Source: an optimization exercise on an open RTL-to-GDS flow (aim: small area, a short achievable clock period and few clock cycles). Production flows keep margins and buffers that such runs may drop. Where RTL was checked, it was by simulation tests only, not by an equivalence proof against the original. Some runs may be left out. An edit can pass the tests and still lose a function that they never use. No functional check of the RTL was part of runs 2, 4 and 5.

Fig. 1: run 1, wiring heat map
Bar = 20 um. The die is cut into 25 by 25 equal tiles; black is low, pale yellow is high, scaled to the fullest tile. Values are wire area over tile area, all layers added.
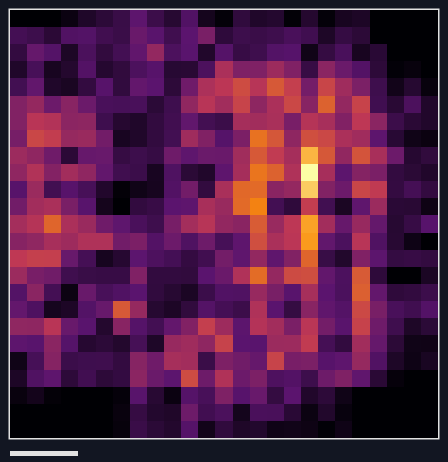
Fig. 2: run 1, supply voltage drop heat map
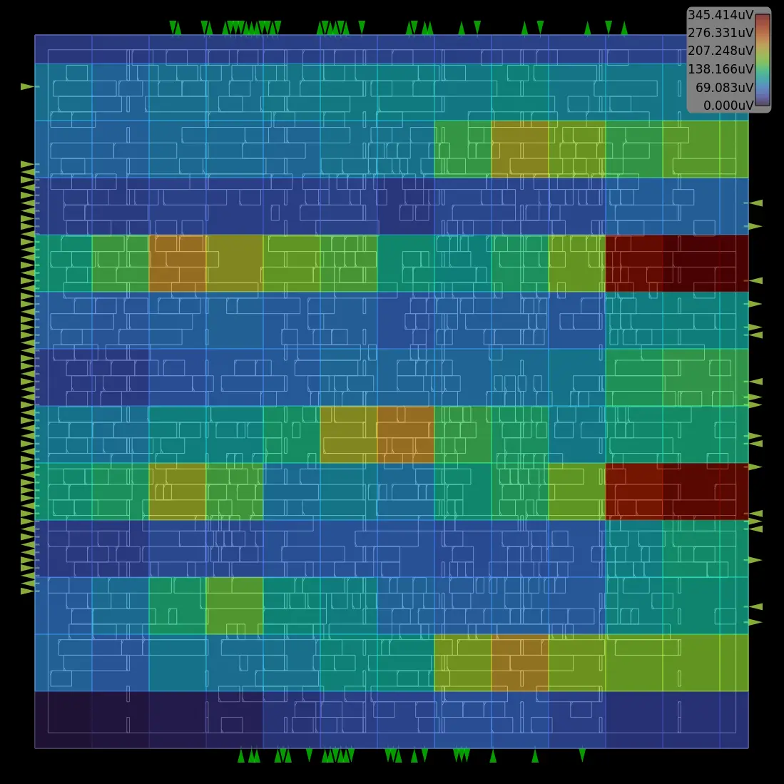
Fig. 3: run 1, clock routing
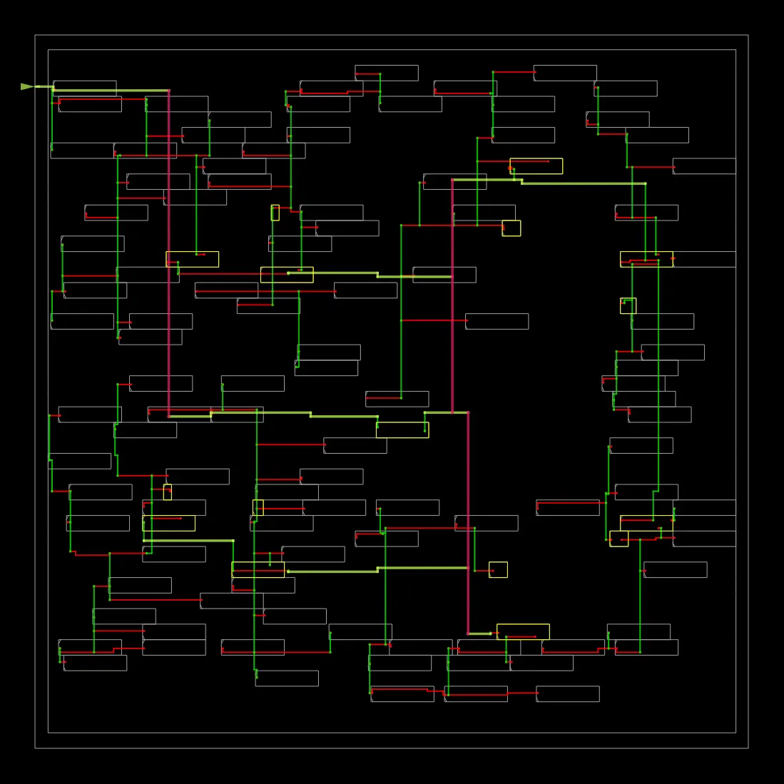
==> run.sh <==
#!/bin/bash
# synth_recipe.tcl (not shown) runs the flow's synth.tcl, then flattens the netlist and writes it again
# the make line also repeats each setting of config.mk as NAME=value (left out here)
make -C /OpenROAD-flow-scripts/flow DESIGN_CONFIG=/design/flow/config.mk WORK_HOME=/design/flow/orfs CLKGATE_MAP_FILE= SYNTH_SCRIPT=/design/flow/synth_recipe.tcl finish
==> constraint.sdc <==
create_clock -name core_clock -period 3.3 [get_ports {clk}]
set_input_delay 0.6600 -clock core_clock [delete_from_list [all_inputs] [get_ports {clk}]]
set_output_delay 0.6600 -clock core_clock [all_outputs]
set_load 0.01 [all_outputs]
==> design.v <==
module seq_mult(d, done, clk, a, b, go, reset);
  parameter n=32, log2n=5;
  output [2*n-1:0] d;
  output reg done;
	input clk;
	input [n-1:0] a, b;
	input go, reset;
	reg c;
	reg [n-1:0] p, q, m;
	reg [log2n:0]count;
	reg [n:0] sum;
	reg [log2n:0] count_n;
	always @(posedge clk, posedge reset)
		if(reset == 1) begin
			done <= 0;
		end
    else if(reset == 0) begin
			if(go) begin
				c <= 0;
        p <= 0;
				q <= a;
				m <= b;
				done <= 0;
				count <= n;
      end
			else if (!done) begin
				if (q[0] == 0) begin
					sum = 0 + p; 
				end
				else begin
					sum = m + p; 
				end
				{c,p,q} <= {sum,q} >> 1;
				count_n = count - 1;
				count <= count_n;
				if (count_n == 0) begin
					done <= 1;
				end
			end
		end
	assign d = {p,q};
endmodule
==> config.mk <==
export PLATFORM = sky130hd
export DESIGN_NAME = seq_mult
export DESIGN_NICKNAME = seq_mult
export VERILOG_FILES = /design/flow/design.v
export SDC_FILE = /design/flow/constraint.sdc
export NUM_CORES = 4
export LEC_CHECK = 0
export CAP_MARGIN = 20
export CORE_MARGIN = 2
export CORE_UTILIZATION = 40
export PLACE_DENSITY = 0.6
export SLEW_MARGIN = 20
==> impl_metrics.toml, run 1 <==
[sta]
hold_viol = 0
max_freq_mhz = 344
period_share_pct = 88.0
fin_setup_tns_ns = 0
fin_ws_ns = 0.396
worstMarginPinSlew_ns = 0.614
finClkSkew_ns = 0.00804

[clock_network]
cts_resized = 0
cts_hold_buf = 0
cts.path.max_buffers = 2
tritoncts = "built"
worstSkewPairLatency_ns = 0.36
post_cts_buffers = 0
cts.clk_slew.worst_paths_ns = 0.07

[place]
place_ws_ns = 0.425
dp.cells = 798
port-buffer-count = 131
dp_hpwl_um = 10500
dpl_cell_area_um2 = 7400
place_congestion = 0.890

[worst_setup_path]
critPathSlowestCell = "edfxtp_1"
cpMostUsedCell = "a21oi_1"
path_buf_inv = 0
start_kind = "flop"
cp-startpoint = "p[0]"
cp_data_required_time_ns = 3.42
cp_cell_sequence = "ha_1 > fa_1 > a21o_1 > nand4_1 > a21oi_1 > o211ai_2 > a21oi_1 > or3_1 > a32o_1"
crit_family = "compound AO/OA/AOI/OAI gates"
cpPeakStageDelay_ns = 0.42
r2r_start = "p[0]"
end_kind = "flop"
path_depth = 9

[drt]
wl_um = 14700
ant_nets = 0
drc = 0
first_pass_iters = 4

[layout]
clkCellAreaFrac_pct = 3.54
inverters = 11
regArea_um2 = 3090
stdcell_count = 814
multi_input_area_um2 = 2670
syn_to_final_growth_pct = 31.1
largest_cell_class = "flip-flops and latches"
final_util_pct = 53.2
n_all_buffers = 140
drive_above_1_share_pct = 12.1
seq_share_pct = 40.2
fin_area_um2 = 7680
multi_input_cells = 360
buf_share_pct = 17.9
largest_registers = "m (32), p (32), q (32)"

[synth]
synth_seq_cells = 103
netlist_area_um2 = 5860
yosys.area_share.simple_pct = 11.0
ys_async_sr_fraction_pct = 0.971
syn_avg_cell_area_um2 = 11.9
synthAdderAreaFrac_pct = 7.61
muxShareOfSynthArea_pct = 7.69
synthFlopType = "edfxtp_1"
synth_cell_type_count = 60
synth_edf_count = 102

[floorplan]
ioPinCount = 132
core_area_um2 = 14400
fp.dieH_um = 125
tapCellCount = 184
dieArea_um2 = 15600

[global_routing]
grt_pass1_vias = 4612
antenna_found_initial = 0
grt_pass1_wl_um = 23600
grt-ovfl-total = 0

[min_path]
hp-class = "input pin to asynchronous set/reset pin"

[run]
cap_violations = 0

[run_status]
status = "finished clean"
Testbench counts for the RTL of run 1, summed over its fixed seeds: cycles 79,208.
## Picture notes: Fig. 1
nearly empty tiles = 9.8%
tiles over half the peak = 8.5%
fullest tile = 0.62
mean over tiles = 0.15
drt wl/cell: 18.1 um
Via Count: 4421

## Picture notes: Fig. 2

## Picture notes: Fig. 3
Sink Count: 103
clock buffer count from CTS: 9
final-layout clock buffer total: 10

run 1: per-layer routing:
| metal | up-vias | wire, um | track usage, % |
|---|---|---|---|
| li1 | 2163 | - | - |
| met1 | 2107 | 6630 | 25.3 |
| met2 | 133 | 6610 | 29.5 |
| met3 | 18 | 1220 | 6.50 |
| met4 | 0 | 252 | 6.80 |
| met5 | - | 0 | 0 |
run 1: cell usage after synthesis, types with 7 or more instances:
cell      number  share of area [%]
a32o_1         8                1.4
a211oi_1       8                1.0
xnor2_1       13                1.9
nor2_1        37                2.4
mux2_2        31                6.0
a21o_1        16                2.1
or3_1          9               0.96
ha_1          34                7.3
nand2b_1       7               0.75
a21oi_1       33                2.8
nand2_1       34                2.2
o21ai_0       25                2.1
clkbuf_1       8               0.51
inv_1         10               0.64
mux2i_1        9                1.5
edfxtp_1     102                 52
nand3_1        7               0.60
nand4_1        8               0.85
run 1: cell families after synthesis:
family | count (synthesis)
AO/OA/AOI/OAI | 137
AND/OR/NAND/NOR | 128
flip-flops | 103
multiplexers | 41
adder cells (fa/ha/maj) | 35
buffers and inverters | 28
XOR/XNOR | 19
Fig. 4: run 1, sequential cells grouped by signal name
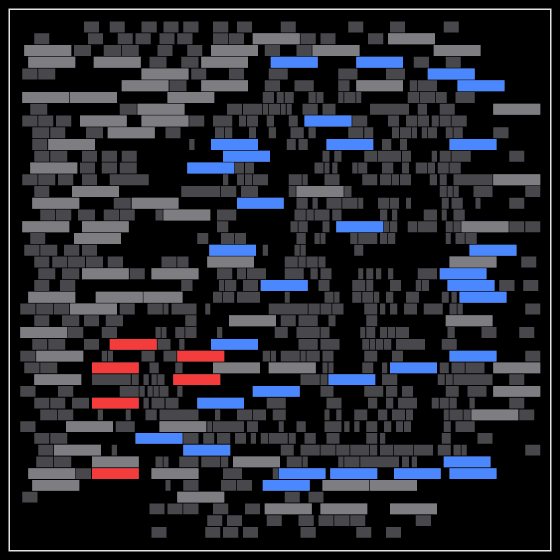

## Run 2: files that changed since run 1, shown whole
==> design.v <==
module seq_mult(d, done, clk, a, b, go, reset);
  output [63:0] d;
  output reg done;
  input clk;
  input [31:0] a, b;
  input go, reset;
  reg [31:0] m;               
  reg [31:0] q;               
  reg [3:0] e1, e2, ng;      
  reg [33:0] s, c;           
  reg [7:0] slo, clo;        
  reg cin;                    
  reg first;                  
  reg [1:0] cnt;
  function [11:0] benc(input [8:0] v);
    integer i;
    begin
      for (i = 0; i < 4; i = i + 1) begin
        benc[i] = v[2*i+1] ^ v[2*i];
        benc[4+i] = (v[2*i+2] & ~v[2*i+1] & ~v[2*i]) | (~v[2*i+2] & v[2*i+1] & v[2*i]);
        benc[8+i] = v[2*i+2];
      end
    end
  endfunction
  wire [11:0] enc_go = benc({a[7:0], 1'b0});
  wire [11:0] enc_nx = benc(q[15:7]);
  wire last = cnt == 2'd3;
  wire [33:0] si = first ? 34'd1 << 33 : s;
  wire [33:0] ci = first ? 34'd0 : c;
  wire [31:0] ar = m & {32{last & q[7]}};
  wire [32:0] mx = {1'b0, m};
  wire [32:0] m2 = {m, 1'b0};
  wire [32:0] pp0 = (mx & {33{e1[0]}} | m2 & {33{e2[0]}}) ^ {33{ng[0]}};
  wire [32:0] pp1 = (mx & {33{e1[1]}} | m2 & {33{e2[1]}}) ^ {33{ng[1]}};
  wire [32:0] pp2 = (mx & {33{e1[2]}} | m2 & {33{e2[2]}}) ^ {33{ng[2]}};
  wire [32:0] pp3 = (mx & {33{e1[3]}} | m2 & {33{e2[3]}}) ^ {33{ng[3]}};
  wire hs1;
  wire hc2;
  wire hs3;
  wire hc4;
  wire fs5;
  wire fc6;
  wire fs7;
  wire fc8;
  wire fs9;
  wire fc10;
  wire fs11;
  wire fc12;
  wire fs13;
  wire fc14;
  wire fs15;
  wire fc16;
  wire fs17;
  wire fc18;
  wire fs19;
  wire fc20;
  wire fs21;
  wire fc22;
  wire fs23;
  wire fc24;
  wire fs25;
  wire fc26;
  wire fs27;
  wire fc28;
  wire fs29;
  wire fc30;
  wire fs31;
  wire fc32;
  wire fs33;
  wire fc34;
  wire fs35;
  wire fc36;
  wire fs37;
  wire fc38;
  wire fs39;
  wire fc40;
  wire fs41;
  wire fc42;
  wire fs43;
  wire fc44;
  wire fs45;
  wire fc46;
  wire fs47;
  wire fc48;
  wire fs49;
  wire fc50;
  wire fs51;
  wire fc52;
  wire fs53;
  wire fc54;
  wire fs55;
  wire fc56;
  wire hs57;
  wire hc58;
  wire hs59;
  wire hc60;
  wire fs61;
  wire fc62;
  wire hs63;
  wire hc64;
  wire fs65;
  wire fc66;
  wire hs67;
  wire hc68;
  wire fs69;
  wire fc70;
  wire fs71;
  wire fc72;
  wire fs73;
  wire fc74;
  wire fs75;
  wire fc76;
  wire fs77;
  wire fc78;
  wire fs79;
  wire fc80;
  wire fs81;
  wire fc82;
  wire fs83;
  wire fc84;
  wire fs85;
  wire fc86;
  wire fs87;
  wire fc88;
  wire fs89;
  wire fc90;
  wire fs91;
  wire fc92;
  wire fs93;
  wire fc94;
  wire fs95;
  wire fc96;
  wire fs97;
  wire fc98;
  wire fs99;
  wire fc100;
  wire fs101;
  wire fc102;
  wire fs103;
  wire fc104;
  wire fs105;
  wire fc106;
  wire fs107;
  wire fc108;
  wire fs109;
  wire fc110;
  wire fs111;
  wire fc112;
  wire fs113;
  wire fc114;
  wire fs115;
  wire fc116;
  wire fs117;
  wire fc118;
  wire fs119;
  wire fc120;
  wire fs121;
  wire fc122;
  wire fs123;
  wire fc124;
  wire fs125;
  wire fc126;
  wire fs127;
  wire fc128;
  wire fs129;
  wire fc130;
  wire fs131;
  wire fc132;
  wire fs133;
  wire fc134;
  wire fs135;
  wire fc136;
  wire fs137;
  wire fc138;
  wire fs139;
  wire fc140;
  wire fs141;
  wire fc142;
  wire fs143;
  wire fc144;
  wire fs145;
  wire fc146;
  wire fs147;
  wire fc148;
  wire fs149;
  wire fc150;
  wire fs151;
  wire fc152;
  wire fs153;
  wire fc154;
  wire fs155;
  wire fc156;
  wire fs157;
  wire fc158;
  wire fs159;
  wire fc160;
  wire fs161;
  wire fc162;
  wire fs163;
  wire fc164;
  wire fs165;
  wire fc166;
  wire fs167;
  wire fc168;
  wire fs169;
  wire fc170;
  wire fs171;
  wire fc172;
  wire fs173;
  wire fc174;
  wire fs175;
  wire fc176;
  wire fs177;
  wire fc178;
  wire fs179;
  wire fc180;
  wire fs181;
  wire fc182;
  wire fs183;
  wire fc184;
  wire fs185;
  wire fc186;
  wire hs187;
  wire hc188;
  wire hs189;
  wire hc190;
  wire hs191;
  wire hc192;
  wire fs193;
  wire fc194;
  wire fs195;
  wire fc196;
  wire fs197;
  wire fc198;
  wire fs199;
  wire fc200;
  wire fs201;
  wire fc202;
  wire fs203;
  wire fc204;
  wire fs205;
  wire fc206;
  wire fs207;
  wire fc208;
  wire fs209;
  wire fc210;
  wire fs211;
  wire fc212;
  wire fs213;
  wire fc214;
  wire fs215;
  wire fc216;
  wire fs217;
  wire fc218;
  wire fs219;
  wire fc220;
  wire fs221;
  wire fc222;
  wire fs223;
  wire fc224;
  wire fs225;
  wire fc226;
  wire fs227;
  wire fc228;
  wire fs229;
  wire fc230;
  wire fs231;
  wire fc232;
  wire fs233;
  wire fc234;
  wire fs235;
  wire fc236;
  wire fs237;
  wire fc238;
  wire fs239;
  wire fc240;
  wire fs241;
  wire fc242;
  wire fs243;
  wire fc244;
  wire fs245;
  wire fc246;
  wire fs247;
  wire fc248;
  wire fs249;
  wire fc250;
  wire fs251;
  wire fc252;
  wire fs253;
  wire fc254;
  wire fs255;
  wire fc256;
  wire fs257;
  wire fc258;
  wire fs259;
  wire fc260;
  wire fs261;
  wire fc262;
  wire fs263;
  wire fc264;
  wire hs265;
  wire hc266;
  wire hs267;
  wire hc268;
  wire fs269;
  wire fc270;
  wire fs271;
  wire fc272;
  wire fs273;
  wire fc274;
  wire fs275;
  wire fc276;
  wire fs277;
  wire fc278;
  wire fs279;
  wire fc280;
  wire fs281;
  wire fc282;
  wire fs283;
  wire fc284;
  wire fs285;
  wire fc286;
  wire fs287;
  wire fc288;
  wire fs289;
  wire fc290;
  wire fs291;
  wire fc292;
  wire fs293;
  wire fc294;
  wire fs295;
  wire fc296;
  wire fs297;
  wire fc298;
  wire fs299;
  wire fc300;
  wire fs301;
  wire fc302;
  wire fs303;
  wire fc304;
  wire fs305;
  wire fc306;
  wire fs307;
  wire fc308;
  wire fs309;
  wire fc310;
  wire fs311;
  wire fc312;
  wire fs313;
  wire fc314;
  wire fs315;
  wire fc316;
  wire fs317;
  wire fc318;
  wire fs319;
  wire fc320;
  wire fs321;
  wire fc322;
  wire fs323;
  wire fc324;
  wire fs325;
  wire fc326;
  wire fs327;
  wire fc328;
  wire fs329;
  wire fc330;
  wire fs331;
  wire fc332;
  wire fs333;
  wire fc334;
  wire fs335;
  wire fc336;
  wire fs337;
  wire fc338;
  wire fs339;
  wire fc340;
  wire fs341;
  wire fc342;
  wire fs343;
  wire fc344;
  wire fs345;
  wire fc346;
  assign hs1 = ng[3] ^ ci[6];
  assign hc2 = ng[3] & ci[6];
  assign hs3 = ci[7] ^ si[7];
  assign hc4 = ci[7] & si[7];
  assign fs5 = ci[8] ^ si[8] ^ ar[0];
  assign fc6 = (ci[8] & si[8]) | (ci[8] & ar[0]) | (si[8] & ar[0]);
  assign fs7 = ci[9] ^ si[9] ^ ar[1];
  assign fc8 = (ci[9] & si[9]) | (ci[9] & ar[1]) | (si[9] & ar[1]);
  assign fs9 = ci[10] ^ si[10] ^ ar[2];
  assign fc10 = (ci[10] & si[10]) | (ci[10] & ar[2]) | (si[10] & ar[2]);
  assign fs11 = ci[11] ^ si[11] ^ ar[3];
  assign fc12 = (ci[11] & si[11]) | (ci[11] & ar[3]) | (si[11] & ar[3]);
  assign fs13 = ci[12] ^ si[12] ^ ar[4];
  assign fc14 = (ci[12] & si[12]) | (ci[12] & ar[4]) | (si[12] & ar[4]);
  assign fs15 = ci[13] ^ si[13] ^ ar[5];
  assign fc16 = (ci[13] & si[13]) | (ci[13] & ar[5]) | (si[13] & ar[5]);
  assign fs17 = ci[14] ^ si[14] ^ ar[6];
  assign fc18 = (ci[14] & si[14]) | (ci[14] & ar[6]) | (si[14] & ar[6]);
  assign fs19 = ci[15] ^ si[15] ^ ar[7];
  assign fc20 = (ci[15] & si[15]) | (ci[15] & ar[7]) | (si[15] & ar[7]);
  assign fs21 = ci[16] ^ si[16] ^ ar[8];
  assign fc22 = (ci[16] & si[16]) | (ci[16] & ar[8]) | (si[16] & ar[8]);
  assign fs23 = ci[17] ^ si[17] ^ ar[9];
  assign fc24 = (ci[17] & si[17]) | (ci[17] & ar[9]) | (si[17] & ar[9]);
  assign fs25 = ci[18] ^ si[18] ^ ar[10];
  assign fc26 = (ci[18] & si[18]) | (ci[18] & ar[10]) | (si[18] & ar[10]);
  assign fs27 = ci[19] ^ si[19] ^ ar[11];
  assign fc28 = (ci[19] & si[19]) | (ci[19] & ar[11]) | (si[19] & ar[11]);
  assign fs29 = ci[20] ^ si[20] ^ ar[12];
  assign fc30 = (ci[20] & si[20]) | (ci[20] & ar[12]) | (si[20] & ar[12]);
  assign fs31 = ci[21] ^ si[21] ^ ar[13];
  assign fc32 = (ci[21] & si[21]) | (ci[21] & ar[13]) | (si[21] & ar[13]);
  assign fs33 = ci[22] ^ si[22] ^ ar[14];
  assign fc34 = (ci[22] & si[22]) | (ci[22] & ar[14]) | (si[22] & ar[14]);
  assign fs35 = ci[23] ^ si[23] ^ ar[15];
  assign fc36 = (ci[23] & si[23]) | (ci[23] & ar[15]) | (si[23] & ar[15]);
  assign fs37 = ci[24] ^ si[24] ^ ar[16];
  assign fc38 = (ci[24] & si[24]) | (ci[24] & ar[16]) | (si[24] & ar[16]);
  assign fs39 = ci[25] ^ si[25] ^ ar[17];
  assign fc40 = (ci[25] & si[25]) | (ci[25] & ar[17]) | (si[25] & ar[17]);
  assign fs41 = ci[26] ^ si[26] ^ ar[18];
  assign fc42 = (ci[26] & si[26]) | (ci[26] & ar[18]) | (si[26] & ar[18]);
  assign fs43 = ci[27] ^ si[27] ^ ar[19];
  assign fc44 = (ci[27] & si[27]) | (ci[27] & ar[19]) | (si[27] & ar[19]);
  assign fs45 = ci[28] ^ si[28] ^ ar[20];
  assign fc46 = (ci[28] & si[28]) | (ci[28] & ar[20]) | (si[28] & ar[20]);
  assign fs47 = ci[29] ^ si[29] ^ ar[21];
  assign fc48 = (ci[29] & si[29]) | (ci[29] & ar[21]) | (si[29] & ar[21]);
  assign fs49 = ci[30] ^ si[30] ^ ar[22];
  assign fc50 = (ci[30] & si[30]) | (ci[30] & ar[22]) | (si[30] & ar[22]);
  assign fs51 = ci[31] ^ si[31] ^ ar[23];
  assign fc52 = (ci[31] & si[31]) | (ci[31] & ar[23]) | (si[31] & ar[23]);
  assign fs53 = ci[32] ^ si[32] ^ ar[24];
  assign fc54 = (ci[32] & si[32]) | (ci[32] & ar[24]) | (si[32] & ar[24]);
  assign fs55 = ~ng[0] ^ ci[33] ^ si[33];
  assign fc56 = (~ng[0] & ci[33]) | (~ng[0] & si[33]) | (ci[33] & si[33]);
  assign hs57 = ng[1] ^ ci[2];
  assign hc58 = ng[1] & ci[2];
  assign hs59 = ci[3] ^ si[3];
  assign hc60 = ci[3] & si[3];
  assign fs61 = ng[2] ^ ci[4] ^ si[4];
  assign fc62 = (ng[2] & ci[4]) | (ng[2] & si[4]) | (ci[4] & si[4]);
  assign hs63 = hc60 ^ fs61;
  assign hc64 = hc60 & fs61;
  assign fs65 = ci[5] ^ si[5] ^ fc62;
  assign fc66 = (ci[5] & si[5]) | (ci[5] & fc62) | (si[5] & fc62);
  assign hs67 = pp0[5] ^ pp1[3];
  assign hc68 = pp0[5] & pp1[3];
  assign fs69 = si[6] ^ hs1 ^ pp0[6];
  assign fc70 = (si[6] & hs1) | (si[6] & pp0[6]) | (hs1 & pp0[6]);
  assign fs71 = pp1[4] ^ pp2[2] ^ pp3[0];
  assign fc72 = (pp1[4] & pp2[2]) | (pp1[4] & pp3[0]) | (pp2[2] & pp3[0]);
  assign fs73 = hc2 ^ hs3 ^ pp0[7];
  assign fc74 = (hc2 & hs3) | (hc2 & pp0[7]) | (hs3 & pp0[7]);
  assign fs75 = pp1[5] ^ pp2[3] ^ pp3[1];
  assign fc76 = (pp1[5] & pp2[3]) | (pp1[5] & pp3[1]) | (pp2[3] & pp3[1]);
  assign fs77 = hc4 ^ pp0[8] ^ pp1[6];
  assign fc78 = (hc4 & pp0[8]) | (hc4 & pp1[6]) | (pp0[8] & pp1[6]);
  assign fs79 = pp2[4] ^ pp3[2] ^ fs5;
  assign fc80 = (pp2[4] & pp3[2]) | (pp2[4] & fs5) | (pp3[2] & fs5);
  assign fs81 = pp0[9] ^ pp1[7] ^ pp2[5];
  assign fc82 = (pp0[9] & pp1[7]) | (pp0[9] & pp2[5]) | (pp1[7] & pp2[5]);
  assign fs83 = pp3[3] ^ fc6 ^ fs7;
  assign fc84 = (pp3[3] & fc6) | (pp3[3] & fs7) | (fc6 & fs7);
  assign fs85 = pp0[10] ^ pp1[8] ^ pp2[6];
  assign fc86 = (pp0[10] & pp1[8]) | (pp0[10] & pp2[6]) | (pp1[8] & pp2[6]);
  assign fs87 = pp3[4] ^ fc8 ^ fs9;
  assign fc88 = (pp3[4] & fc8) | (pp3[4] & fs9) | (fc8 & fs9);
  assign fs89 = pp0[11] ^ pp1[9] ^ pp2[7];
  assign fc90 = (pp0[11] & pp1[9]) | (pp0[11] & pp2[7]) | (pp1[9] & pp2[7]);
  assign fs91 = pp3[5] ^ fc10 ^ fs11;
  assign fc92 = (pp3[5] & fc10) | (pp3[5] & fs11) | (fc10 & fs11);
  assign fs93 = pp0[12] ^ pp1[10] ^ pp2[8];
  assign fc94 = (pp0[12] & pp1[10]) | (pp0[12] & pp2[8]) | (pp1[10] & pp2[8]);
  assign fs95 = pp3[6] ^ fc12 ^ fs13;
  assign fc96 = (pp3[6] & fc12) | (pp3[6] & fs13) | (fc12 & fs13);
  assign fs97 = pp0[13] ^ pp1[11] ^ pp2[9];
  assign fc98 = (pp0[13] & pp1[11]) | (pp0[13] & pp2[9]) | (pp1[11] & pp2[9]);
  assign fs99 = pp3[7] ^ fc14 ^ fs15;
  assign fc100 = (pp3[7] & fc14) | (pp3[7] & fs15) | (fc14 & fs15);
  assign fs101 = pp0[14] ^ pp1[12] ^ pp2[10];
  assign fc102 = (pp0[14] & pp1[12]) | (pp0[14] & pp2[10]) | (pp1[12] & pp2[10]);
  assign fs103 = pp3[8] ^ fc16 ^ fs17;
  assign fc104 = (pp3[8] & fc16) | (pp3[8] & fs17) | (fc16 & fs17);
  assign fs105 = pp0[15] ^ pp1[13] ^ pp2[11];
  assign fc106 = (pp0[15] & pp1[13]) | (pp0[15] & pp2[11]) | (pp1[13] & pp2[11]);
  assign fs107 = pp3[9] ^ fc18 ^ fs19;
  assign fc108 = (pp3[9] & fc18) | (pp3[9] & fs19) | (fc18 & fs19);
  assign fs109 = pp0[16] ^ pp1[14] ^ pp2[12];
  assign fc110 = (pp0[16] & pp1[14]) | (pp0[16] & pp2[12]) | (pp1[14] & pp2[12]);
  assign fs111 = pp3[10] ^ fc20 ^ fs21;
  assign fc112 = (pp3[10] & fc20) | (pp3[10] & fs21) | (fc20 & fs21);
  assign fs113 = pp0[17] ^ pp1[15] ^ pp2[13];
  assign fc114 = (pp0[17] & pp1[15]) | (pp0[17] & pp2[13]) | (pp1[15] & pp2[13]);
  assign fs115 = pp3[11] ^ fc22 ^ fs23;
  assign fc116 = (pp3[11] & fc22) | (pp3[11] & fs23) | (fc22 & fs23);
  assign fs117 = pp0[18] ^ pp1[16] ^ pp2[14];
  assign fc118 = (pp0[18] & pp1[16]) | (pp0[18] & pp2[14]) | (pp1[16] & pp2[14]);
  assign fs119 = pp3[12] ^ fc24 ^ fs25;
  assign fc120 = (pp3[12] & fc24) | (pp3[12] & fs25) | (fc24 & fs25);
  assign fs121 = pp0[19] ^ pp1[17] ^ pp2[15];
  assign fc122 = (pp0[19] & pp1[17]) | (pp0[19] & pp2[15]) | (pp1[17] & pp2[15]);
  assign fs123 = pp3[13] ^ fc26 ^ fs27;
  assign fc124 = (pp3[13] & fc26) | (pp3[13] & fs27) | (fc26 & fs27);
  assign fs125 = pp0[20] ^ pp1[18] ^ pp2[16];
  assign fc126 = (pp0[20] & pp1[18]) | (pp0[20] & pp2[16]) | (pp1[18] & pp2[16]);
  assign fs127 = pp3[14] ^ fc28 ^ fs29;
  assign fc128 = (pp3[14] & fc28) | (pp3[14] & fs29) | (fc28 & fs29);
  assign fs129 = pp0[21] ^ pp1[19] ^ pp2[17];
  assign fc130 = (pp0[21] & pp1[19]) | (pp0[21] & pp2[17]) | (pp1[19] & pp2[17]);
  assign fs131 = pp3[15] ^ fc30 ^ fs31;
  assign fc132 = (pp3[15] & fc30) | (pp3[15] & fs31) | (fc30 & fs31);
  assign fs133 = pp0[22] ^ pp1[20] ^ pp2[18];
  assign fc134 = (pp0[22] & pp1[20]) | (pp0[22] & pp2[18]) | (pp1[20] & pp2[18]);
  assign fs135 = pp3[16] ^ fc32 ^ fs33;
  assign fc136 = (pp3[16] & fc32) | (pp3[16] & fs33) | (fc32 & fs33);
  assign fs137 = pp0[23] ^ pp1[21] ^ pp2[19];
  assign fc138 = (pp0[23] & pp1[21]) | (pp0[23] & pp2[19]) | (pp1[21] & pp2[19]);
  assign fs139 = pp3[17] ^ fc34 ^ fs35;
  assign fc140 = (pp3[17] & fc34) | (pp3[17] & fs35) | (fc34 & fs35);
  assign fs141 = pp0[24] ^ pp1[22] ^ pp2[20];
  assign fc142 = (pp0[24] & pp1[22]) | (pp0[24] & pp2[20]) | (pp1[22] & pp2[20]);
  assign fs143 = pp3[18] ^ fc36 ^ fs37;
  assign fc144 = (pp3[18] & fc36) | (pp3[18] & fs37) | (fc36 & fs37);
  assign fs145 = pp0[25] ^ pp1[23] ^ pp2[21];
  assign fc146 = (pp0[25] & pp1[23]) | (pp0[25] & pp2[21]) | (pp1[23] & pp2[21]);
  assign fs147 = pp3[19] ^ fc38 ^ fs39;
  assign fc148 = (pp3[19] & fc38) | (pp3[19] & fs39) | (fc38 & fs39);
  assign fs149 = pp0[26] ^ pp1[24] ^ pp2[22];
  assign fc150 = (pp0[26] & pp1[24]) | (pp0[26] & pp2[22]) | (pp1[24] & pp2[22]);
  assign fs151 = pp3[20] ^ fc40 ^ fs41;
  assign fc152 = (pp3[20] & fc40) | (pp3[20] & fs41) | (fc40 & fs41);
  assign fs153 = pp0[27] ^ pp1[25] ^ pp2[23];
  assign fc154 = (pp0[27] & pp1[25]) | (pp0[27] & pp2[23]) | (pp1[25] & pp2[23]);
  assign fs155 = pp3[21] ^ fc42 ^ fs43;
  assign fc156 = (pp3[21] & fc42) | (pp3[21] & fs43) | (fc42 & fs43);
  assign fs157 = pp0[28] ^ pp1[26] ^ pp2[24];
  assign fc158 = (pp0[28] & pp1[26]) | (pp0[28] & pp2[24]) | (pp1[26] & pp2[24]);
  assign fs159 = pp3[22] ^ fc44 ^ fs45;
  assign fc160 = (pp3[22] & fc44) | (pp3[22] & fs45) | (fc44 & fs45);
  assign fs161 = pp0[29] ^ pp1[27] ^ pp2[25];
  assign fc162 = (pp0[29] & pp1[27]) | (pp0[29] & pp2[25]) | (pp1[27] & pp2[25]);
  assign fs163 = pp3[23] ^ fc46 ^ fs47;
  assign fc164 = (pp3[23] & fc46) | (pp3[23] & fs47) | (fc46 & fs47);
  assign fs165 = pp0[30] ^ pp1[28] ^ pp2[26];
  assign fc166 = (pp0[30] & pp1[28]) | (pp0[30] & pp2[26]) | (pp1[28] & pp2[26]);
  assign fs167 = pp3[24] ^ fc48 ^ fs49;
  assign fc168 = (pp3[24] & fc48) | (pp3[24] & fs49) | (fc48 & fs49);
  assign fs169 = pp0[31] ^ pp1[29] ^ pp2[27];
  assign fc170 = (pp0[31] & pp1[29]) | (pp0[31] & pp2[27]) | (pp1[29] & pp2[27]);
  assign fs171 = pp3[25] ^ fc50 ^ fs51;
  assign fc172 = (pp3[25] & fc50) | (pp3[25] & fs51) | (fc50 & fs51);
  assign fs173 = pp0[32] ^ pp1[30] ^ pp2[28];
  assign fc174 = (pp0[32] & pp1[30]) | (pp0[32] & pp2[28]) | (pp1[30] & pp2[28]);
  assign fs175 = pp3[26] ^ fc52 ^ fs53;
  assign fc176 = (pp3[26] & fc52) | (pp3[26] & fs53) | (fc52 & fs53);
  assign fs177 = ar[25] ^ fs55 ^ pp1[31];
  assign fc178 = (ar[25] & fs55) | (ar[25] & pp1[31]) | (fs55 & pp1[31]);
  assign fs179 = pp2[29] ^ pp3[27] ^ fc54;
  assign fc180 = (pp2[29] & pp3[27]) | (pp2[29] & fc54) | (pp3[27] & fc54);
  assign fs181 = 1'b1 ^ ar[26] ^ fc56;
  assign fc182 = (1'b1 & ar[26]) | (1'b1 & fc56) | (ar[26] & fc56);
  assign fs183 = pp1[32] ^ pp2[30] ^ pp3[28];
  assign fc184 = (pp1[32] & pp2[30]) | (pp1[32] & pp3[28]) | (pp2[30] & pp3[28]);
  assign fs185 = ~ng[1] ^ ar[27] ^ pp2[31];
  assign fc186 = (~ng[1] & ar[27]) | (~ng[1] & pp2[31]) | (ar[27] & pp2[31]);
  assign hs187 = 1'b1 ^ ar[28];
  assign hc188 = 1'b1 & ar[28];
  assign hs189 = ng[0] ^ ci[0];
  assign hc190 = ng[0] & ci[0];
  assign hs191 = ci[1] ^ si[1];
  assign hc192 = ci[1] & si[1];
  assign fs193 = si[2] ^ hc192 ^ hs57;
  assign fc194 = (si[2] & hc192) | (si[2] & hs57) | (hc192 & hs57);
  assign fs195 = hc58 ^ hs59 ^ pp0[3];
  assign fc196 = (hc58 & hs59) | (hc58 & pp0[3]) | (hs59 & pp0[3]);
  assign fs197 = pp0[4] ^ pp1[2] ^ pp2[0];
  assign fc198 = (pp0[4] & pp1[2]) | (pp0[4] & pp2[0]) | (pp1[2] & pp2[0]);
  assign fs199 = pp2[1] ^ hc64 ^ hs67;
  assign fc200 = (pp2[1] & hc64) | (pp2[1] & hs67) | (hc64 & hs67);
  assign fs201 = hc68 ^ fc66 ^ fs69;
  assign fc202 = (hc68 & fc66) | (hc68 & fs69) | (fc66 & fs69);
  assign fs203 = fc70 ^ fc72 ^ fs73;
  assign fc204 = (fc70 & fc72) | (fc70 & fs73) | (fc72 & fs73);
  assign fs205 = fc74 ^ fc76 ^ fs77;
  assign fc206 = (fc74 & fc76) | (fc74 & fs77) | (fc76 & fs77);
  assign fs207 = fc78 ^ fs81 ^ fc80;
  assign fc208 = (fc78 & fs81) | (fc78 & fc80) | (fs81 & fc80);
  assign fs209 = fc82 ^ fs85 ^ fc84;
  assign fc210 = (fc82 & fs85) | (fc82 & fc84) | (fs85 & fc84);
  assign fs211 = fc86 ^ fs89 ^ fc88;
  assign fc212 = (fc86 & fs89) | (fc86 & fc88) | (fs89 & fc88);
  assign fs213 = fc90 ^ fs93 ^ fc92;
  assign fc214 = (fc90 & fs93) | (fc90 & fc92) | (fs93 & fc92);
  assign fs215 = fc94 ^ fs97 ^ fc96;
  assign fc216 = (fc94 & fs97) | (fc94 & fc96) | (fs97 & fc96);
  assign fs217 = fc98 ^ fs101 ^ fc100;
  assign fc218 = (fc98 & fs101) | (fc98 & fc100) | (fs101 & fc100);
  assign fs219 = fc102 ^ fs105 ^ fc104;
  assign fc220 = (fc102 & fs105) | (fc102 & fc104) | (fs105 & fc104);
  assign fs221 = fc106 ^ fs109 ^ fc108;
  assign fc222 = (fc106 & fs109) | (fc106 & fc108) | (fs109 & fc108);
  assign fs223 = fc110 ^ fs113 ^ fc112;
  assign fc224 = (fc110 & fs113) | (fc110 & fc112) | (fs113 & fc112);
  assign fs225 = fc114 ^ fs117 ^ fc116;
  assign fc226 = (fc114 & fs117) | (fc114 & fc116) | (fs117 & fc116);
  assign fs227 = fc118 ^ fs121 ^ fc120;
  assign fc228 = (fc118 & fs121) | (fc118 & fc120) | (fs121 & fc120);
  assign fs229 = fc122 ^ fs125 ^ fc124;
  assign fc230 = (fc122 & fs125) | (fc122 & fc124) | (fs125 & fc124);
  assign fs231 = fc126 ^ fs129 ^ fc128;
  assign fc232 = (fc126 & fs129) | (fc126 & fc128) | (fs129 & fc128);
  assign fs233 = fc130 ^ fs133 ^ fc132;
  assign fc234 = (fc130 & fs133) | (fc130 & fc132) | (fs133 & fc132);
  assign fs235 = fc134 ^ fs137 ^ fc136;
  assign fc236 = (fc134 & fs137) | (fc134 & fc136) | (fs137 & fc136);
  assign fs237 = fc138 ^ fs141 ^ fc140;
  assign fc238 = (fc138 & fs141) | (fc138 & fc140) | (fs141 & fc140);
  assign fs239 = fc142 ^ fs145 ^ fc144;
  assign fc240 = (fc142 & fs145) | (fc142 & fc144) | (fs145 & fc144);
  assign fs241 = fc146 ^ fs149 ^ fc148;
  assign fc242 = (fc146 & fs149) | (fc146 & fc148) | (fs149 & fc148);
  assign fs243 = fc150 ^ fs153 ^ fc152;
  assign fc244 = (fc150 & fs153) | (fc150 & fc152) | (fs153 & fc152);
  assign fs245 = fc154 ^ fs157 ^ fc156;
  assign fc246 = (fc154 & fs157) | (fc154 & fc156) | (fs157 & fc156);
  assign fs247 = fc158 ^ fs161 ^ fc160;
  assign fc248 = (fc158 & fs161) | (fc158 & fc160) | (fs161 & fc160);
  assign fs249 = fc162 ^ fs165 ^ fc164;
  assign fc250 = (fc162 & fs165) | (fc162 & fc164) | (fs165 & fc164);
  assign fs251 = fc166 ^ fs169 ^ fc168;
  assign fc252 = (fc166 & fs169) | (fc166 & fc168) | (fs169 & fc168);
  assign fs253 = fc170 ^ fs173 ^ fc172;
  assign fc254 = (fc170 & fs173) | (fc170 & fc172) | (fs173 & fc172);
  assign fs255 = fc174 ^ fs177 ^ fc176;
  assign fc256 = (fc174 & fs177) | (fc174 & fc176) | (fs177 & fc176);
  assign fs257 = fs181 ^ fc178 ^ fc180;
  assign fc258 = (fs181 & fc178) | (fs181 & fc180) | (fc178 & fc180);
  assign fs259 = pp3[29] ^ fc182 ^ fc184;
  assign fc260 = (pp3[29] & fc182) | (pp3[29] & fc184) | (fc182 & fc184);
  assign fs261 = hs187 ^ pp2[32] ^ pp3[30];
  assign fc262 = (hs187 & pp2[32]) | (hs187 & pp3[30]) | (pp2[32] & pp3[30]);
  assign fs263 = ~ng[2] ^ ar[29] ^ hc188;
  assign fc264 = (~ng[2] & ar[29]) | (~ng[2] & hc188) | (ar[29] & hc188);
  assign hs265 = 1'b1 ^ ar[30];
  assign hc266 = 1'b1 & ar[30];
  assign hs267 = si[0] ^ hs189;
  assign hc268 = si[0] & hs189;
  assign fs269 = hc190 ^ hs191 ^ hc268;
  assign fc270 = (hc190 & hs191) | (hc190 & hc268) | (hs191 & hc268);
  assign fs271 = pp0[2] ^ pp1[0] ^ fs193;
  assign fc272 = (pp0[2] & pp1[0]) | (pp0[2] & fs193) | (pp1[0] & fs193);
  assign fs273 = pp1[1] ^ fc194 ^ fs195;
  assign fc274 = (pp1[1] & fc194) | (pp1[1] & fs195) | (fc194 & fs195);
  assign fs275 = hs63 ^ fc196 ^ fs197;
  assign fc276 = (hs63 & fc196) | (hs63 & fs197) | (fc196 & fs197);
  assign fs277 = fs65 ^ fc198 ^ fs199;
  assign fc278 = (fs65 & fc198) | (fs65 & fs199) | (fc198 & fs199);
  assign fs279 = fs71 ^ fc200 ^ fs201;
  assign fc280 = (fs71 & fc200) | (fs71 & fs201) | (fc200 & fs201);
  assign fs281 = fs75 ^ fc202 ^ fs203;
  assign fc282 = (fs75 & fc202) | (fs75 & fs203) | (fc202 & fs203);
  assign fs283 = fs79 ^ fc204 ^ fs205;
  assign fc284 = (fs79 & fc204) | (fs79 & fs205) | (fc204 & fs205);
  assign fs285 = fs83 ^ fc206 ^ fs207;
  assign fc286 = (fs83 & fc206) | (fs83 & fs207) | (fc206 & fs207);
  assign fs287 = fs87 ^ fc208 ^ fs209;
  assign fc288 = (fs87 & fc208) | (fs87 & fs209) | (fc208 & fs209);
  assign fs289 = fs91 ^ fc210 ^ fs211;
  assign fc290 = (fs91 & fc210) | (fs91 & fs211) | (fc210 & fs211);
  assign fs291 = fs95 ^ fc212 ^ fs213;
  assign fc292 = (fs95 & fc212) | (fs95 & fs213) | (fc212 & fs213);
  assign fs293 = fs99 ^ fc214 ^ fs215;
  assign fc294 = (fs99 & fc214) | (fs99 & fs215) | (fc214 & fs215);
  assign fs295 = fs103 ^ fc216 ^ fs217;
  assign fc296 = (fs103 & fc216) | (fs103 & fs217) | (fc216 & fs217);
  assign fs297 = fs107 ^ fc218 ^ fs219;
  assign fc298 = (fs107 & fc218) | (fs107 & fs219) | (fc218 & fs219);
  assign fs299 = fs111 ^ fc220 ^ fs221;
  assign fc300 = (fs111 & fc220) | (fs111 & fs221) | (fc220 & fs221);
  assign fs301 = fs115 ^ fc222 ^ fs223;
  assign fc302 = (fs115 & fc222) | (fs115 & fs223) | (fc222 & fs223);
  assign fs303 = fs119 ^ fc224 ^ fs225;
  assign fc304 = (fs119 & fc224) | (fs119 & fs225) | (fc224 & fs225);
  assign fs305 = fs123 ^ fc226 ^ fs227;
  assign fc306 = (fs123 & fc226) | (fs123 & fs227) | (fc226 & fs227);
  assign fs307 = fs127 ^ fc228 ^ fs229;
  assign fc308 = (fs127 & fc228) | (fs127 & fs229) | (fc228 & fs229);
  assign fs309 = fs131 ^ fc230 ^ fs231;
  assign fc310 = (fs131 & fc230) | (fs131 & fs231) | (fc230 & fs231);
  assign fs311 = fs135 ^ fc232 ^ fs233;
  assign fc312 = (fs135 & fc232) | (fs135 & fs233) | (fc232 & fs233);
  assign fs313 = fs139 ^ fc234 ^ fs235;
  assign fc314 = (fs139 & fc234) | (fs139 & fs235) | (fc234 & fs235);
  assign fs315 = fs143 ^ fc236 ^ fs237;
  assign fc316 = (fs143 & fc236) | (fs143 & fs237) | (fc236 & fs237);
  assign fs317 = fs147 ^ fc238 ^ fs239;
  assign fc318 = (fs147 & fc238) | (fs147 & fs239) | (fc238 & fs239);
  assign fs319 = fs151 ^ fc240 ^ fs241;
  assign fc320 = (fs151 & fc240) | (fs151 & fs241) | (fc240 & fs241);
  assign fs321 = fs155 ^ fc242 ^ fs243;
  assign fc322 = (fs155 & fc242) | (fs155 & fs243) | (fc242 & fs243);
  assign fs323 = fs159 ^ fc244 ^ fs245;
  assign fc324 = (fs159 & fc244) | (fs159 & fs245) | (fc244 & fs245);
  assign fs325 = fs163 ^ fc246 ^ fs247;
  assign fc326 = (fs163 & fc246) | (fs163 & fs247) | (fc246 & fs247);
  assign fs327 = fs167 ^ fc248 ^ fs249;
  assign fc328 = (fs167 & fc248) | (fs167 & fs249) | (fc248 & fs249);
  assign fs329 = fs171 ^ fc250 ^ fs251;
  assign fc330 = (fs171 & fc250) | (fs171 & fs251) | (fc250 & fs251);
  assign fs331 = fs175 ^ fc252 ^ fs253;
  assign fc332 = (fs175 & fc252) | (fs175 & fs253) | (fc252 & fs253);
  assign fs333 = fs179 ^ fc254 ^ fs255;
  assign fc334 = (fs179 & fc254) | (fs179 & fs255) | (fc254 & fs255);
  assign fs335 = fs183 ^ fc256 ^ fs257;
  assign fc336 = (fs183 & fc256) | (fs183 & fs257) | (fc256 & fs257);
  assign fs337 = fs185 ^ fc258 ^ fs259;
  assign fc338 = (fs185 & fc258) | (fs185 & fs259) | (fc258 & fs259);
  assign fs339 = fc186 ^ fs261 ^ fc260;
  assign fc340 = (fc186 & fs261) | (fc186 & fc260) | (fs261 & fc260);
  assign fs341 = pp3[31] ^ fs263 ^ fc262;
  assign fc342 = (pp3[31] & fs263) | (pp3[31] & fc262) | (fs263 & fc262);
  assign fs343 = hs265 ^ pp3[32] ^ fc264;
  assign fc344 = (hs265 & pp3[32]) | (hs265 & fc264) | (pp3[32] & fc264);
  assign fs345 = ~ng[3] ^ ar[31] ^ hc266;
  assign fc346 = (~ng[3] & ar[31]) | (~ng[3] & hc266) | (ar[31] & hc266);
  wire [41:0] ts = {1'b0, 1'b1, fc344, fc342, fc340, fc338, fc336, fc334, fc332, fc330, fc328, fc326, fc324, fc322, fc320, fc318, fc316, fc314, fc312, fc310, fc308, fc306, fc304, fc302, fc300, fc298, fc296, fc294, fc292, fc290, fc288, fc286, fc284, fc282, fc280, fc278, fc276, fc274, fc272, fc270, pp0[1], pp0[0]};
  wire [41:0] tc = {1'b0, fc346, fs345, fs343, fs341, fs339, fs337, fs335, fs333, fs331, fs329, fs327, fs325, fs323, fs321, fs319, fs317, fs315, fs313, fs311, fs309, fs307, fs305, fs303, fs301, fs299, fs297, fs295, fs293, fs291, fs289, fs287, fs285, fs283, fs281, fs279, fs277, fs275, fs273, fs271, fs269, hs267};
  wire [8:0] lo = slo + clo + (cin & ~first);
  always @(posedge clk, posedge reset)
    if (reset) begin
      done <= 1'b0;
      first <= 1'b0;
      cnt <= 2'd0;
    end else if (go) begin
      done <= 1'b0;
      first <= 1'b1;
      cnt <= 2'd0;
    end else if (!done) begin
      done <= last;
      first <= 1'b0;
      cnt <= cnt + 2'd1;
    end
  always @(posedge clk)
    if (go) begin
      m <= b;
      q <= a;
      {ng, e2, e1} <= enc_go;
    end else if (!done) begin
      q <= {lo[7:0], q[31:8]};
      {ng, e2, e1} <= enc_nx;
    end
  always @(posedge clk)
    if (!done) begin
      s <= ts[41:8];
      c <= tc[41:8];
      slo <= ts[7:0];
      clo <= tc[7:0];
      cin <= lo[8] & ~first;
    end
  wire [41:0] top = {s, slo} + {c, clo} + cin;
  assign d = {top[39:0], q[31:8]};
endmodule
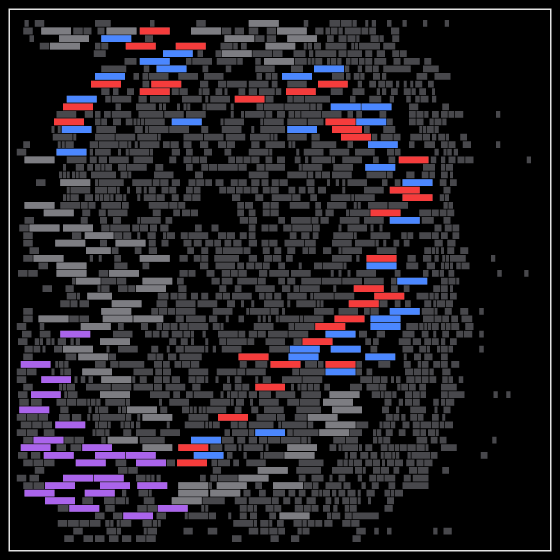
Fig. 5. Sequential cells grouped by signal name (run 2).
s -> red  # flops 32
q -> purple  # flops 25, where south-west
c -> blue  # flops 33
not coloured = 64
sequential cell area share: 25.2%
Final Util: 51.4%
register area: 4610 um2

==> impl_metrics.toml, run 2 <==
[worst_setup_path]
crit_family = "compound AO/OA/AOI/OAI gates"
end_kind = "output port"
start_kind = "flop"
path_buf_inv = 4
cp_cell_sequence = "inv_2 > fa_2 > inv_2 > fa_2 > nand2_2 > o21ai_4 > o31ai_4 > a21oi_4 > o21ai_2 > a32o_2 > o41ai_4 > buf_4 > a31oi_4 > xnor2_1 > buf_2"
cpPeakStageDelay_ns = 0.40
critPathSlowestCell = "fa_2"
cp_data_required_time_ns = 2.64

[layout]
drive_above_1_share_pct = 22.6
fin_area_um2 = 18300
syn_to_final_growth_pct = 26.9
largest_registers = "c (33), m (32), s (32)"
stdcell_count = 2042
largest_reg_flops = 33

[run]
cap_violations = 0

[synth]
netlist_area_um2 = 14400
ys_top_cells_by_area = "edfxtp_1, fa_1, xnor2_1"
synth_top_area_cell = "edfxtp_1"
synth_common_cells = "fa_1, xnor2_1, edfxtp_1, inv_1, a22oi_1"
synth_cell_type_count = 57
syn_avg_cell_area_um2 = 10.8
ys_async_sr_fraction_pct = 2.60
muxShareOfSynthArea_pct = 1.70
synth_top_area_share_pct = 31.2
yosys.area_share.simple_pct = 8.04

[global_routing]
grtUsageMet1_pct = 30.1
met3_usage_pct = 3.72
grt-ovfl-total = 0
grt_pass1_vias = 11200
grt_pass1_wl_um = 61100
antenna_found_initial = 0
globalRouteMet2Util_pct = 31.7

[place]
dp.cells = 1993
port-buffer-count = 131
dpl_cell_area_um2 = 17300
dp_hpwl_um = 29800
place_ws_ns = -0.758
place_congestion = 0.872

[sta]
rsz0062_at_grt = "true"
fin_setup_tns_ns = -7.65
fin_ws_ns = -0.656
worstMarginPinSlew_ns = 0.903
finClkSkew_ns = 0.0138
slew-limit-headroom_pct = 39.8
period_share_pct = 120
finalSetupViolCount = 28
hold_viol = 0
max_freq_mhz = 253

[floorplan]
fp.dieH_um = 194
core_area_um2 = 35600
dieArea_um2 = 37600
ioPinCount = 132

[drt]
drt_iter0_drc = 726
ant_nets = 0
wl_um = 38300
drc = 0
wl_met2_um = 17300
wl_met1_um = 18100
viasPerCell = 5.22
first_pass_iters = 5
wl_per_cell_um = 18.7
met3_length_um = 2240
vias = 10700

[clock_network]
tritoncts = "built"
cts_hold_buf = 0
cts.clk_slew.worst_paths_ns = 0.07
cts.path.max_buffers = 2

[min_path]
hp-class = "input pin to asynchronous set/reset pin"

[run_status]
violatedChecks = "negative setup slack"
status = "failed layout checks"
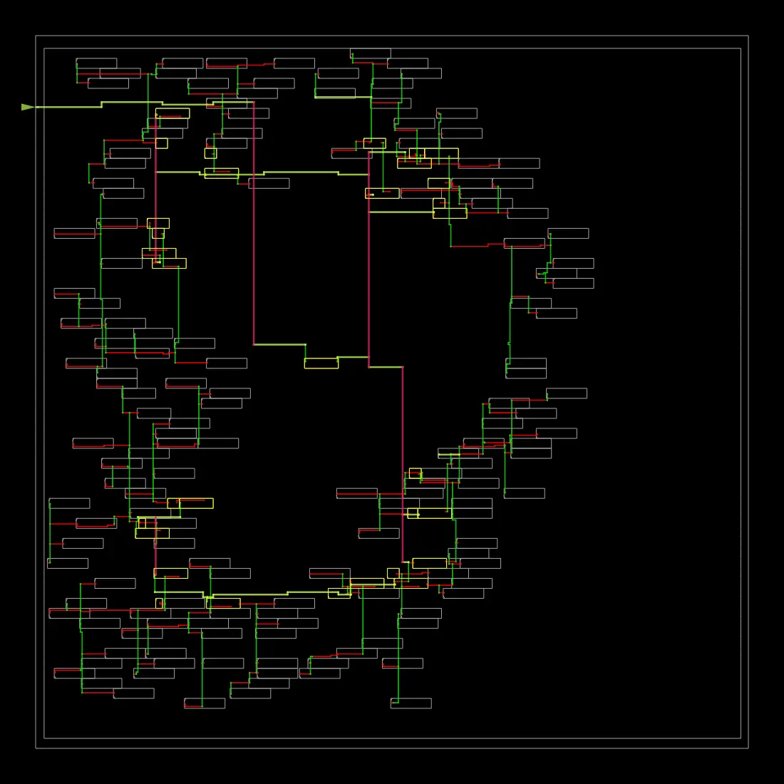
Fig. 6. Clock routing (run 2).
clock buffer count from CTS: 17
Clock Latency Late Sink: 0.45 ns
Sink Count: 154
final-layout clock buffer total: 17

[run 2: cell types whose count changed in the layout (fill, tap and decap cells not counted), sizes merged, moves of 16 or more]
cell           before  now
a21oi              38   60
xnor2              13  160
nor2b               2   63
fa                  1  163
inv                13  151
xor2                6   26
edfxtp            102  150
a22oi               0  124
ha                 34   50
clkdlybuf4s50     130   95
and3                6   29
nand2              34   61
buf                10  222
[run 2: what timing repair did]
action,in CTS,in global routing
pin swaps,34,35
endpoints found under the setup margin,35,47
gates resized for setup,176,49
setup buffers,14,4
endpoints found under the hold margin,0,0
[run 2: path summary, 6_finish.rpt]
| kind | start | end | depth (start not counted) |
|---|---|---|---|
| max | cin | d[60] | 15 |
| min | reset | cnt[0] | 2 |
| max reg2reg | cnt[0] | c[2] | 9 |
| min reg2reg | cnt[1] | cnt[1] | 2 |
| max in group asynchronous | reset | first | 2 |
| min in group core_clock | cnt[1] | cnt[1] | 2 |
[run 2: layout make-up]
type                            count  area (um2)
Fill cell                        3201       17300
Sequential cell                   154        4610
Clock inverter                     15         155
Timing Repair Buffer              323        2760
Clock buffer                       17         425
Tap cell                          461         577
Inverter                          143         537
Multi-Input combinational cell    929        9240
Fig. 7: run 2, supply voltage drop heat map
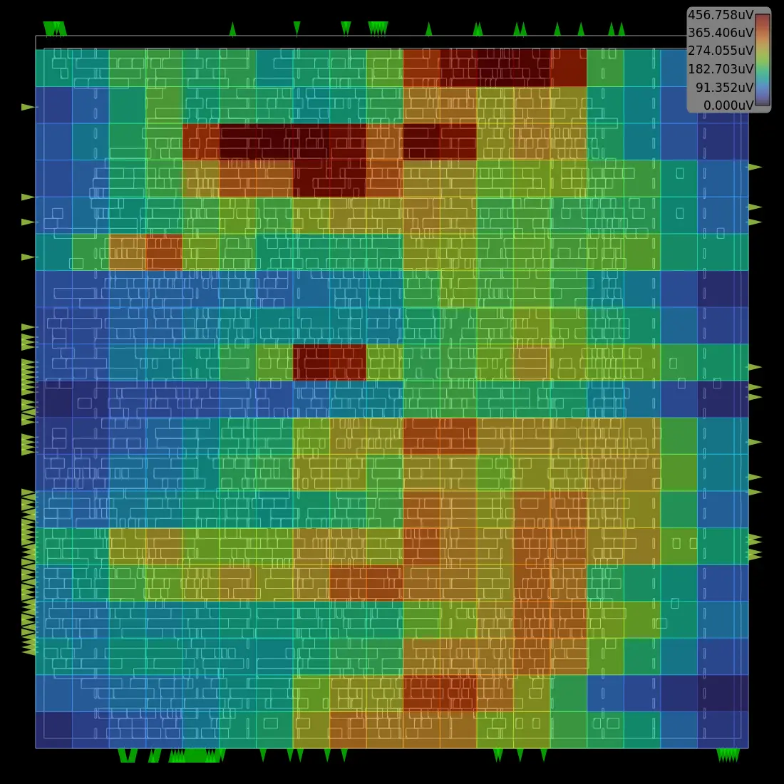

==> run 3: a larger rewrite; changed files in full <==
==> design.v <==
module seq_mult(d, done, clk, a, b, go, reset);
  output [63:0] d;
  output reg done;
  input clk;
  input [31:0] a, b;
  input go, reset;
  reg [31:0] m;               
  reg [31:0] q;               
  reg [31:0] hi;              
  reg [3:0] e1, e2, ng;      
  reg [34:0] s, c;           
  reg [7:0] slo;             
  reg [7:1] clo;             
  reg cin;                    
  reg first;                  
  reg [2:0] cnt;
  function [11:0] benc(input [8:0] v);
    integer i;
    begin
      for (i = 0; i < 4; i = i + 1) begin
        benc[i] = v[2*i+1] ^ v[2*i];
        benc[4+i] = (v[2*i+2] & ~v[2*i+1] & ~v[2*i]) | (~v[2*i+2] & v[2*i+1] & v[2*i]);
        benc[8+i] = v[2*i+2];
      end
    end
  endfunction
  wire [11:0] enc_go = benc({a[8:1], 1'b0});
  wire [11:0] enc_nx = benc({q[16] & ~(cnt == 3'd2), q[15:8]});
  wire [34:0] si = first ? {3'd0, m & {32{q[0]}}} : s;
  wire [34:0] ci = first ? 35'd1 << 34 : c;
  wire [32:0] mx = {1'b0, m};
  wire [32:0] m2 = {m, 1'b0};
  wire [32:0] pp0 = (mx & {33{e1[0]}} | m2 & {33{e2[0]}}) ^ {33{ng[0]}};
  wire [32:0] pp1 = (mx & {33{e1[1]}} | m2 & {33{e2[1]}}) ^ {33{ng[1]}};
  wire [32:0] pp2 = (mx & {33{e1[2]}} | m2 & {33{e2[2]}}) ^ {33{ng[2]}};
  wire [32:0] pp3 = (mx & {33{e1[3]}} | m2 & {33{e2[3]}}) ^ {33{ng[3]}};
  wire hs1;
  wire hc2;
  wire hs3;
  wire hc4;
  wire hs5;
  wire hc6;
  wire hs7;
  wire hc8;
  wire hs9;
  wire hc10;
  wire hs11;
  wire hc12;
  wire hs13;
  wire hc14;
  wire hs15;
  wire hc16;
  wire hs17;
  wire hc18;
  wire hs19;
  wire hc20;
  wire hs21;
  wire hc22;
  wire hs23;
  wire hc24;
  wire hs25;
  wire hc26;
  wire hs27;
  wire hc28;
  wire hs29;
  wire hc30;
  wire hs31;
  wire hc32;
  wire hs33;
  wire hc34;
  wire hs35;
  wire hc36;
  wire hs37;
  wire hc38;
  wire hs39;
  wire hc40;
  wire hs41;
  wire hc42;
  wire hs43;
  wire hc44;
  wire hs45;
  wire hc46;
  wire hs47;
  wire hc48;
  wire hs49;
  wire hc50;
  wire hs51;
  wire hc52;
  wire hs53;
  wire hc54;
  wire hs55;
  wire hc56;
  wire hs57;
  wire hc58;
  wire hs59;
  wire hc60;
  wire fs61;
  wire fc62;
  wire hs63;
  wire hc64;
  wire fs65;
  wire fc66;
  wire hs67;
  wire hc68;
  wire fs69;
  wire fc70;
  wire fs71;
  wire fc72;
  wire fs73;
  wire fc74;
  wire fs75;
  wire fc76;
  wire fs77;
  wire fc78;
  wire fs79;
  wire fc80;
  wire fs81;
  wire fc82;
  wire fs83;
  wire fc84;
  wire fs85;
  wire fc86;
  wire fs87;
  wire fc88;
  wire fs89;
  wire fc90;
  wire fs91;
  wire fc92;
  wire fs93;
  wire fc94;
  wire fs95;
  wire fc96;
  wire fs97;
  wire fc98;
  wire fs99;
  wire fc100;
  wire fs101;
  wire fc102;
  wire fs103;
  wire fc104;
  wire fs105;
  wire fc106;
  wire fs107;
  wire fc108;
  wire fs109;
  wire fc110;
  wire fs111;
  wire fc112;
  wire fs113;
  wire fc114;
  wire fs115;
  wire fc116;
  wire fs117;
  wire fc118;
  wire fs119;
  wire fc120;
  wire fs121;
  wire fc122;
  wire fs123;
  wire fc124;
  wire fs125;
  wire fc126;
  wire fs127;
  wire fc128;
  wire fs129;
  wire fc130;
  wire fs131;
  wire fc132;
  wire fs133;
  wire fc134;
  wire fs135;
  wire fc136;
  wire fs137;
  wire fc138;
  wire fs139;
  wire fc140;
  wire fs141;
  wire fc142;
  wire fs143;
  wire fc144;
  wire fs145;
  wire fc146;
  wire fs147;
  wire fc148;
  wire fs149;
  wire fc150;
  wire fs151;
  wire fc152;
  wire fs153;
  wire fc154;
  wire fs155;
  wire fc156;
  wire fs157;
  wire fc158;
  wire fs159;
  wire fc160;
  wire fs161;
  wire fc162;
  wire fs163;
  wire fc164;
  wire fs165;
  wire fc166;
  wire fs167;
  wire fc168;
  wire fs169;
  wire fc170;
  wire fs171;
  wire fc172;
  wire fs173;
  wire fc174;
  wire fs175;
  wire fc176;
  wire fs177;
  wire fc178;
  wire fs179;
  wire fc180;
  wire fs181;
  wire fc182;
  wire hs183;
  wire hc184;
  wire hs185;
  wire hc186;
  wire hs187;
  wire hc188;
  wire hs189;
  wire hc190;
  wire fs191;
  wire fc192;
  wire fs193;
  wire fc194;
  wire fs195;
  wire fc196;
  wire fs197;
  wire fc198;
  wire fs199;
  wire fc200;
  wire fs201;
  wire fc202;
  wire fs203;
  wire fc204;
  wire fs205;
  wire fc206;
  wire fs207;
  wire fc208;
  wire fs209;
  wire fc210;
  wire fs211;
  wire fc212;
  wire fs213;
  wire fc214;
  wire fs215;
  wire fc216;
  wire fs217;
  wire fc218;
  wire fs219;
  wire fc220;
  wire fs221;
  wire fc222;
  wire fs223;
  wire fc224;
  wire fs225;
  wire fc226;
  wire fs227;
  wire fc228;
  wire fs229;
  wire fc230;
  wire fs231;
  wire fc232;
  wire fs233;
  wire fc234;
  wire fs235;
  wire fc236;
  wire fs237;
  wire fc238;
  wire fs239;
  wire fc240;
  wire fs241;
  wire fc242;
  wire fs243;
  wire fc244;
  wire fs245;
  wire fc246;
  wire fs247;
  wire fc248;
  wire fs249;
  wire fc250;
  wire fs251;
  wire fc252;
  wire fs253;
  wire fc254;
  wire fs255;
  wire fc256;
  wire fs257;
  wire fc258;
  wire fs259;
  wire fc260;
  wire hs261;
  wire hc262;
  wire fs263;
  wire fc264;
  wire fs265;
  wire fc266;
  wire fs267;
  wire fc268;
  wire fs269;
  wire fc270;
  wire fs271;
  wire fc272;
  wire fs273;
  wire fc274;
  wire fs275;
  wire fc276;
  wire fs277;
  wire fc278;
  wire fs279;
  wire fc280;
  wire fs281;
  wire fc282;
  wire fs283;
  wire fc284;
  wire fs285;
  wire fc286;
  wire fs287;
  wire fc288;
  wire fs289;
  wire fc290;
  wire fs291;
  wire fc292;
  wire fs293;
  wire fc294;
  wire fs295;
  wire fc296;
  wire fs297;
  wire fc298;
  wire fs299;
  wire fc300;
  wire fs301;
  wire fc302;
  wire fs303;
  wire fc304;
  wire fs305;
  wire fc306;
  wire fs307;
  wire fc308;
  wire fs309;
  wire fc310;
  wire fs311;
  wire fc312;
  wire fs313;
  wire fc314;
  wire fs315;
  wire fc316;
  wire fs317;
  wire fc318;
  wire fs319;
  wire fc320;
  wire fs321;
  wire fc322;
  wire fs323;
  wire fc324;
  wire fs325;
  wire fc326;
  wire fs327;
  wire fc328;
  wire fs329;
  wire fc330;
  wire fs331;
  wire fc332;
  wire fs333;
  wire fc334;
  wire fs335;
  wire fc336;
  wire fs337;
  wire fc338;
  wire hs339;
  wire hc340;
  assign hs1 = ng[3] ^ ci[7];
  assign hc2 = ng[3] & ci[7];
  assign hs3 = ci[8] ^ si[8];
  assign hc4 = ci[8] & si[8];
  assign hs5 = ci[9] ^ si[9];
  assign hc6 = ci[9] & si[9];
  assign hs7 = ci[10] ^ si[10];
  assign hc8 = ci[10] & si[10];
  assign hs9 = ci[11] ^ si[11];
  assign hc10 = ci[11] & si[11];
  assign hs11 = ci[12] ^ si[12];
  assign hc12 = ci[12] & si[12];
  assign hs13 = ci[13] ^ si[13];
  assign hc14 = ci[13] & si[13];
  assign hs15 = ci[14] ^ si[14];
  assign hc16 = ci[14] & si[14];
  assign hs17 = ci[15] ^ si[15];
  assign hc18 = ci[15] & si[15];
  assign hs19 = ci[16] ^ si[16];
  assign hc20 = ci[16] & si[16];
  assign hs21 = ci[17] ^ si[17];
  assign hc22 = ci[17] & si[17];
  assign hs23 = ci[18] ^ si[18];
  assign hc24 = ci[18] & si[18];
  assign hs25 = ci[19] ^ si[19];
  assign hc26 = ci[19] & si[19];
  assign hs27 = ci[20] ^ si[20];
  assign hc28 = ci[20] & si[20];
  assign hs29 = ci[21] ^ si[21];
  assign hc30 = ci[21] & si[21];
  assign hs31 = ci[22] ^ si[22];
  assign hc32 = ci[22] & si[22];
  assign hs33 = ci[23] ^ si[23];
  assign hc34 = ci[23] & si[23];
  assign hs35 = ci[24] ^ si[24];
  assign hc36 = ci[24] & si[24];
  assign hs37 = ci[25] ^ si[25];
  assign hc38 = ci[25] & si[25];
  assign hs39 = ci[26] ^ si[26];
  assign hc40 = ci[26] & si[26];
  assign hs41 = ci[27] ^ si[27];
  assign hc42 = ci[27] & si[27];
  assign hs43 = ci[28] ^ si[28];
  assign hc44 = ci[28] & si[28];
  assign hs45 = ci[29] ^ si[29];
  assign hc46 = ci[29] & si[29];
  assign hs47 = ci[30] ^ si[30];
  assign hc48 = ci[30] & si[30];
  assign hs49 = ci[31] ^ si[31];
  assign hc50 = ci[31] & si[31];
  assign hs51 = ci[32] ^ si[32];
  assign hc52 = ci[32] & si[32];
  assign hs53 = ci[33] ^ si[33];
  assign hc54 = ci[33] & si[33];
  assign hs55 = ~ng[0] ^ ci[34];
  assign hc56 = ~ng[0] & ci[34];
  assign hs57 = ng[1] ^ ci[3];
  assign hc58 = ng[1] & ci[3];
  assign hs59 = ci[4] ^ si[4];
  assign hc60 = ci[4] & si[4];
  assign fs61 = ng[2] ^ ci[5] ^ si[5];
  assign fc62 = (ng[2] & ci[5]) | (ng[2] & si[5]) | (ci[5] & si[5]);
  assign hs63 = pp0[4] ^ pp1[2];
  assign hc64 = pp0[4] & pp1[2];
  assign fs65 = ci[6] ^ si[6] ^ pp0[5];
  assign fc66 = (ci[6] & si[6]) | (ci[6] & pp0[5]) | (si[6] & pp0[5]);
  assign hs67 = pp1[3] ^ pp2[1];
  assign hc68 = pp1[3] & pp2[1];
  assign fs69 = si[7] ^ pp0[6] ^ pp1[4];
  assign fc70 = (si[7] & pp0[6]) | (si[7] & pp1[4]) | (pp0[6] & pp1[4]);
  assign fs71 = pp2[2] ^ pp3[0] ^ hs1;
  assign fc72 = (pp2[2] & pp3[0]) | (pp2[2] & hs1) | (pp3[0] & hs1);
  assign fs73 = pp0[7] ^ pp1[5] ^ pp2[3];
  assign fc74 = (pp0[7] & pp1[5]) | (pp0[7] & pp2[3]) | (pp1[5] & pp2[3]);
  assign fs75 = pp3[1] ^ hc2 ^ hs3;
  assign fc76 = (pp3[1] & hc2) | (pp3[1] & hs3) | (hc2 & hs3);
  assign fs77 = pp0[8] ^ pp1[6] ^ pp2[4];
  assign fc78 = (pp0[8] & pp1[6]) | (pp0[8] & pp2[4]) | (pp1[6] & pp2[4]);
  assign fs79 = pp3[2] ^ hc4 ^ hs5;
  assign fc80 = (pp3[2] & hc4) | (pp3[2] & hs5) | (hc4 & hs5);
  assign fs81 = pp0[9] ^ pp1[7] ^ pp2[5];
  assign fc82 = (pp0[9] & pp1[7]) | (pp0[9] & pp2[5]) | (pp1[7] & pp2[5]);
  assign fs83 = pp3[3] ^ hc6 ^ hs7;
  assign fc84 = (pp3[3] & hc6) | (pp3[3] & hs7) | (hc6 & hs7);
  assign fs85 = pp0[10] ^ pp1[8] ^ pp2[6];
  assign fc86 = (pp0[10] & pp1[8]) | (pp0[10] & pp2[6]) | (pp1[8] & pp2[6]);
  assign fs87 = pp3[4] ^ hc8 ^ hs9;
  assign fc88 = (pp3[4] & hc8) | (pp3[4] & hs9) | (hc8 & hs9);
  assign fs89 = pp0[11] ^ pp1[9] ^ pp2[7];
  assign fc90 = (pp0[11] & pp1[9]) | (pp0[11] & pp2[7]) | (pp1[9] & pp2[7]);
  assign fs91 = pp3[5] ^ hc10 ^ hs11;
  assign fc92 = (pp3[5] & hc10) | (pp3[5] & hs11) | (hc10 & hs11);
  assign fs93 = pp0[12] ^ pp1[10] ^ pp2[8];
  assign fc94 = (pp0[12] & pp1[10]) | (pp0[12] & pp2[8]) | (pp1[10] & pp2[8]);
  assign fs95 = pp3[6] ^ hc12 ^ hs13;
  assign fc96 = (pp3[6] & hc12) | (pp3[6] & hs13) | (hc12 & hs13);
  assign fs97 = pp0[13] ^ pp1[11] ^ pp2[9];
  assign fc98 = (pp0[13] & pp1[11]) | (pp0[13] & pp2[9]) | (pp1[11] & pp2[9]);
  assign fs99 = pp3[7] ^ hc14 ^ hs15;
  assign fc100 = (pp3[7] & hc14) | (pp3[7] & hs15) | (hc14 & hs15);
  assign fs101 = pp0[14] ^ pp1[12] ^ pp2[10];
  assign fc102 = (pp0[14] & pp1[12]) | (pp0[14] & pp2[10]) | (pp1[12] & pp2[10]);
  assign fs103 = pp3[8] ^ hc16 ^ hs17;
  assign fc104 = (pp3[8] & hc16) | (pp3[8] & hs17) | (hc16 & hs17);
  assign fs105 = pp0[15] ^ pp1[13] ^ pp2[11];
  assign fc106 = (pp0[15] & pp1[13]) | (pp0[15] & pp2[11]) | (pp1[13] & pp2[11]);
  assign fs107 = pp3[9] ^ hc18 ^ hs19;
  assign fc108 = (pp3[9] & hc18) | (pp3[9] & hs19) | (hc18 & hs19);
  assign fs109 = pp0[16] ^ pp1[14] ^ pp2[12];
  assign fc110 = (pp0[16] & pp1[14]) | (pp0[16] & pp2[12]) | (pp1[14] & pp2[12]);
  assign fs111 = pp3[10] ^ hc20 ^ hs21;
  assign fc112 = (pp3[10] & hc20) | (pp3[10] & hs21) | (hc20 & hs21);
  assign fs113 = pp0[17] ^ pp1[15] ^ pp2[13];
  assign fc114 = (pp0[17] & pp1[15]) | (pp0[17] & pp2[13]) | (pp1[15] & pp2[13]);
  assign fs115 = pp3[11] ^ hc22 ^ hs23;
  assign fc116 = (pp3[11] & hc22) | (pp3[11] & hs23) | (hc22 & hs23);
  assign fs117 = pp0[18] ^ pp1[16] ^ pp2[14];
  assign fc118 = (pp0[18] & pp1[16]) | (pp0[18] & pp2[14]) | (pp1[16] & pp2[14]);
  assign fs119 = pp3[12] ^ hc24 ^ hs25;
  assign fc120 = (pp3[12] & hc24) | (pp3[12] & hs25) | (hc24 & hs25);
  assign fs121 = pp0[19] ^ pp1[17] ^ pp2[15];
  assign fc122 = (pp0[19] & pp1[17]) | (pp0[19] & pp2[15]) | (pp1[17] & pp2[15]);
  assign fs123 = pp3[13] ^ hc26 ^ hs27;
  assign fc124 = (pp3[13] & hc26) | (pp3[13] & hs27) | (hc26 & hs27);
  assign fs125 = pp0[20] ^ pp1[18] ^ pp2[16];
  assign fc126 = (pp0[20] & pp1[18]) | (pp0[20] & pp2[16]) | (pp1[18] & pp2[16]);
  assign fs127 = pp3[14] ^ hc28 ^ hs29;
  assign fc128 = (pp3[14] & hc28) | (pp3[14] & hs29) | (hc28 & hs29);
  assign fs129 = pp0[21] ^ pp1[19] ^ pp2[17];
  assign fc130 = (pp0[21] & pp1[19]) | (pp0[21] & pp2[17]) | (pp1[19] & pp2[17]);
  assign fs131 = pp3[15] ^ hc30 ^ hs31;
  assign fc132 = (pp3[15] & hc30) | (pp3[15] & hs31) | (hc30 & hs31);
  assign fs133 = pp0[22] ^ pp1[20] ^ pp2[18];
  assign fc134 = (pp0[22] & pp1[20]) | (pp0[22] & pp2[18]) | (pp1[20] & pp2[18]);
  assign fs135 = pp3[16] ^ hc32 ^ hs33;
  assign fc136 = (pp3[16] & hc32) | (pp3[16] & hs33) | (hc32 & hs33);
  assign fs137 = pp0[23] ^ pp1[21] ^ pp2[19];
  assign fc138 = (pp0[23] & pp1[21]) | (pp0[23] & pp2[19]) | (pp1[21] & pp2[19]);
  assign fs139 = pp3[17] ^ hc34 ^ hs35;
  assign fc140 = (pp3[17] & hc34) | (pp3[17] & hs35) | (hc34 & hs35);
  assign fs141 = pp0[24] ^ pp1[22] ^ pp2[20];
  assign fc142 = (pp0[24] & pp1[22]) | (pp0[24] & pp2[20]) | (pp1[22] & pp2[20]);
  assign fs143 = pp3[18] ^ hc36 ^ hs37;
  assign fc144 = (pp3[18] & hc36) | (pp3[18] & hs37) | (hc36 & hs37);
  assign fs145 = pp0[25] ^ pp1[23] ^ pp2[21];
  assign fc146 = (pp0[25] & pp1[23]) | (pp0[25] & pp2[21]) | (pp1[23] & pp2[21]);
  assign fs147 = pp3[19] ^ hc38 ^ hs39;
  assign fc148 = (pp3[19] & hc38) | (pp3[19] & hs39) | (hc38 & hs39);
  assign fs149 = pp0[26] ^ pp1[24] ^ pp2[22];
  assign fc150 = (pp0[26] & pp1[24]) | (pp0[26] & pp2[22]) | (pp1[24] & pp2[22]);
  assign fs151 = pp3[20] ^ hc40 ^ hs41;
  assign fc152 = (pp3[20] & hc40) | (pp3[20] & hs41) | (hc40 & hs41);
  assign fs153 = pp0[27] ^ pp1[25] ^ pp2[23];
  assign fc154 = (pp0[27] & pp1[25]) | (pp0[27] & pp2[23]) | (pp1[25] & pp2[23]);
  assign fs155 = pp3[21] ^ hc42 ^ hs43;
  assign fc156 = (pp3[21] & hc42) | (pp3[21] & hs43) | (hc42 & hs43);
  assign fs157 = pp0[28] ^ pp1[26] ^ pp2[24];
  assign fc158 = (pp0[28] & pp1[26]) | (pp0[28] & pp2[24]) | (pp1[26] & pp2[24]);
  assign fs159 = pp3[22] ^ hc44 ^ hs45;
  assign fc160 = (pp3[22] & hc44) | (pp3[22] & hs45) | (hc44 & hs45);
  assign fs161 = pp0[29] ^ pp1[27] ^ pp2[25];
  assign fc162 = (pp0[29] & pp1[27]) | (pp0[29] & pp2[25]) | (pp1[27] & pp2[25]);
  assign fs163 = pp3[23] ^ hc46 ^ hs47;
  assign fc164 = (pp3[23] & hc46) | (pp3[23] & hs47) | (hc46 & hs47);
  assign fs165 = pp0[30] ^ pp1[28] ^ pp2[26];
  assign fc166 = (pp0[30] & pp1[28]) | (pp0[30] & pp2[26]) | (pp1[28] & pp2[26]);
  assign fs167 = pp3[24] ^ hc48 ^ hs49;
  assign fc168 = (pp3[24] & hc48) | (pp3[24] & hs49) | (hc48 & hs49);
  assign fs169 = pp0[31] ^ pp1[29] ^ pp2[27];
  assign fc170 = (pp0[31] & pp1[29]) | (pp0[31] & pp2[27]) | (pp1[29] & pp2[27]);
  assign fs171 = pp3[25] ^ hc50 ^ hs51;
  assign fc172 = (pp3[25] & hc50) | (pp3[25] & hs51) | (hc50 & hs51);
  assign fs173 = pp0[32] ^ pp1[30] ^ pp2[28];
  assign fc174 = (pp0[32] & pp1[30]) | (pp0[32] & pp2[28]) | (pp1[30] & pp2[28]);
  assign fs175 = pp3[26] ^ hc52 ^ hs53;
  assign fc176 = (pp3[26] & hc52) | (pp3[26] & hs53) | (hc52 & hs53);
  assign fs177 = si[34] ^ pp1[31] ^ pp2[29];
  assign fc178 = (si[34] & pp1[31]) | (si[34] & pp2[29]) | (pp1[31] & pp2[29]);
  assign fs179 = pp3[27] ^ hc54 ^ hs55;
  assign fc180 = (pp3[27] & hc54) | (pp3[27] & hs55) | (hc54 & hs55);
  assign fs181 = 1'b1 ^ pp1[32] ^ pp2[30];
  assign fc182 = (1'b1 & pp1[32]) | (1'b1 & pp2[30]) | (pp1[32] & pp2[30]);
  assign hs183 = pp3[28] ^ hc56;
  assign hc184 = pp3[28] & hc56;
  assign hs185 = ~ng[1] ^ pp2[31];
  assign hc186 = ~ng[1] & pp2[31];
  assign hs187 = ng[0] ^ ci[1];
  assign hc188 = ng[0] & ci[1];
  assign hs189 = ci[2] ^ si[2];
  assign hc190 = ci[2] & si[2];
  assign fs191 = si[3] ^ pp0[2] ^ pp1[0];
  assign fc192 = (si[3] & pp0[2]) | (si[3] & pp1[0]) | (pp0[2] & pp1[0]);
  assign fs193 = pp0[3] ^ pp1[1] ^ hc58;
  assign fc194 = (pp0[3] & pp1[1]) | (pp0[3] & hc58) | (pp1[1] & hc58);
  assign fs195 = pp2[0] ^ hc60 ^ hs63;
  assign fc196 = (pp2[0] & hc60) | (pp2[0] & hs63) | (hc60 & hs63);
  assign fs197 = fc62 ^ hc64 ^ hs67;
  assign fc198 = (fc62 & hc64) | (fc62 & hs67) | (hc64 & hs67);
  assign fs199 = hc68 ^ fc66 ^ fs69;
  assign fc200 = (hc68 & fc66) | (hc68 & fs69) | (fc66 & fs69);
  assign fs201 = fc70 ^ fc72 ^ fs73;
  assign fc202 = (fc70 & fc72) | (fc70 & fs73) | (fc72 & fs73);
  assign fs203 = fc74 ^ fc76 ^ fs77;
  assign fc204 = (fc74 & fc76) | (fc74 & fs77) | (fc76 & fs77);
  assign fs205 = fc78 ^ fc80 ^ fs81;
  assign fc206 = (fc78 & fc80) | (fc78 & fs81) | (fc80 & fs81);
  assign fs207 = fc82 ^ fc84 ^ fs85;
  assign fc208 = (fc82 & fc84) | (fc82 & fs85) | (fc84 & fs85);
  assign fs209 = fc86 ^ fc88 ^ fs89;
  assign fc210 = (fc86 & fc88) | (fc86 & fs89) | (fc88 & fs89);
  assign fs211 = fc90 ^ fc92 ^ fs93;
  assign fc212 = (fc90 & fc92) | (fc90 & fs93) | (fc92 & fs93);
  assign fs213 = fc94 ^ fc96 ^ fs97;
  assign fc214 = (fc94 & fc96) | (fc94 & fs97) | (fc96 & fs97);
  assign fs215 = fc98 ^ fc100 ^ fs101;
  assign fc216 = (fc98 & fc100) | (fc98 & fs101) | (fc100 & fs101);
  assign fs217 = fc102 ^ fc104 ^ fs105;
  assign fc218 = (fc102 & fc104) | (fc102 & fs105) | (fc104 & fs105);
  assign fs219 = fc106 ^ fc108 ^ fs109;
  assign fc220 = (fc106 & fc108) | (fc106 & fs109) | (fc108 & fs109);
  assign fs221 = fc110 ^ fc112 ^ fs113;
  assign fc222 = (fc110 & fc112) | (fc110 & fs113) | (fc112 & fs113);
  assign fs223 = fc114 ^ fc116 ^ fs117;
  assign fc224 = (fc114 & fc116) | (fc114 & fs117) | (fc116 & fs117);
  assign fs225 = fc118 ^ fc120 ^ fs121;
  assign fc226 = (fc118 & fc120) | (fc118 & fs121) | (fc120 & fs121);
  assign fs227 = fc122 ^ fc124 ^ fs125;
  assign fc228 = (fc122 & fc124) | (fc122 & fs125) | (fc124 & fs125);
  assign fs229 = fc126 ^ fc128 ^ fs129;
  assign fc230 = (fc126 & fc128) | (fc126 & fs129) | (fc128 & fs129);
  assign fs231 = fc130 ^ fc132 ^ fs133;
  assign fc232 = (fc130 & fc132) | (fc130 & fs133) | (fc132 & fs133);
  assign fs233 = fc134 ^ fc136 ^ fs137;
  assign fc234 = (fc134 & fc136) | (fc134 & fs137) | (fc136 & fs137);
  assign fs235 = fc138 ^ fc140 ^ fs141;
  assign fc236 = (fc138 & fc140) | (fc138 & fs141) | (fc140 & fs141);
  assign fs237 = fc142 ^ fc144 ^ fs145;
  assign fc238 = (fc142 & fc144) | (fc142 & fs145) | (fc144 & fs145);
  assign fs239 = fc146 ^ fc148 ^ fs149;
  assign fc240 = (fc146 & fc148) | (fc146 & fs149) | (fc148 & fs149);
  assign fs241 = fc150 ^ fc152 ^ fs153;
  assign fc242 = (fc150 & fc152) | (fc150 & fs153) | (fc152 & fs153);
  assign fs243 = fc154 ^ fc156 ^ fs157;
  assign fc244 = (fc154 & fc156) | (fc154 & fs157) | (fc156 & fs157);
  assign fs245 = fc158 ^ fc160 ^ fs161;
  assign fc246 = (fc158 & fc160) | (fc158 & fs161) | (fc160 & fs161);
  assign fs247 = fc162 ^ fc164 ^ fs165;
  assign fc248 = (fc162 & fc164) | (fc162 & fs165) | (fc164 & fs165);
  assign fs249 = fc166 ^ fc168 ^ fs169;
  assign fc250 = (fc166 & fc168) | (fc166 & fs169) | (fc168 & fs169);
  assign fs251 = fc170 ^ fc172 ^ fs173;
  assign fc252 = (fc170 & fc172) | (fc170 & fs173) | (fc172 & fs173);
  assign fs253 = fc174 ^ fc176 ^ fs177;
  assign fc254 = (fc174 & fc176) | (fc174 & fs177) | (fc176 & fs177);
  assign fs255 = hs183 ^ fc178 ^ fc180;
  assign fc256 = (hs183 & fc178) | (hs183 & fc180) | (fc178 & fc180);
  assign fs257 = pp3[29] ^ hs185 ^ hc184;
  assign fc258 = (pp3[29] & hs185) | (pp3[29] & hc184) | (hs185 & hc184);
  assign fs259 = 1'b1 ^ pp2[32] ^ pp3[30];
  assign fc260 = (1'b1 & pp2[32]) | (1'b1 & pp3[30]) | (pp2[32] & pp3[30]);
  assign hs261 = ci[0] ^ si[0];
  assign hc262 = ci[0] & si[0];
  assign fs263 = si[1] ^ pp0[0] ^ hc262;
  assign fc264 = (si[1] & pp0[0]) | (si[1] & hc262) | (pp0[0] & hc262);
  assign fs265 = pp0[1] ^ hc188 ^ hs189;
  assign fc266 = (pp0[1] & hc188) | (pp0[1] & hs189) | (hc188 & hs189);
  assign fs267 = hc190 ^ hs57 ^ fc266;
  assign fc268 = (hc190 & hs57) | (hc190 & fc266) | (hs57 & fc266);
  assign fs269 = hs59 ^ fc192 ^ fs193;
  assign fc270 = (hs59 & fc192) | (hs59 & fs193) | (fc192 & fs193);
  assign fs271 = fs61 ^ fc194 ^ fs195;
  assign fc272 = (fs61 & fc194) | (fs61 & fs195) | (fc194 & fs195);
  assign fs273 = fs65 ^ fc196 ^ fs197;
  assign fc274 = (fs65 & fc196) | (fs65 & fs197) | (fc196 & fs197);
  assign fs275 = fs71 ^ fc198 ^ fs199;
  assign fc276 = (fs71 & fc198) | (fs71 & fs199) | (fc198 & fs199);
  assign fs277 = fs75 ^ fc200 ^ fs201;
  assign fc278 = (fs75 & fc200) | (fs75 & fs201) | (fc200 & fs201);
  assign fs279 = fs79 ^ fc202 ^ fs203;
  assign fc280 = (fs79 & fc202) | (fs79 & fs203) | (fc202 & fs203);
  assign fs281 = fs83 ^ fc204 ^ fs205;
  assign fc282 = (fs83 & fc204) | (fs83 & fs205) | (fc204 & fs205);
  assign fs283 = fs87 ^ fc206 ^ fs207;
  assign fc284 = (fs87 & fc206) | (fs87 & fs207) | (fc206 & fs207);
  assign fs285 = fs91 ^ fc208 ^ fs209;
  assign fc286 = (fs91 & fc208) | (fs91 & fs209) | (fc208 & fs209);
  assign fs287 = fs95 ^ fc210 ^ fs211;
  assign fc288 = (fs95 & fc210) | (fs95 & fs211) | (fc210 & fs211);
  assign fs289 = fs99 ^ fc212 ^ fs213;
  assign fc290 = (fs99 & fc212) | (fs99 & fs213) | (fc212 & fs213);
  assign fs291 = fs103 ^ fc214 ^ fs215;
  assign fc292 = (fs103 & fc214) | (fs103 & fs215) | (fc214 & fs215);
  assign fs293 = fs107 ^ fc216 ^ fs217;
  assign fc294 = (fs107 & fc216) | (fs107 & fs217) | (fc216 & fs217);
  assign fs295 = fs111 ^ fc218 ^ fs219;
  assign fc296 = (fs111 & fc218) | (fs111 & fs219) | (fc218 & fs219);
  assign fs297 = fs115 ^ fc220 ^ fs221;
  assign fc298 = (fs115 & fc220) | (fs115 & fs221) | (fc220 & fs221);
  assign fs299 = fs119 ^ fc222 ^ fs223;
  assign fc300 = (fs119 & fc222) | (fs119 & fs223) | (fc222 & fs223);
  assign fs301 = fs123 ^ fc224 ^ fs225;
  assign fc302 = (fs123 & fc224) | (fs123 & fs225) | (fc224 & fs225);
  assign fs303 = fs127 ^ fc226 ^ fs227;
  assign fc304 = (fs127 & fc226) | (fs127 & fs227) | (fc226 & fs227);
  assign fs305 = fs131 ^ fc228 ^ fs229;
  assign fc306 = (fs131 & fc228) | (fs131 & fs229) | (fc228 & fs229);
  assign fs307 = fs135 ^ fc230 ^ fs231;
  assign fc308 = (fs135 & fc230) | (fs135 & fs231) | (fc230 & fs231);
  assign fs309 = fs139 ^ fc232 ^ fs233;
  assign fc310 = (fs139 & fc232) | (fs139 & fs233) | (fc232 & fs233);
  assign fs311 = fs143 ^ fc234 ^ fs235;
  assign fc312 = (fs143 & fc234) | (fs143 & fs235) | (fc234 & fs235);
  assign fs313 = fs147 ^ fc236 ^ fs237;
  assign fc314 = (fs147 & fc236) | (fs147 & fs237) | (fc236 & fs237);
  assign fs315 = fs151 ^ fc238 ^ fs239;
  assign fc316 = (fs151 & fc238) | (fs151 & fs239) | (fc238 & fs239);
  assign fs317 = fs155 ^ fc240 ^ fs241;
  assign fc318 = (fs155 & fc240) | (fs155 & fs241) | (fc240 & fs241);
  assign fs319 = fs159 ^ fc242 ^ fs243;
  assign fc320 = (fs159 & fc242) | (fs159 & fs243) | (fc242 & fs243);
  assign fs321 = fs163 ^ fc244 ^ fs245;
  assign fc322 = (fs163 & fc244) | (fs163 & fs245) | (fc244 & fs245);
  assign fs323 = fs167 ^ fc246 ^ fs247;
  assign fc324 = (fs167 & fc246) | (fs167 & fs247) | (fc246 & fs247);
  assign fs325 = fs171 ^ fc248 ^ fs249;
  assign fc326 = (fs171 & fc248) | (fs171 & fs249) | (fc248 & fs249);
  assign fs327 = fs175 ^ fc250 ^ fs251;
  assign fc328 = (fs175 & fc250) | (fs175 & fs251) | (fc250 & fs251);
  assign fs329 = fs179 ^ fc252 ^ fs253;
  assign fc330 = (fs179 & fc252) | (fs179 & fs253) | (fc252 & fs253);
  assign fs331 = fs181 ^ fc254 ^ fs255;
  assign fc332 = (fs181 & fc254) | (fs181 & fs255) | (fc254 & fs255);
  assign fs333 = fc182 ^ fs257 ^ fc256;
  assign fc334 = (fc182 & fs257) | (fc182 & fc256) | (fs257 & fc256);
  assign fs335 = hc186 ^ fs259 ^ fc258;
  assign fc336 = (hc186 & fs259) | (hc186 & fc258) | (fs259 & fc258);
  assign fs337 = ~ng[2] ^ pp3[31] ^ fc260;
  assign fc338 = (~ng[2] & pp3[31]) | (~ng[2] & fc260) | (pp3[31] & fc260);
  assign hs339 = 1'b1 ^ pp3[32];
  assign hc340 = 1'b1 & pp3[32];
  wire [42:0] ts = {1'b0, 1'b1, ~ng[3], fc338, fc336, fc334, fc332, fc330, fc328, fc326, fc324, fc322, fc320, fc318, fc316, fc314, fc312, fc310, fc308, fc306, fc304, fc302, fc300, fc298, fc296, fc294, fc292, fc290, fc288, fc286, fc284, fc282, fc280, fc278, fc276, fc274, fc272, fc270, fc268, fs191, fc264, hs187, hs261};
  wire [42:0] tc = {1'b0, 1'b0, hc340, hs339, fs337, fs335, fs333, fs331, fs329, fs327, fs325, fs323, fs321, fs319, fs317, fs315, fs313, fs311, fs309, fs307, fs305, fs303, fs301, fs299, fs297, fs295, fs293, fs291, fs289, fs287, fs285, fs283, fs281, fs279, fs277, fs275, fs273, fs271, fs269, fs267, fs265, fs263, 1'b0};
  wire [8:0] lo = slo + {clo, cin & ~first};
  wire [39:0] xa = {s[31:0], slo};
  wire [39:0] xb = {c[31:0], clo, cin};
  wire [39:0] kp0 = xa ^ xb;
  wire [39:0] kg0 = xa & xb;
  wire [39:0] kg1 = kg0 | (kp0 & {kg0[38:0], 1'd0});
  wire [39:0] kp1 = kp0 & {kp0[38:0], 1'd0};
  wire [39:0] kg2 = kg1 | (kp1 & {kg1[37:0], 2'd0});
  wire [39:0] kp2 = kp1 & {kp1[37:0], 2'd0};
  wire [39:0] kg3 = kg2 | (kp2 & {kg2[35:0], 4'd0});
  wire [39:0] kp3 = kp2 & {kp2[35:0], 4'd0};
  wire [39:0] kg4 = kg3 | (kp3 & {kg3[31:0], 8'd0});
  wire [39:0] kp4 = kp3 & {kp3[31:0], 8'd0};
  wire [39:0] kg5 = kg4 | (kp4 & {kg4[23:0], 16'd0});
  wire [39:0] kp5 = kp4 & {kp4[23:0], 16'd0};
  wire [39:0] kg6 = kg5 | (kp5 & {kg5[7:0], 32'd0});
  wire [39:0] kp6 = kp5 & {kp5[7:0], 32'd0};
  wire [39:0] sum = kp0 ^ {kg6[38:0], 1'b0};
  wire [31:0] top = sum[39:8];
  always @(posedge clk, posedge reset)
    if (reset)
      done <= 1'b0;
    else if (go)
      done <= 1'b0;
    else if (cnt == 3'd4)
      done <= 1'b1;
  always @(posedge clk)
    if (go) begin
      first <= 1'b1;
      cnt <= 3'd0;
      m <= b;
      q <= a;
      {ng, e2, e1} <= enc_go;
    end else begin
      first <= 1'b0;
      {ng, e2, e1} <= enc_nx;
      if (!done) begin
        cnt <= cnt + 3'd1;
        q <= {lo[7:0], q[31:8]};
      end
    end
  always @(posedge clk) begin
    s <= ts[42:8];
    c <= tc[42:8];
    slo <= ts[7:0];
    clo <= tc[7:1];
    cin <= lo[8] & ~first;
    if (!done && cnt == 3'd4)
      hi <= top;
  end
  assign d = {hi, q};
endmodule
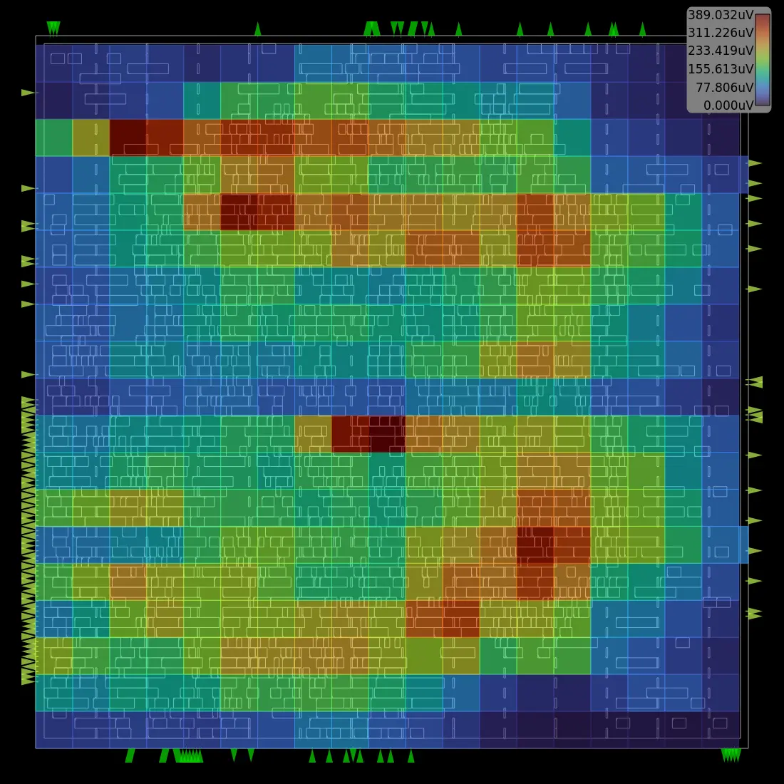
Fig. 8. Supply voltage drop heat map (run 3).

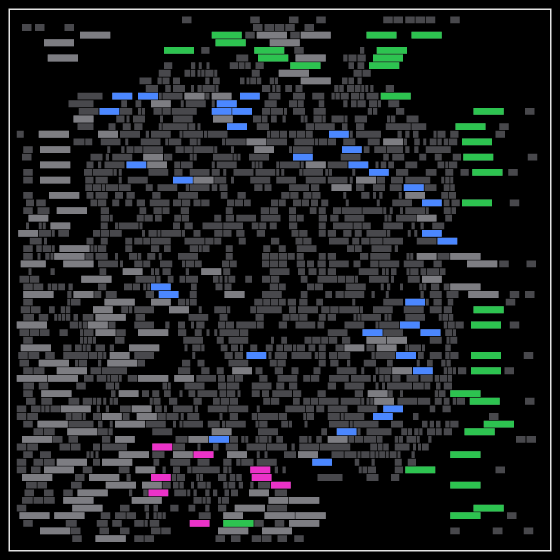
Fig. 9. Sequential cells grouped by signal name (run 3).
slo -> magenta  # flops 8
hi -> green  # flops 32
c -> blue  # flops 33
not coloured = 122

==> impl_metrics.toml, run 3 <==
[synth]
synth_compound_area_share_pct = 14.3
ys_async_sr_fraction_pct = 0.513
syn_nets = 1615
syn_inst = 1337
synth_top_area_cell = "edfxtp_1"
synth_seq_cells = 195
syn_avg_cell_area_um2 = 10.6
yosysWarningCount = 1
synthAdderAreaFrac_pct = 25.4
post-synth-top-count-cell = "inv_1"
synthXorXnorAreaFrac_pct = 10.9
yosys.area_share.simple_pct = 5.86
synth_edf_count = 96
ys_top_cells_by_area = "edfxtp_1, fa_1, dfxtp_1"
synth_common_cells = "inv_1, xnor2_1, fa_1, a22oi_1, dfxtp_1"
yosysSeqAreaShare_pct = 34.2
synth_top_area_share_pct = 20.3
synth_cell_type_count = 59
synthFlopType = "dfxtp_1"
netlist_area_um2 = 14200
muxShareOfSynthArea_pct = 1.97

[sta]
fin_setup_tns_ns = 0
final_max_slew_viol_count = 0
hold_viol = 0
rsz0062_at_grt = "false"
hold-worst-slack_ns = 0.319
max_freq_mhz = 321
worstMarginPinSlew_ns = 0.664
period_share_pct = 94.3
finClkSkew_ns = 0.0195
period_needed_ns = 3.11
finalSetupViolCount = 0
slew-limit-headroom_pct = 54.6

[worst_setup_path]
critPathSlowestCell = "fa_1"
crit_type = "flop to flop"
cp_data_required_time_ns = 3.64
cpPeakStageDelay_ns = 0.52
cpMostUsedCell = "fa_1"
path_buf_inv = 3
arrival_ns = 3.45
end_kind = "flop"
cp_cell_sequence = "and2_1 > buf_4 > a22o_1 > ha_1 > inv_1 > fa_1 > fa_1 > inv_1 > fa_1"
path_max_fanout = 16
start_kind = "flop"
crit_family = "adder cells"

[clock_network]
post_cts_buffers = 0
cts_hold_buf = 0
htreeDepth = 4
cts.sinks = 195
cts.clk_slew.worst_paths_ns = 0.08
worstSkewPairLatency_ns = 0.47
cts_resized = 0
root_buffer = "clkbuf_16"
cts_made_buffers = 17
tritoncts = "built"
cts.path.max_buffers = 2

[drt]
wl_per_cell_um = 19.4
drc = 0
wl_met1_um = 16800
drt_iter0_drc = 910
ant_nets = 0
viasPerCell = 5.29
met3_length_um = 2580
top_layer = "met4"
first_pass_iters = 7
vias = 10000
wl_met2_um = 16700
wl_um = 36900

[floorplan]
core_area_um2 = 35300
start_util_pct = 40.3
fp.dieH_um = 193
ioPinCount = 132
dieArea_um2 = 37100
die_x_um = 193

[global_routing]
antenna_found_initial = 0
grtUsageMet1_pct = 28.9
grt-ovfl-total = 0
grt_pass1_wl_um = 58600
met3_usage_pct = 5.18
grt_pass1_vias = 10300
grt_use_total_pct = 20.9
top_usage_layer = "met2"
globalRouteMet2Util_pct = 32.5

[layout]
final_cell_mix = "inv_1, xnor2_1, clkdlybuf4s50_1, fa_1, a22oi_1"
fillers = 3270
syn_to_final_growth_pct = 16.9
final_util_pct = 47.1
largest_registers = "c (33), s (33)"
layout_commonest_cell = "inv_1"
nets = 1702
antenna_cells = 0
fin_area_um2 = 16600
drive_above_1_share_pct = 6.89

[place]
dpl_cell_area_um2 = 16000
port-buffer-count = 131
place_congestion = 0.862
dp_hpwl_um = 27400

[run]
cap_violations = 0

[min_path]
hp-class = "input pin to asynchronous set/reset pin"

[run_status]
status = "finished clean"
Testbench counts for the RTL of run 3, summed over its fixed seeds: cycles 14,408.
## run 3: path summary, 6_finish.rpt
| kind | slack (ns) | startpoint | endpoint | cells past startpoint |
|---|---|---|---|---|
| min | 0.32 | reset | done | 2 |
| max reg2reg | 0.19 | q[0] | c[5] | 9 |
| min reg2reg | 0.56 | cnt[0] | cnt[0] | 2 |
| max in group asynchronous | 2.89 | reset | done | 2 |
| max | 0.19 | q[0] | c[5] | 9 |
| min in group core_clock | 0.54 | go | first | 1 |
## run 3: through the flow
stage / instances / setup slack, ns
2_1_floorplan: 1337 / 0.146
3_3_place_gp: 1866 / 0.271
3_5_place_dp: 1866 / 0.252
4_1_cts: 1898 / 0.183
5_1_grt: 1898 / 0.0177
6_report: 1898 / 0.188
## run 3: final cells by class
type / instances / area, um2 / area share [%]
Timing Repair Buffer: 160 / 1580 / 9.48
Sequential cell: 195 / 4870 / 29.3
Tap cell: 461 / 577 / 3.47
Inverter: 186 / 698 / 4.20
Clock buffer: 18 / 429 / 2.58
Multi-Input combinational cell: 864 / 8320 / 50.0
Clock inverter: 14 / 160 / 0.963
Fig. 10: run 3, zoomed window
Bar = 10 um. Region (129, 129) to (159, 159) um. Cells in grey, sequential cells in the stronger grey; small squares are vias.
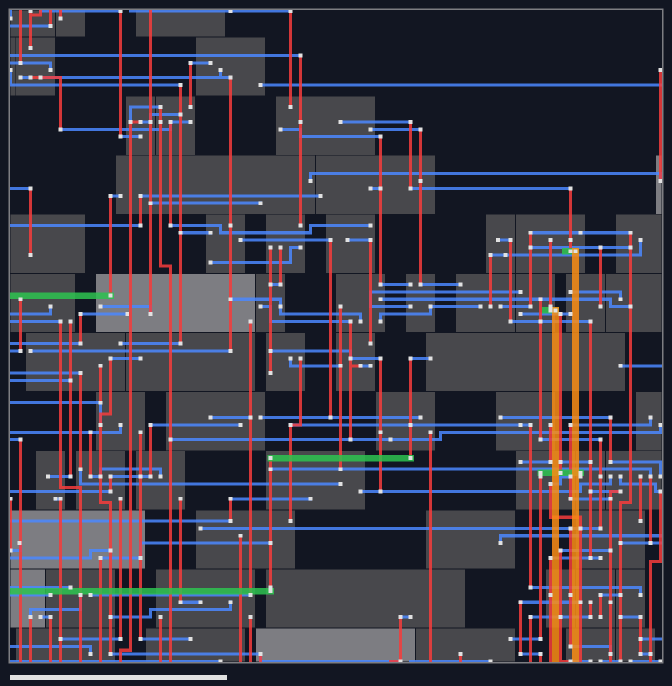

--- run 4: outline of the changes from run 3 ---
design.v: 770 -> 773 lines; modules unchanged: 0
  seq_mult: edited, 770 -> 773 lines
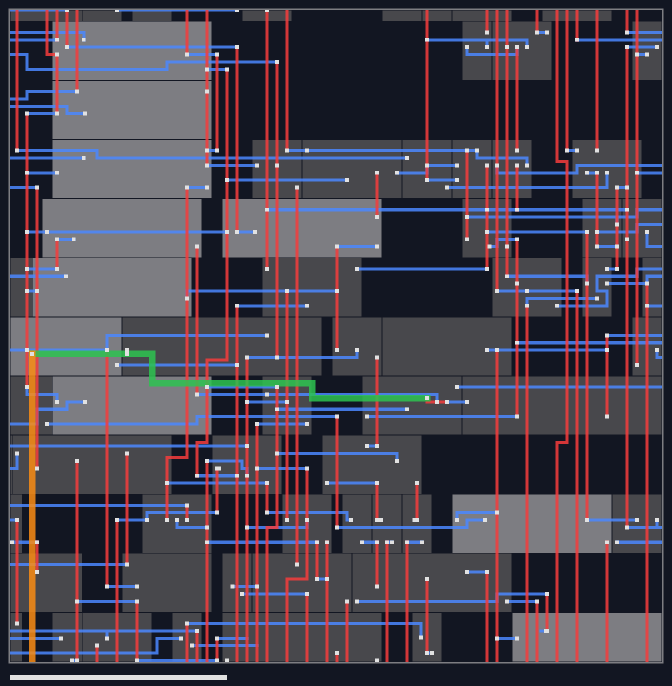
Fig. 11. Zoomed window (run 4).
Bar = 10 um. Region (131, 131) to (161, 161) um. Cells in grey, sequential cells in the stronger grey; small squares are vias.
met1 -> blue
met2 -> red
met4 -> orange
met3 -> green
netlist names of flops here include = c (5), s (5)
most frequent = dfxtp_1 (10), inv_1 (7), nor2b_1 (6)
sequential cells in the window = 10
cells with their middle in the window = 48

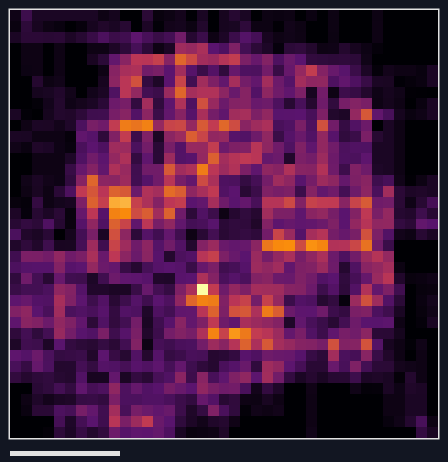
Fig. 12. Wiring heat map (run 4).
Bar = 50 um. The die is cut into 39 by 39 equal tiles; black is low, pale yellow is high, scaled to the fullest tile. Values are wire area over tile area, all layers added.
mean over tiles = 0.16
fullest tile = 0.75
densest ninth of the die = centre
nearly empty tiles = 14%
tiles over half the peak = 6.2%

==> impl_metrics.toml, run 4 <==
[synth]
netlist_area_um2 = 14500
post-synth-top-count-cell = "inv_1"
syn_nets = 1645
ys_async_sr_fraction_pct = 0.510
synthFlopType = "dfxtp_1"
yosysWarningCount = 1
syn_inst = 1368
synth_common_cells = "inv_1, xnor2_1, fa_1, a22oi_1, dfxtp_1"
synth_top_area_cell = "edfxtp_1"
synth_cell_type_count = 63
synth_compound_area_share_pct = 14.9
synth_top_area_share_pct = 19.9

[layout]
clkCellAreaFrac_pct = 3.61
multi_input_area_share_pct = 50.1
stdcell_count = 1939
multi_input_area_um2 = 8490
nClkBuffers = 18
inverters = 186
largest_registers = "c (33), s (33)"
largest_cell_class = "multi-input gates"
layout_commonest_cell = "inv_1"
multi_input_cells = 889
seq_share_pct = 28.9
regArea_um2 = 4890
fillers = 3322
fin_area_um2 = 16900

[drt]
first_pass_iters = 5
wl_per_cell_um = 19.4
viasPerCell = 5.27
vias = 10200
wl_um = 37600

[floorplan]
fp.dieH_um = 194
start_util_pct = 40.6
dieArea_um2 = 37700
die_x_um = 194
ioPinCount = 132
core_area_um2 = 35600

[worst_setup_path]
cpPeakStageDelay_ns = 0.44
arrival_ns = 3.17
path_buf_inv = 1
crit_type = "flop to flop"
crit_family = "compound AO/OA/AOI/OAI gates"
rr_worst_depth = 9
cp_cell_sequence = "ha_1 > a21oi_1 > o21ai_0 > a22oi_1 > nand4_1 > o41ai_4 > buf_4 > o21a_1 > o311ai_1"
r2r_slack_ns = 0.32
cp_data_required_time_ns = 3.50
rr_endpoint = "hi[28]"

[min_path]
hp-class = "input pin to asynchronous set/reset pin"

[sta]
hold_viol = 0
final_max_slew_viol_count = 0
worstMarginPinSlew_ns = 0.686
period_needed_ns = 2.98
fin_setup_tns_ns = 0
finClkSkew_ns = 0.0147
rsz0062_at_grt = "false"
hold-worst-slack_ns = 0.323

[clock_network]
cts.clk_slew.worst_paths_ns = 0.08
worstSkewPairLatency_ns = 0.47
cts_hold_buf = 0
tritoncts = "built"
root_buffer = "clkbuf_16"
cts_made_buffers = 17
htreeDepth = 4
post_cts_buffers = 0

[global_routing]
grt_pass1_vias = 10600
grt_use_total_pct = 20.5
grt_pass1_wl_um = 59700
antenna_found_initial = 1

[run_status]
status = "finished clean"

[place]
dp.cells = 1906

[run]
cap_violations = 0
-- run 4: cell types whose count changed in the layout (fill, tap and decap cells not counted), sizes merged, moves of 4 or more --
cell,before,now
o2111ai,0,4
buf,30,44
o31ai,2,6
xnor2,162,152
o21bai,4,8
nand2,48,53
a2111oi,5,1
nor2,37,42
nor4,0,4
xor2,15,22
-- run 4: worst max-delay path by stage --
stage,end,cells past startpoint
floorplan,c[0],9
global placement,hi[31],9
detailed placement,hi[31],9
CTS,hi[31],9
global route,hi[28],9
finish,hi[28],9
-- run 4: kinds of logic (layout without fill, tap and decap cells) --
| kind of cell | count (synthesis) | after routing |
|---|---|---|
| xor+xnor | 174 | 174 |
| other cells | 0 | 1 |
| buf+inv | 283 | 392 |
| simple gates | 181 | 181 |
| mux | 26 | 26 |
| flops | 196 | 196 |
| fa+ha+maj | 210 | 210 |
| compound gates | 298 | 298 |
-- run 4: layer usage --
| metal | vias to the layer above | share of wire [%] | GRT usage [%] |
|---|---|---|---|
| met5 | - | 0 | 0 |
| li1 | 4815 | - | - |
| met1 | 5072 | 44 | 26.7 |
| met4 | 0 | 2.1 | 6.43 |
| met3 | 41 | 5.7 | 4.44 |
| met2 | 299 | 48 | 34.1 |
Fig. 13: run 4, metal 4
Bar = 50 um. Cells faint in the background.
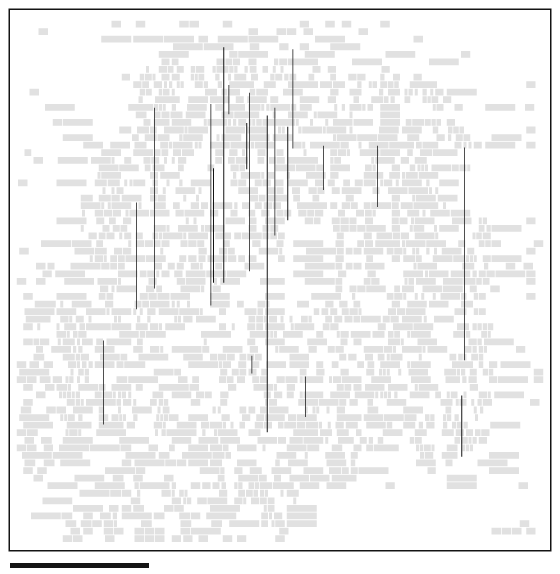

==> run 5: too many edits to list; what changed since run 4 <==
design.v: 773 -> 665 lines; modules unchanged: 0
  seq_mult: edited, 773 -> 665 lines
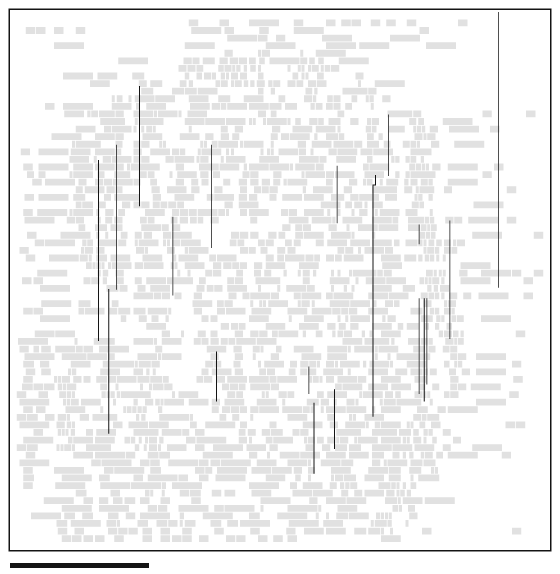
Fig. 14. Metal 4 (run 5).
Bar = 50 um. Cells faint in the background.
share of all routed wire = 1.8%
longest straight run = 98.6 um

==> impl_metrics.toml, run 5 <==
[run_status]
status = "finished clean"

[synth]
yosysSeqAreaShare_pct = 34.1
yosys.area_share.simple_pct = 6.49
syn_inst = 1361
synth_seq_cells = 197
synthXorXnorAreaFrac_pct = 10.6
ys_top_cells_by_area = "edfxtp_1, fa_1, dfxtp_1"
muxShareOfSynthArea_pct = 2.10
synthAdderAreaFrac_pct = 24.1
ys_async_sr_fraction_pct = 0.508
synth_cell_type_count = 62
synth_compound_area_share_pct = 15.7
synthFlopType = "dfxtp_1"
netlist_area_um2 = 14400
syn_nets = 1623

[global_routing]
met3_usage_pct = 3.51
grt_pass1_wl_um = 62000
grtUsageMet1_pct = 29.8
grt_pass1_vias = 10900
antenna_found_initial = 0
grt_use_total_pct = 21.3

[worst_setup_path]
cpPeakStageDelay_ns = 0.49
rr_endpoint = "hi[31]"
setup.worst_path.end = "hi[31]"
r2r_start = "slo[5]"
end_kind = "flop"
path_max_fanout = 4
path_buf_inv = 1
cp-startpoint = "slo[5]"
cp_cell_sequence = "ha_1 > inv_1 > fa_1 > a31o_2 > a311oi_1 > o211ai_1 > a31oi_1 > a41oi_1 > xnor2_1"

[drt]
vias = 10400
wl_met2_um = 18100
drc = 0
wl_um = 39300
drt_iter0_drc = 897
viasPerCell = 5.47
top_layer = "met4"
ant_nets = 0
wl_per_cell_um = 20.7
wl_met1_um = 17900

[sta]
rsz0062_at_grt = "false"
max_freq_mhz = 316
fin_setup_tns_ns = 0
finalSetupViolCount = 0
period_share_pct = 96.0
slew-limit-headroom_pct = 29.7
worstMarginPinSlew_ns = 1.06
final_max_slew_viol_count = 0
hold-worst-slack_ns = 0.354

[layout]
seq_share_pct = 29.3
antenna_cells = 0
multi_input_area_um2 = 8490
nClkBuffers = 18
nets = 1691
largest_reg_flops = 34
clkCellAreaFrac_pct = 3.62
final_cell_mix = "inv_1, xnor2_1, fa_1, clkdlybuf4s50_1, a22oi_1"
multi_input_area_share_pct = 50.6
regArea_um2 = 4910

[floorplan]
dieArea_um2 = 37500
fp.dieH_um = 194
core_area_um2 = 35500

[clock_network]
cts.clk_slew.worst_paths_ns = 0.08
cts.path.max_buffers = 2
cts_hold_buf = 0

[place]
dp.cells = 1871
dp_hpwl_um = 28600
port-buffer-count = 131

[min_path]
hp-class = "input pin to asynchronous set/reset pin"
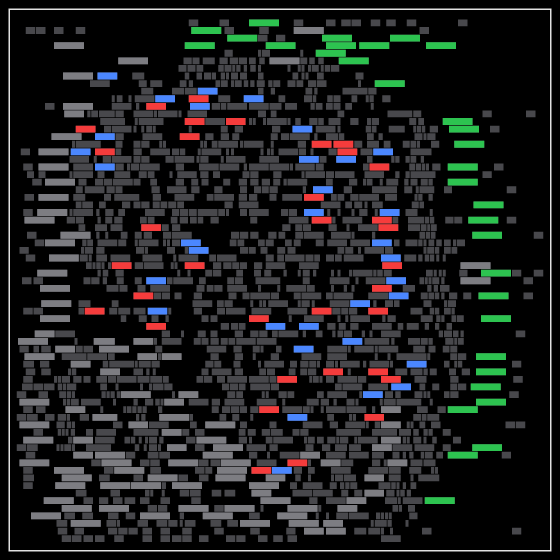
Fig. 15. Sequential cells grouped by signal name (run 5).
c -> blue  # flops 33
hi -> green  # flops 32
s -> red  # flops 34

[run 5: changes by cell type in the layout (fill, tap and decap cells not counted), sizes merged, moves of 4 or more]
| cell | previous run | this run |
|---|---|---|
| inv | 193 | 169 |
| ha | 81 | 59 |
| buf | 44 | 23 |
| and2 | 2 | 11 |
| fa | 129 | 136 |
| nand2 | 53 | 60 |
| nor2b | 40 | 33 |
| a31oi | 3 | 9 |
| xnor2 | 152 | 158 |
| xor2 | 22 | 16 |
| a211oi | 4 | 9 |
| and3 | 3 | 7 |
| nand3 | 10 | 6 |
| o21a | 3 | 7 |
[run 5: metrics by stage]
step                cell area (um2)  utilization [%]
floorplan                     14400                -
global placement              16200             45.6
detailed placement            16200             45.6
CTS                           16800             47.3
global route                  16800             47.3
finish                        16800             47.3
[run 5: repair_timing]
item,in CTS,in global routing
endpoints found under the setup margin,0,2
setup buffers,0,0
endpoints found under the hold margin,0,0
resized for setup,0,1
Fig. 16: run 5, wiring heat map
Bar = 50 um. The die is cut into 39 by 39 equal tiles; black is low, pale yellow is high, scaled to the fullest tile. Values are wire area over tile area, all layers added.
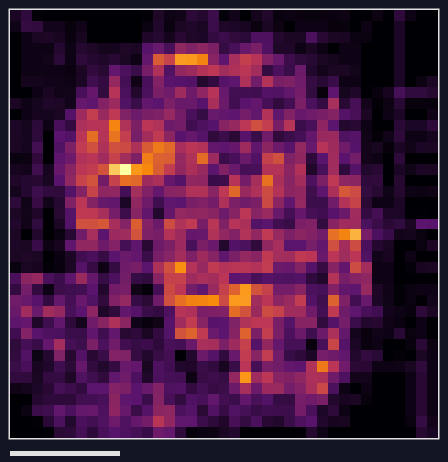

## Run 6: what changed since run 5
--- a/design.v
+++ b/design.v
@@ -616,6 +616,14 @@
   wire [39:0] kp0 = xa ^ xb;
   wire [39:0] kg0 = xa & xb;
-  wire [39:0] kg1 = kg0 | (kp0 & {kg0[38:0], 1'd0});
-  wire [39:0] kp1 = kp0 & {kp0[38:0], 1'd0};
+  wire [39:0] kg1, kp1;
+  assign kg1[0] = kg0[0];
+  assign kp1[0] = kp0[0];
+  genvar gi;
+  generate
+    for (gi = 1; gi < 40; gi = gi + 1) begin : kl1
+      assign kg1[gi] = xa[gi] & xb[gi] | xa[gi] & xa[gi-1] & xb[gi-1] | xb[gi] & xa[gi-1] & xb[gi-1];
+      assign kp1[gi] = (xa[gi] | xb[gi]) & (xa[gi-1] | xb[gi-1]);
+    end
+  endgenerate
   wire [39:0] kg2 = kg1 | (kp1 & {kg1[37:0], 2'd0});
   wire [39:0] kp2 = kp1 & {kp1[37:0], 2'd0};
--- a/config.mk
+++ b/config.mk
@@ -10,3 +10,4 @@
 export CORE_UTILIZATION = 40
 export PLACE_DENSITY = 0.6
+export SETUP_SLACK_MARGIN = 1.0
 export SLEW_MARGIN = 20
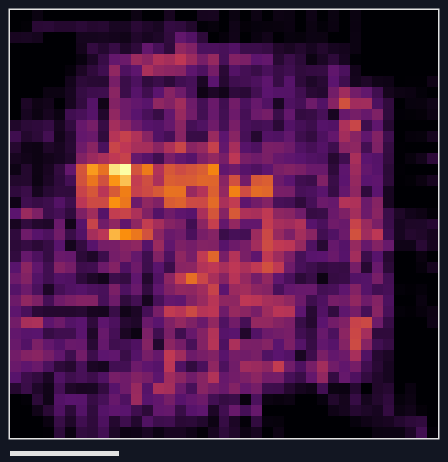
Fig. 17. Wiring heat map (run 6).
Bar = 50 um. The die is cut into 39 by 39 equal tiles; black is low, pale yellow is high, scaled to the fullest tile. Values are wire area over tile area, all layers added.
emptiest ninth of the die = north-east
nearly empty tiles = 16%
fullest tile = 0.85
drt wl/cell: 20.4 um
routed wire length: 43600 um

==> impl_metrics.toml, run 6 <==
[synth]
synthFlopType = "dfxtp_1"
synthXorXnorAreaFrac_pct = 10.5
synth_compound_area_share_pct = 14.5
yosys.area_share.simple_pct = 6.87
syn_avg_cell_area_um2 = 10.2
ys_async_sr_fraction_pct = 0.508
synthAdderAreaFrac_pct = 25.5
synth_cell_type_count = 67
post-synth-top-count-cell = "inv_1"
syn_inst = 1461
synth_edf_count = 96
syn_nets = 1753
ys_top_cells_by_area = "edfxtp_1, fa_1, dfxtp_1"
synth_common_cells = "inv_1, xnor2_1, fa_1, a22oi_1, dfxtp_1"
synth_top_area_cell = "edfxtp_1"
yosysSeqAreaShare_pct = 32.9
synth_top_area_share_pct = 19.3

[clock_network]
worstSkewPairLatency_ns = 0.47
htreeDepth = 4
root_buffer = "clkbuf_16"
tritoncts = "built"
cts_hold_buf = 0

[layout]
multi_input_area_share_pct = 50.8
largest_reg_flops = 34
clkCellAreaFrac_pct = 2.91
inverters = 217
fillers = 3140
fin_area_um2 = 19700
n_all_buffers = 265
syn_to_final_growth_pct = 32.0
multi_input_area_um2 = 10000
final_cell_mix = "inv_1, clkdlybuf4s50_1, xnor2_1, fa_1, edfxtp_1"
antenna_cells = 0

[drt]
ant_nets = 0
wl_met2_um = 20300
drc = 0
vias = 11400
drt_iter0_drc = 813
met3_length_um = 2750
viasPerCell = 5.32
top_layer = "met5"

[place]
port-buffer-count = 131
dpl_cell_area_um2 = 17400
place_ws_ns = 0.447
place_congestion = 0.865
dp_hpwl_um = 29700

[global_routing]
antenna_found_initial = 1
grt_use_total_pct = 23.1
met3_usage_pct = 4.71
globalRouteMet2Util_pct = 37.5
grt_pass1_vias = 12000

[run_status]
status = "finished clean"

[worst_setup_path]
path_max_fanout = 5
cp-startpoint = "e2[0]"
rr_endpoint = "c[10]"
end_kind = "flop"
cp_data_required_time_ns = 3.64

[floorplan]
start_util_pct = 40.6
die_x_um = 197
tapCellCount = 468
fp.dieH_um = 197
dieArea_um2 = 38900

[sta]
final_max_slew_viol_count = 0
max_freq_mhz = 377
finClkSkew_ns = 0.0160

[run]
cap_violations = 0

[min_path]
hp-class = "input pin to asynchronous set/reset pin"
Testbench counts for the RTL of run 6, summed over its fixed seeds: cycles 14,408.
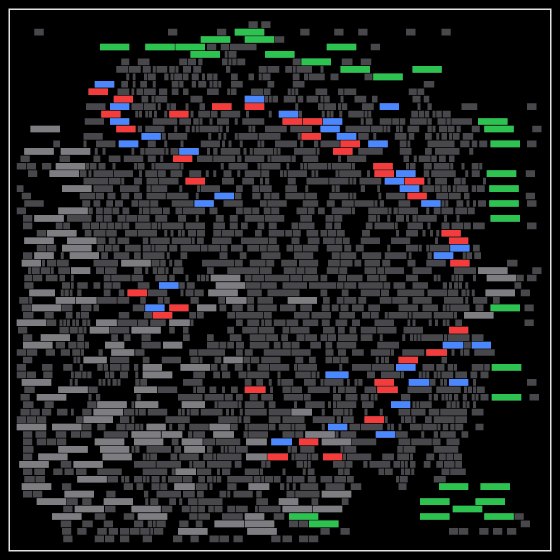
Fig. 18. Sequential cells grouped by signal name (run 6).
hi -> green  # flops 32
s -> red  # flops 34
c -> blue  # flops 33
not coloured = 98

## run 6: cell count changes after synthesis, moves of 8 or more
cell | previous run | this run
xor2_1 | 16 | 24
a21oi_1 | 43 | 28
a22o_1 | 29 | 1
nor2b_1 | 33 | 7
inv_1 | 158 | 213
o211ai_1 | 6 | 16
o21ai_0 | 30 | 52
nor2_1 | 42 | 71
ha_1 | 59 | 94
buf_1 | 20 | 11
nand2b_1 | 3 | 14
nand2_1 | 60 | 79
a31oi_1 | 8 | 18
a21o_1 | 18 | 7
## run 6: critical path, cell delays in order (launching register included)
cell	delay [ns]
dfxtp_4	0.50
buf_16	0.18
a22oi_2	0.08
xnor2_1	0.15
fa_1	0.54
inv_1	0.05
fa_1	0.50
inv_1	0.06
fa_1	0.47
## run 6: repair_timing
item                                    4_1_cts  5_1_grt
cloned                                        7        2
endpoints found under the setup margin       91       95
pin swaps                                    71       58
gates resized for setup                     123       70
buffers inserted                             79       20
## run 6: metrics by stage
step / hold WS (ns) / utilization (%) / instances
floorplan: 0.346 / - / 1461
global placement: 0.531 / 47.4 / 1996
detailed placement: 0.534 / 47.4 / 1996
CTS: 0.294 / 52.3 / 2114
global route: 0.317 / 53.6 / 2136
finish: 0.316 / 53.6 / 2136

==> layout pictures side by side <==
Supply voltage drop heat map.
image #1
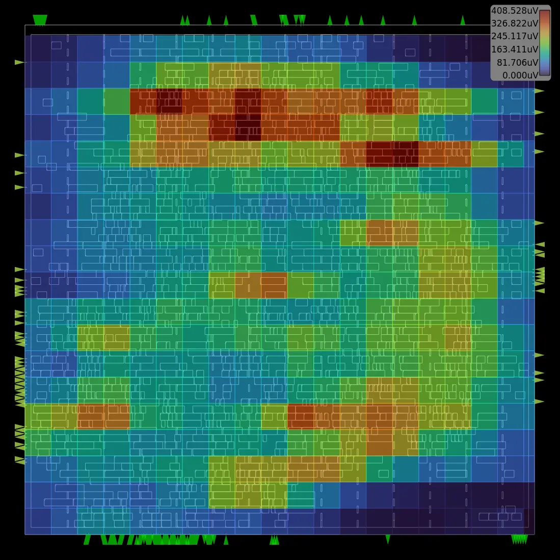
image #2
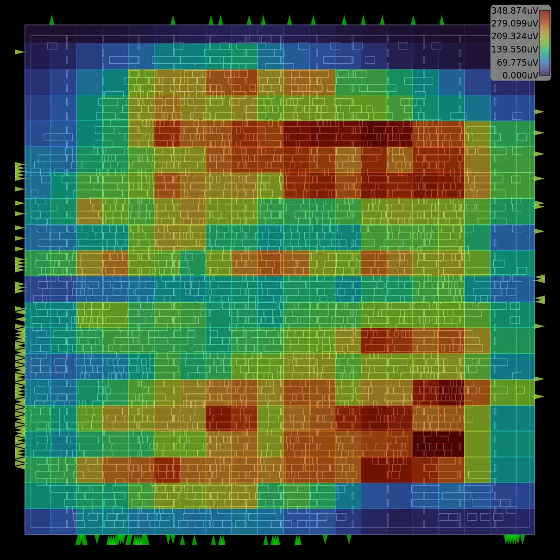
image #3
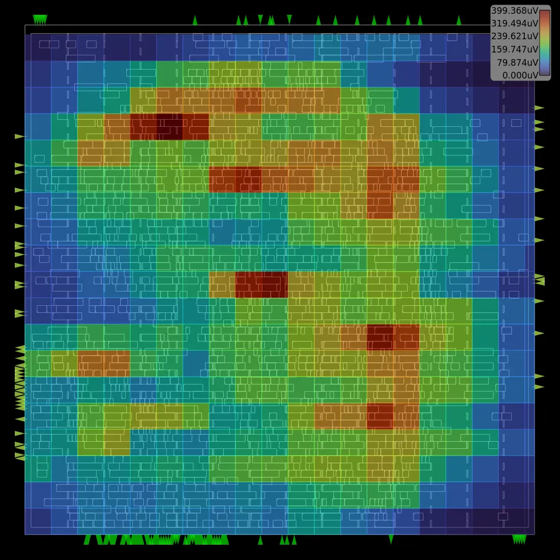
| from | picture |
|---|---|
| run 4 | image #1 |
| run 6 | image #2 |
| run 5 | image #3 |

re-timing with driven ports:
No port has a modelled driver above. Below, the same layouts with a new extraction and two added sets of constraints.
Step 1 sets driving cells, clkbuf_16 on the clock port and buf_2 on the other inputs (assumed; they add their load-dependent delay and slew).
Step 2 also shifts input and output timing later by t, the mid clock arrival at the registers, as if the neighbouring blocks saw the same clock.
Three values: ideal, step 1, step 2; two values: the first two.
run	t, ns	setup slack, ns	clock arrival spread, ns	worst register clock-pin slew, ns
run 1	0.401	0.396 / 0.396 / 0.396	0.009 / 0.009	0.07 / 0.07
run 2	0.486	-0.656 / -0.704 / -0.218	0.013 / 0.014	0.07 / 0.07
run 3	0.510	0.188 / 0.188 / 0.188	0.019 / 0.019	0.08 / 0.08
run 4	0.510	0.324 / 0.324 / 0.324	0.015 / 0.014	0.09 / 0.09
run 5	0.508	0.132 / 0.132 / 0.132	0.017 / 0.017	0.09 / 0.09
run 6	0.516	0.645 / 0.645 / 0.645	0.020 / 0.019	0.09 / 0.09
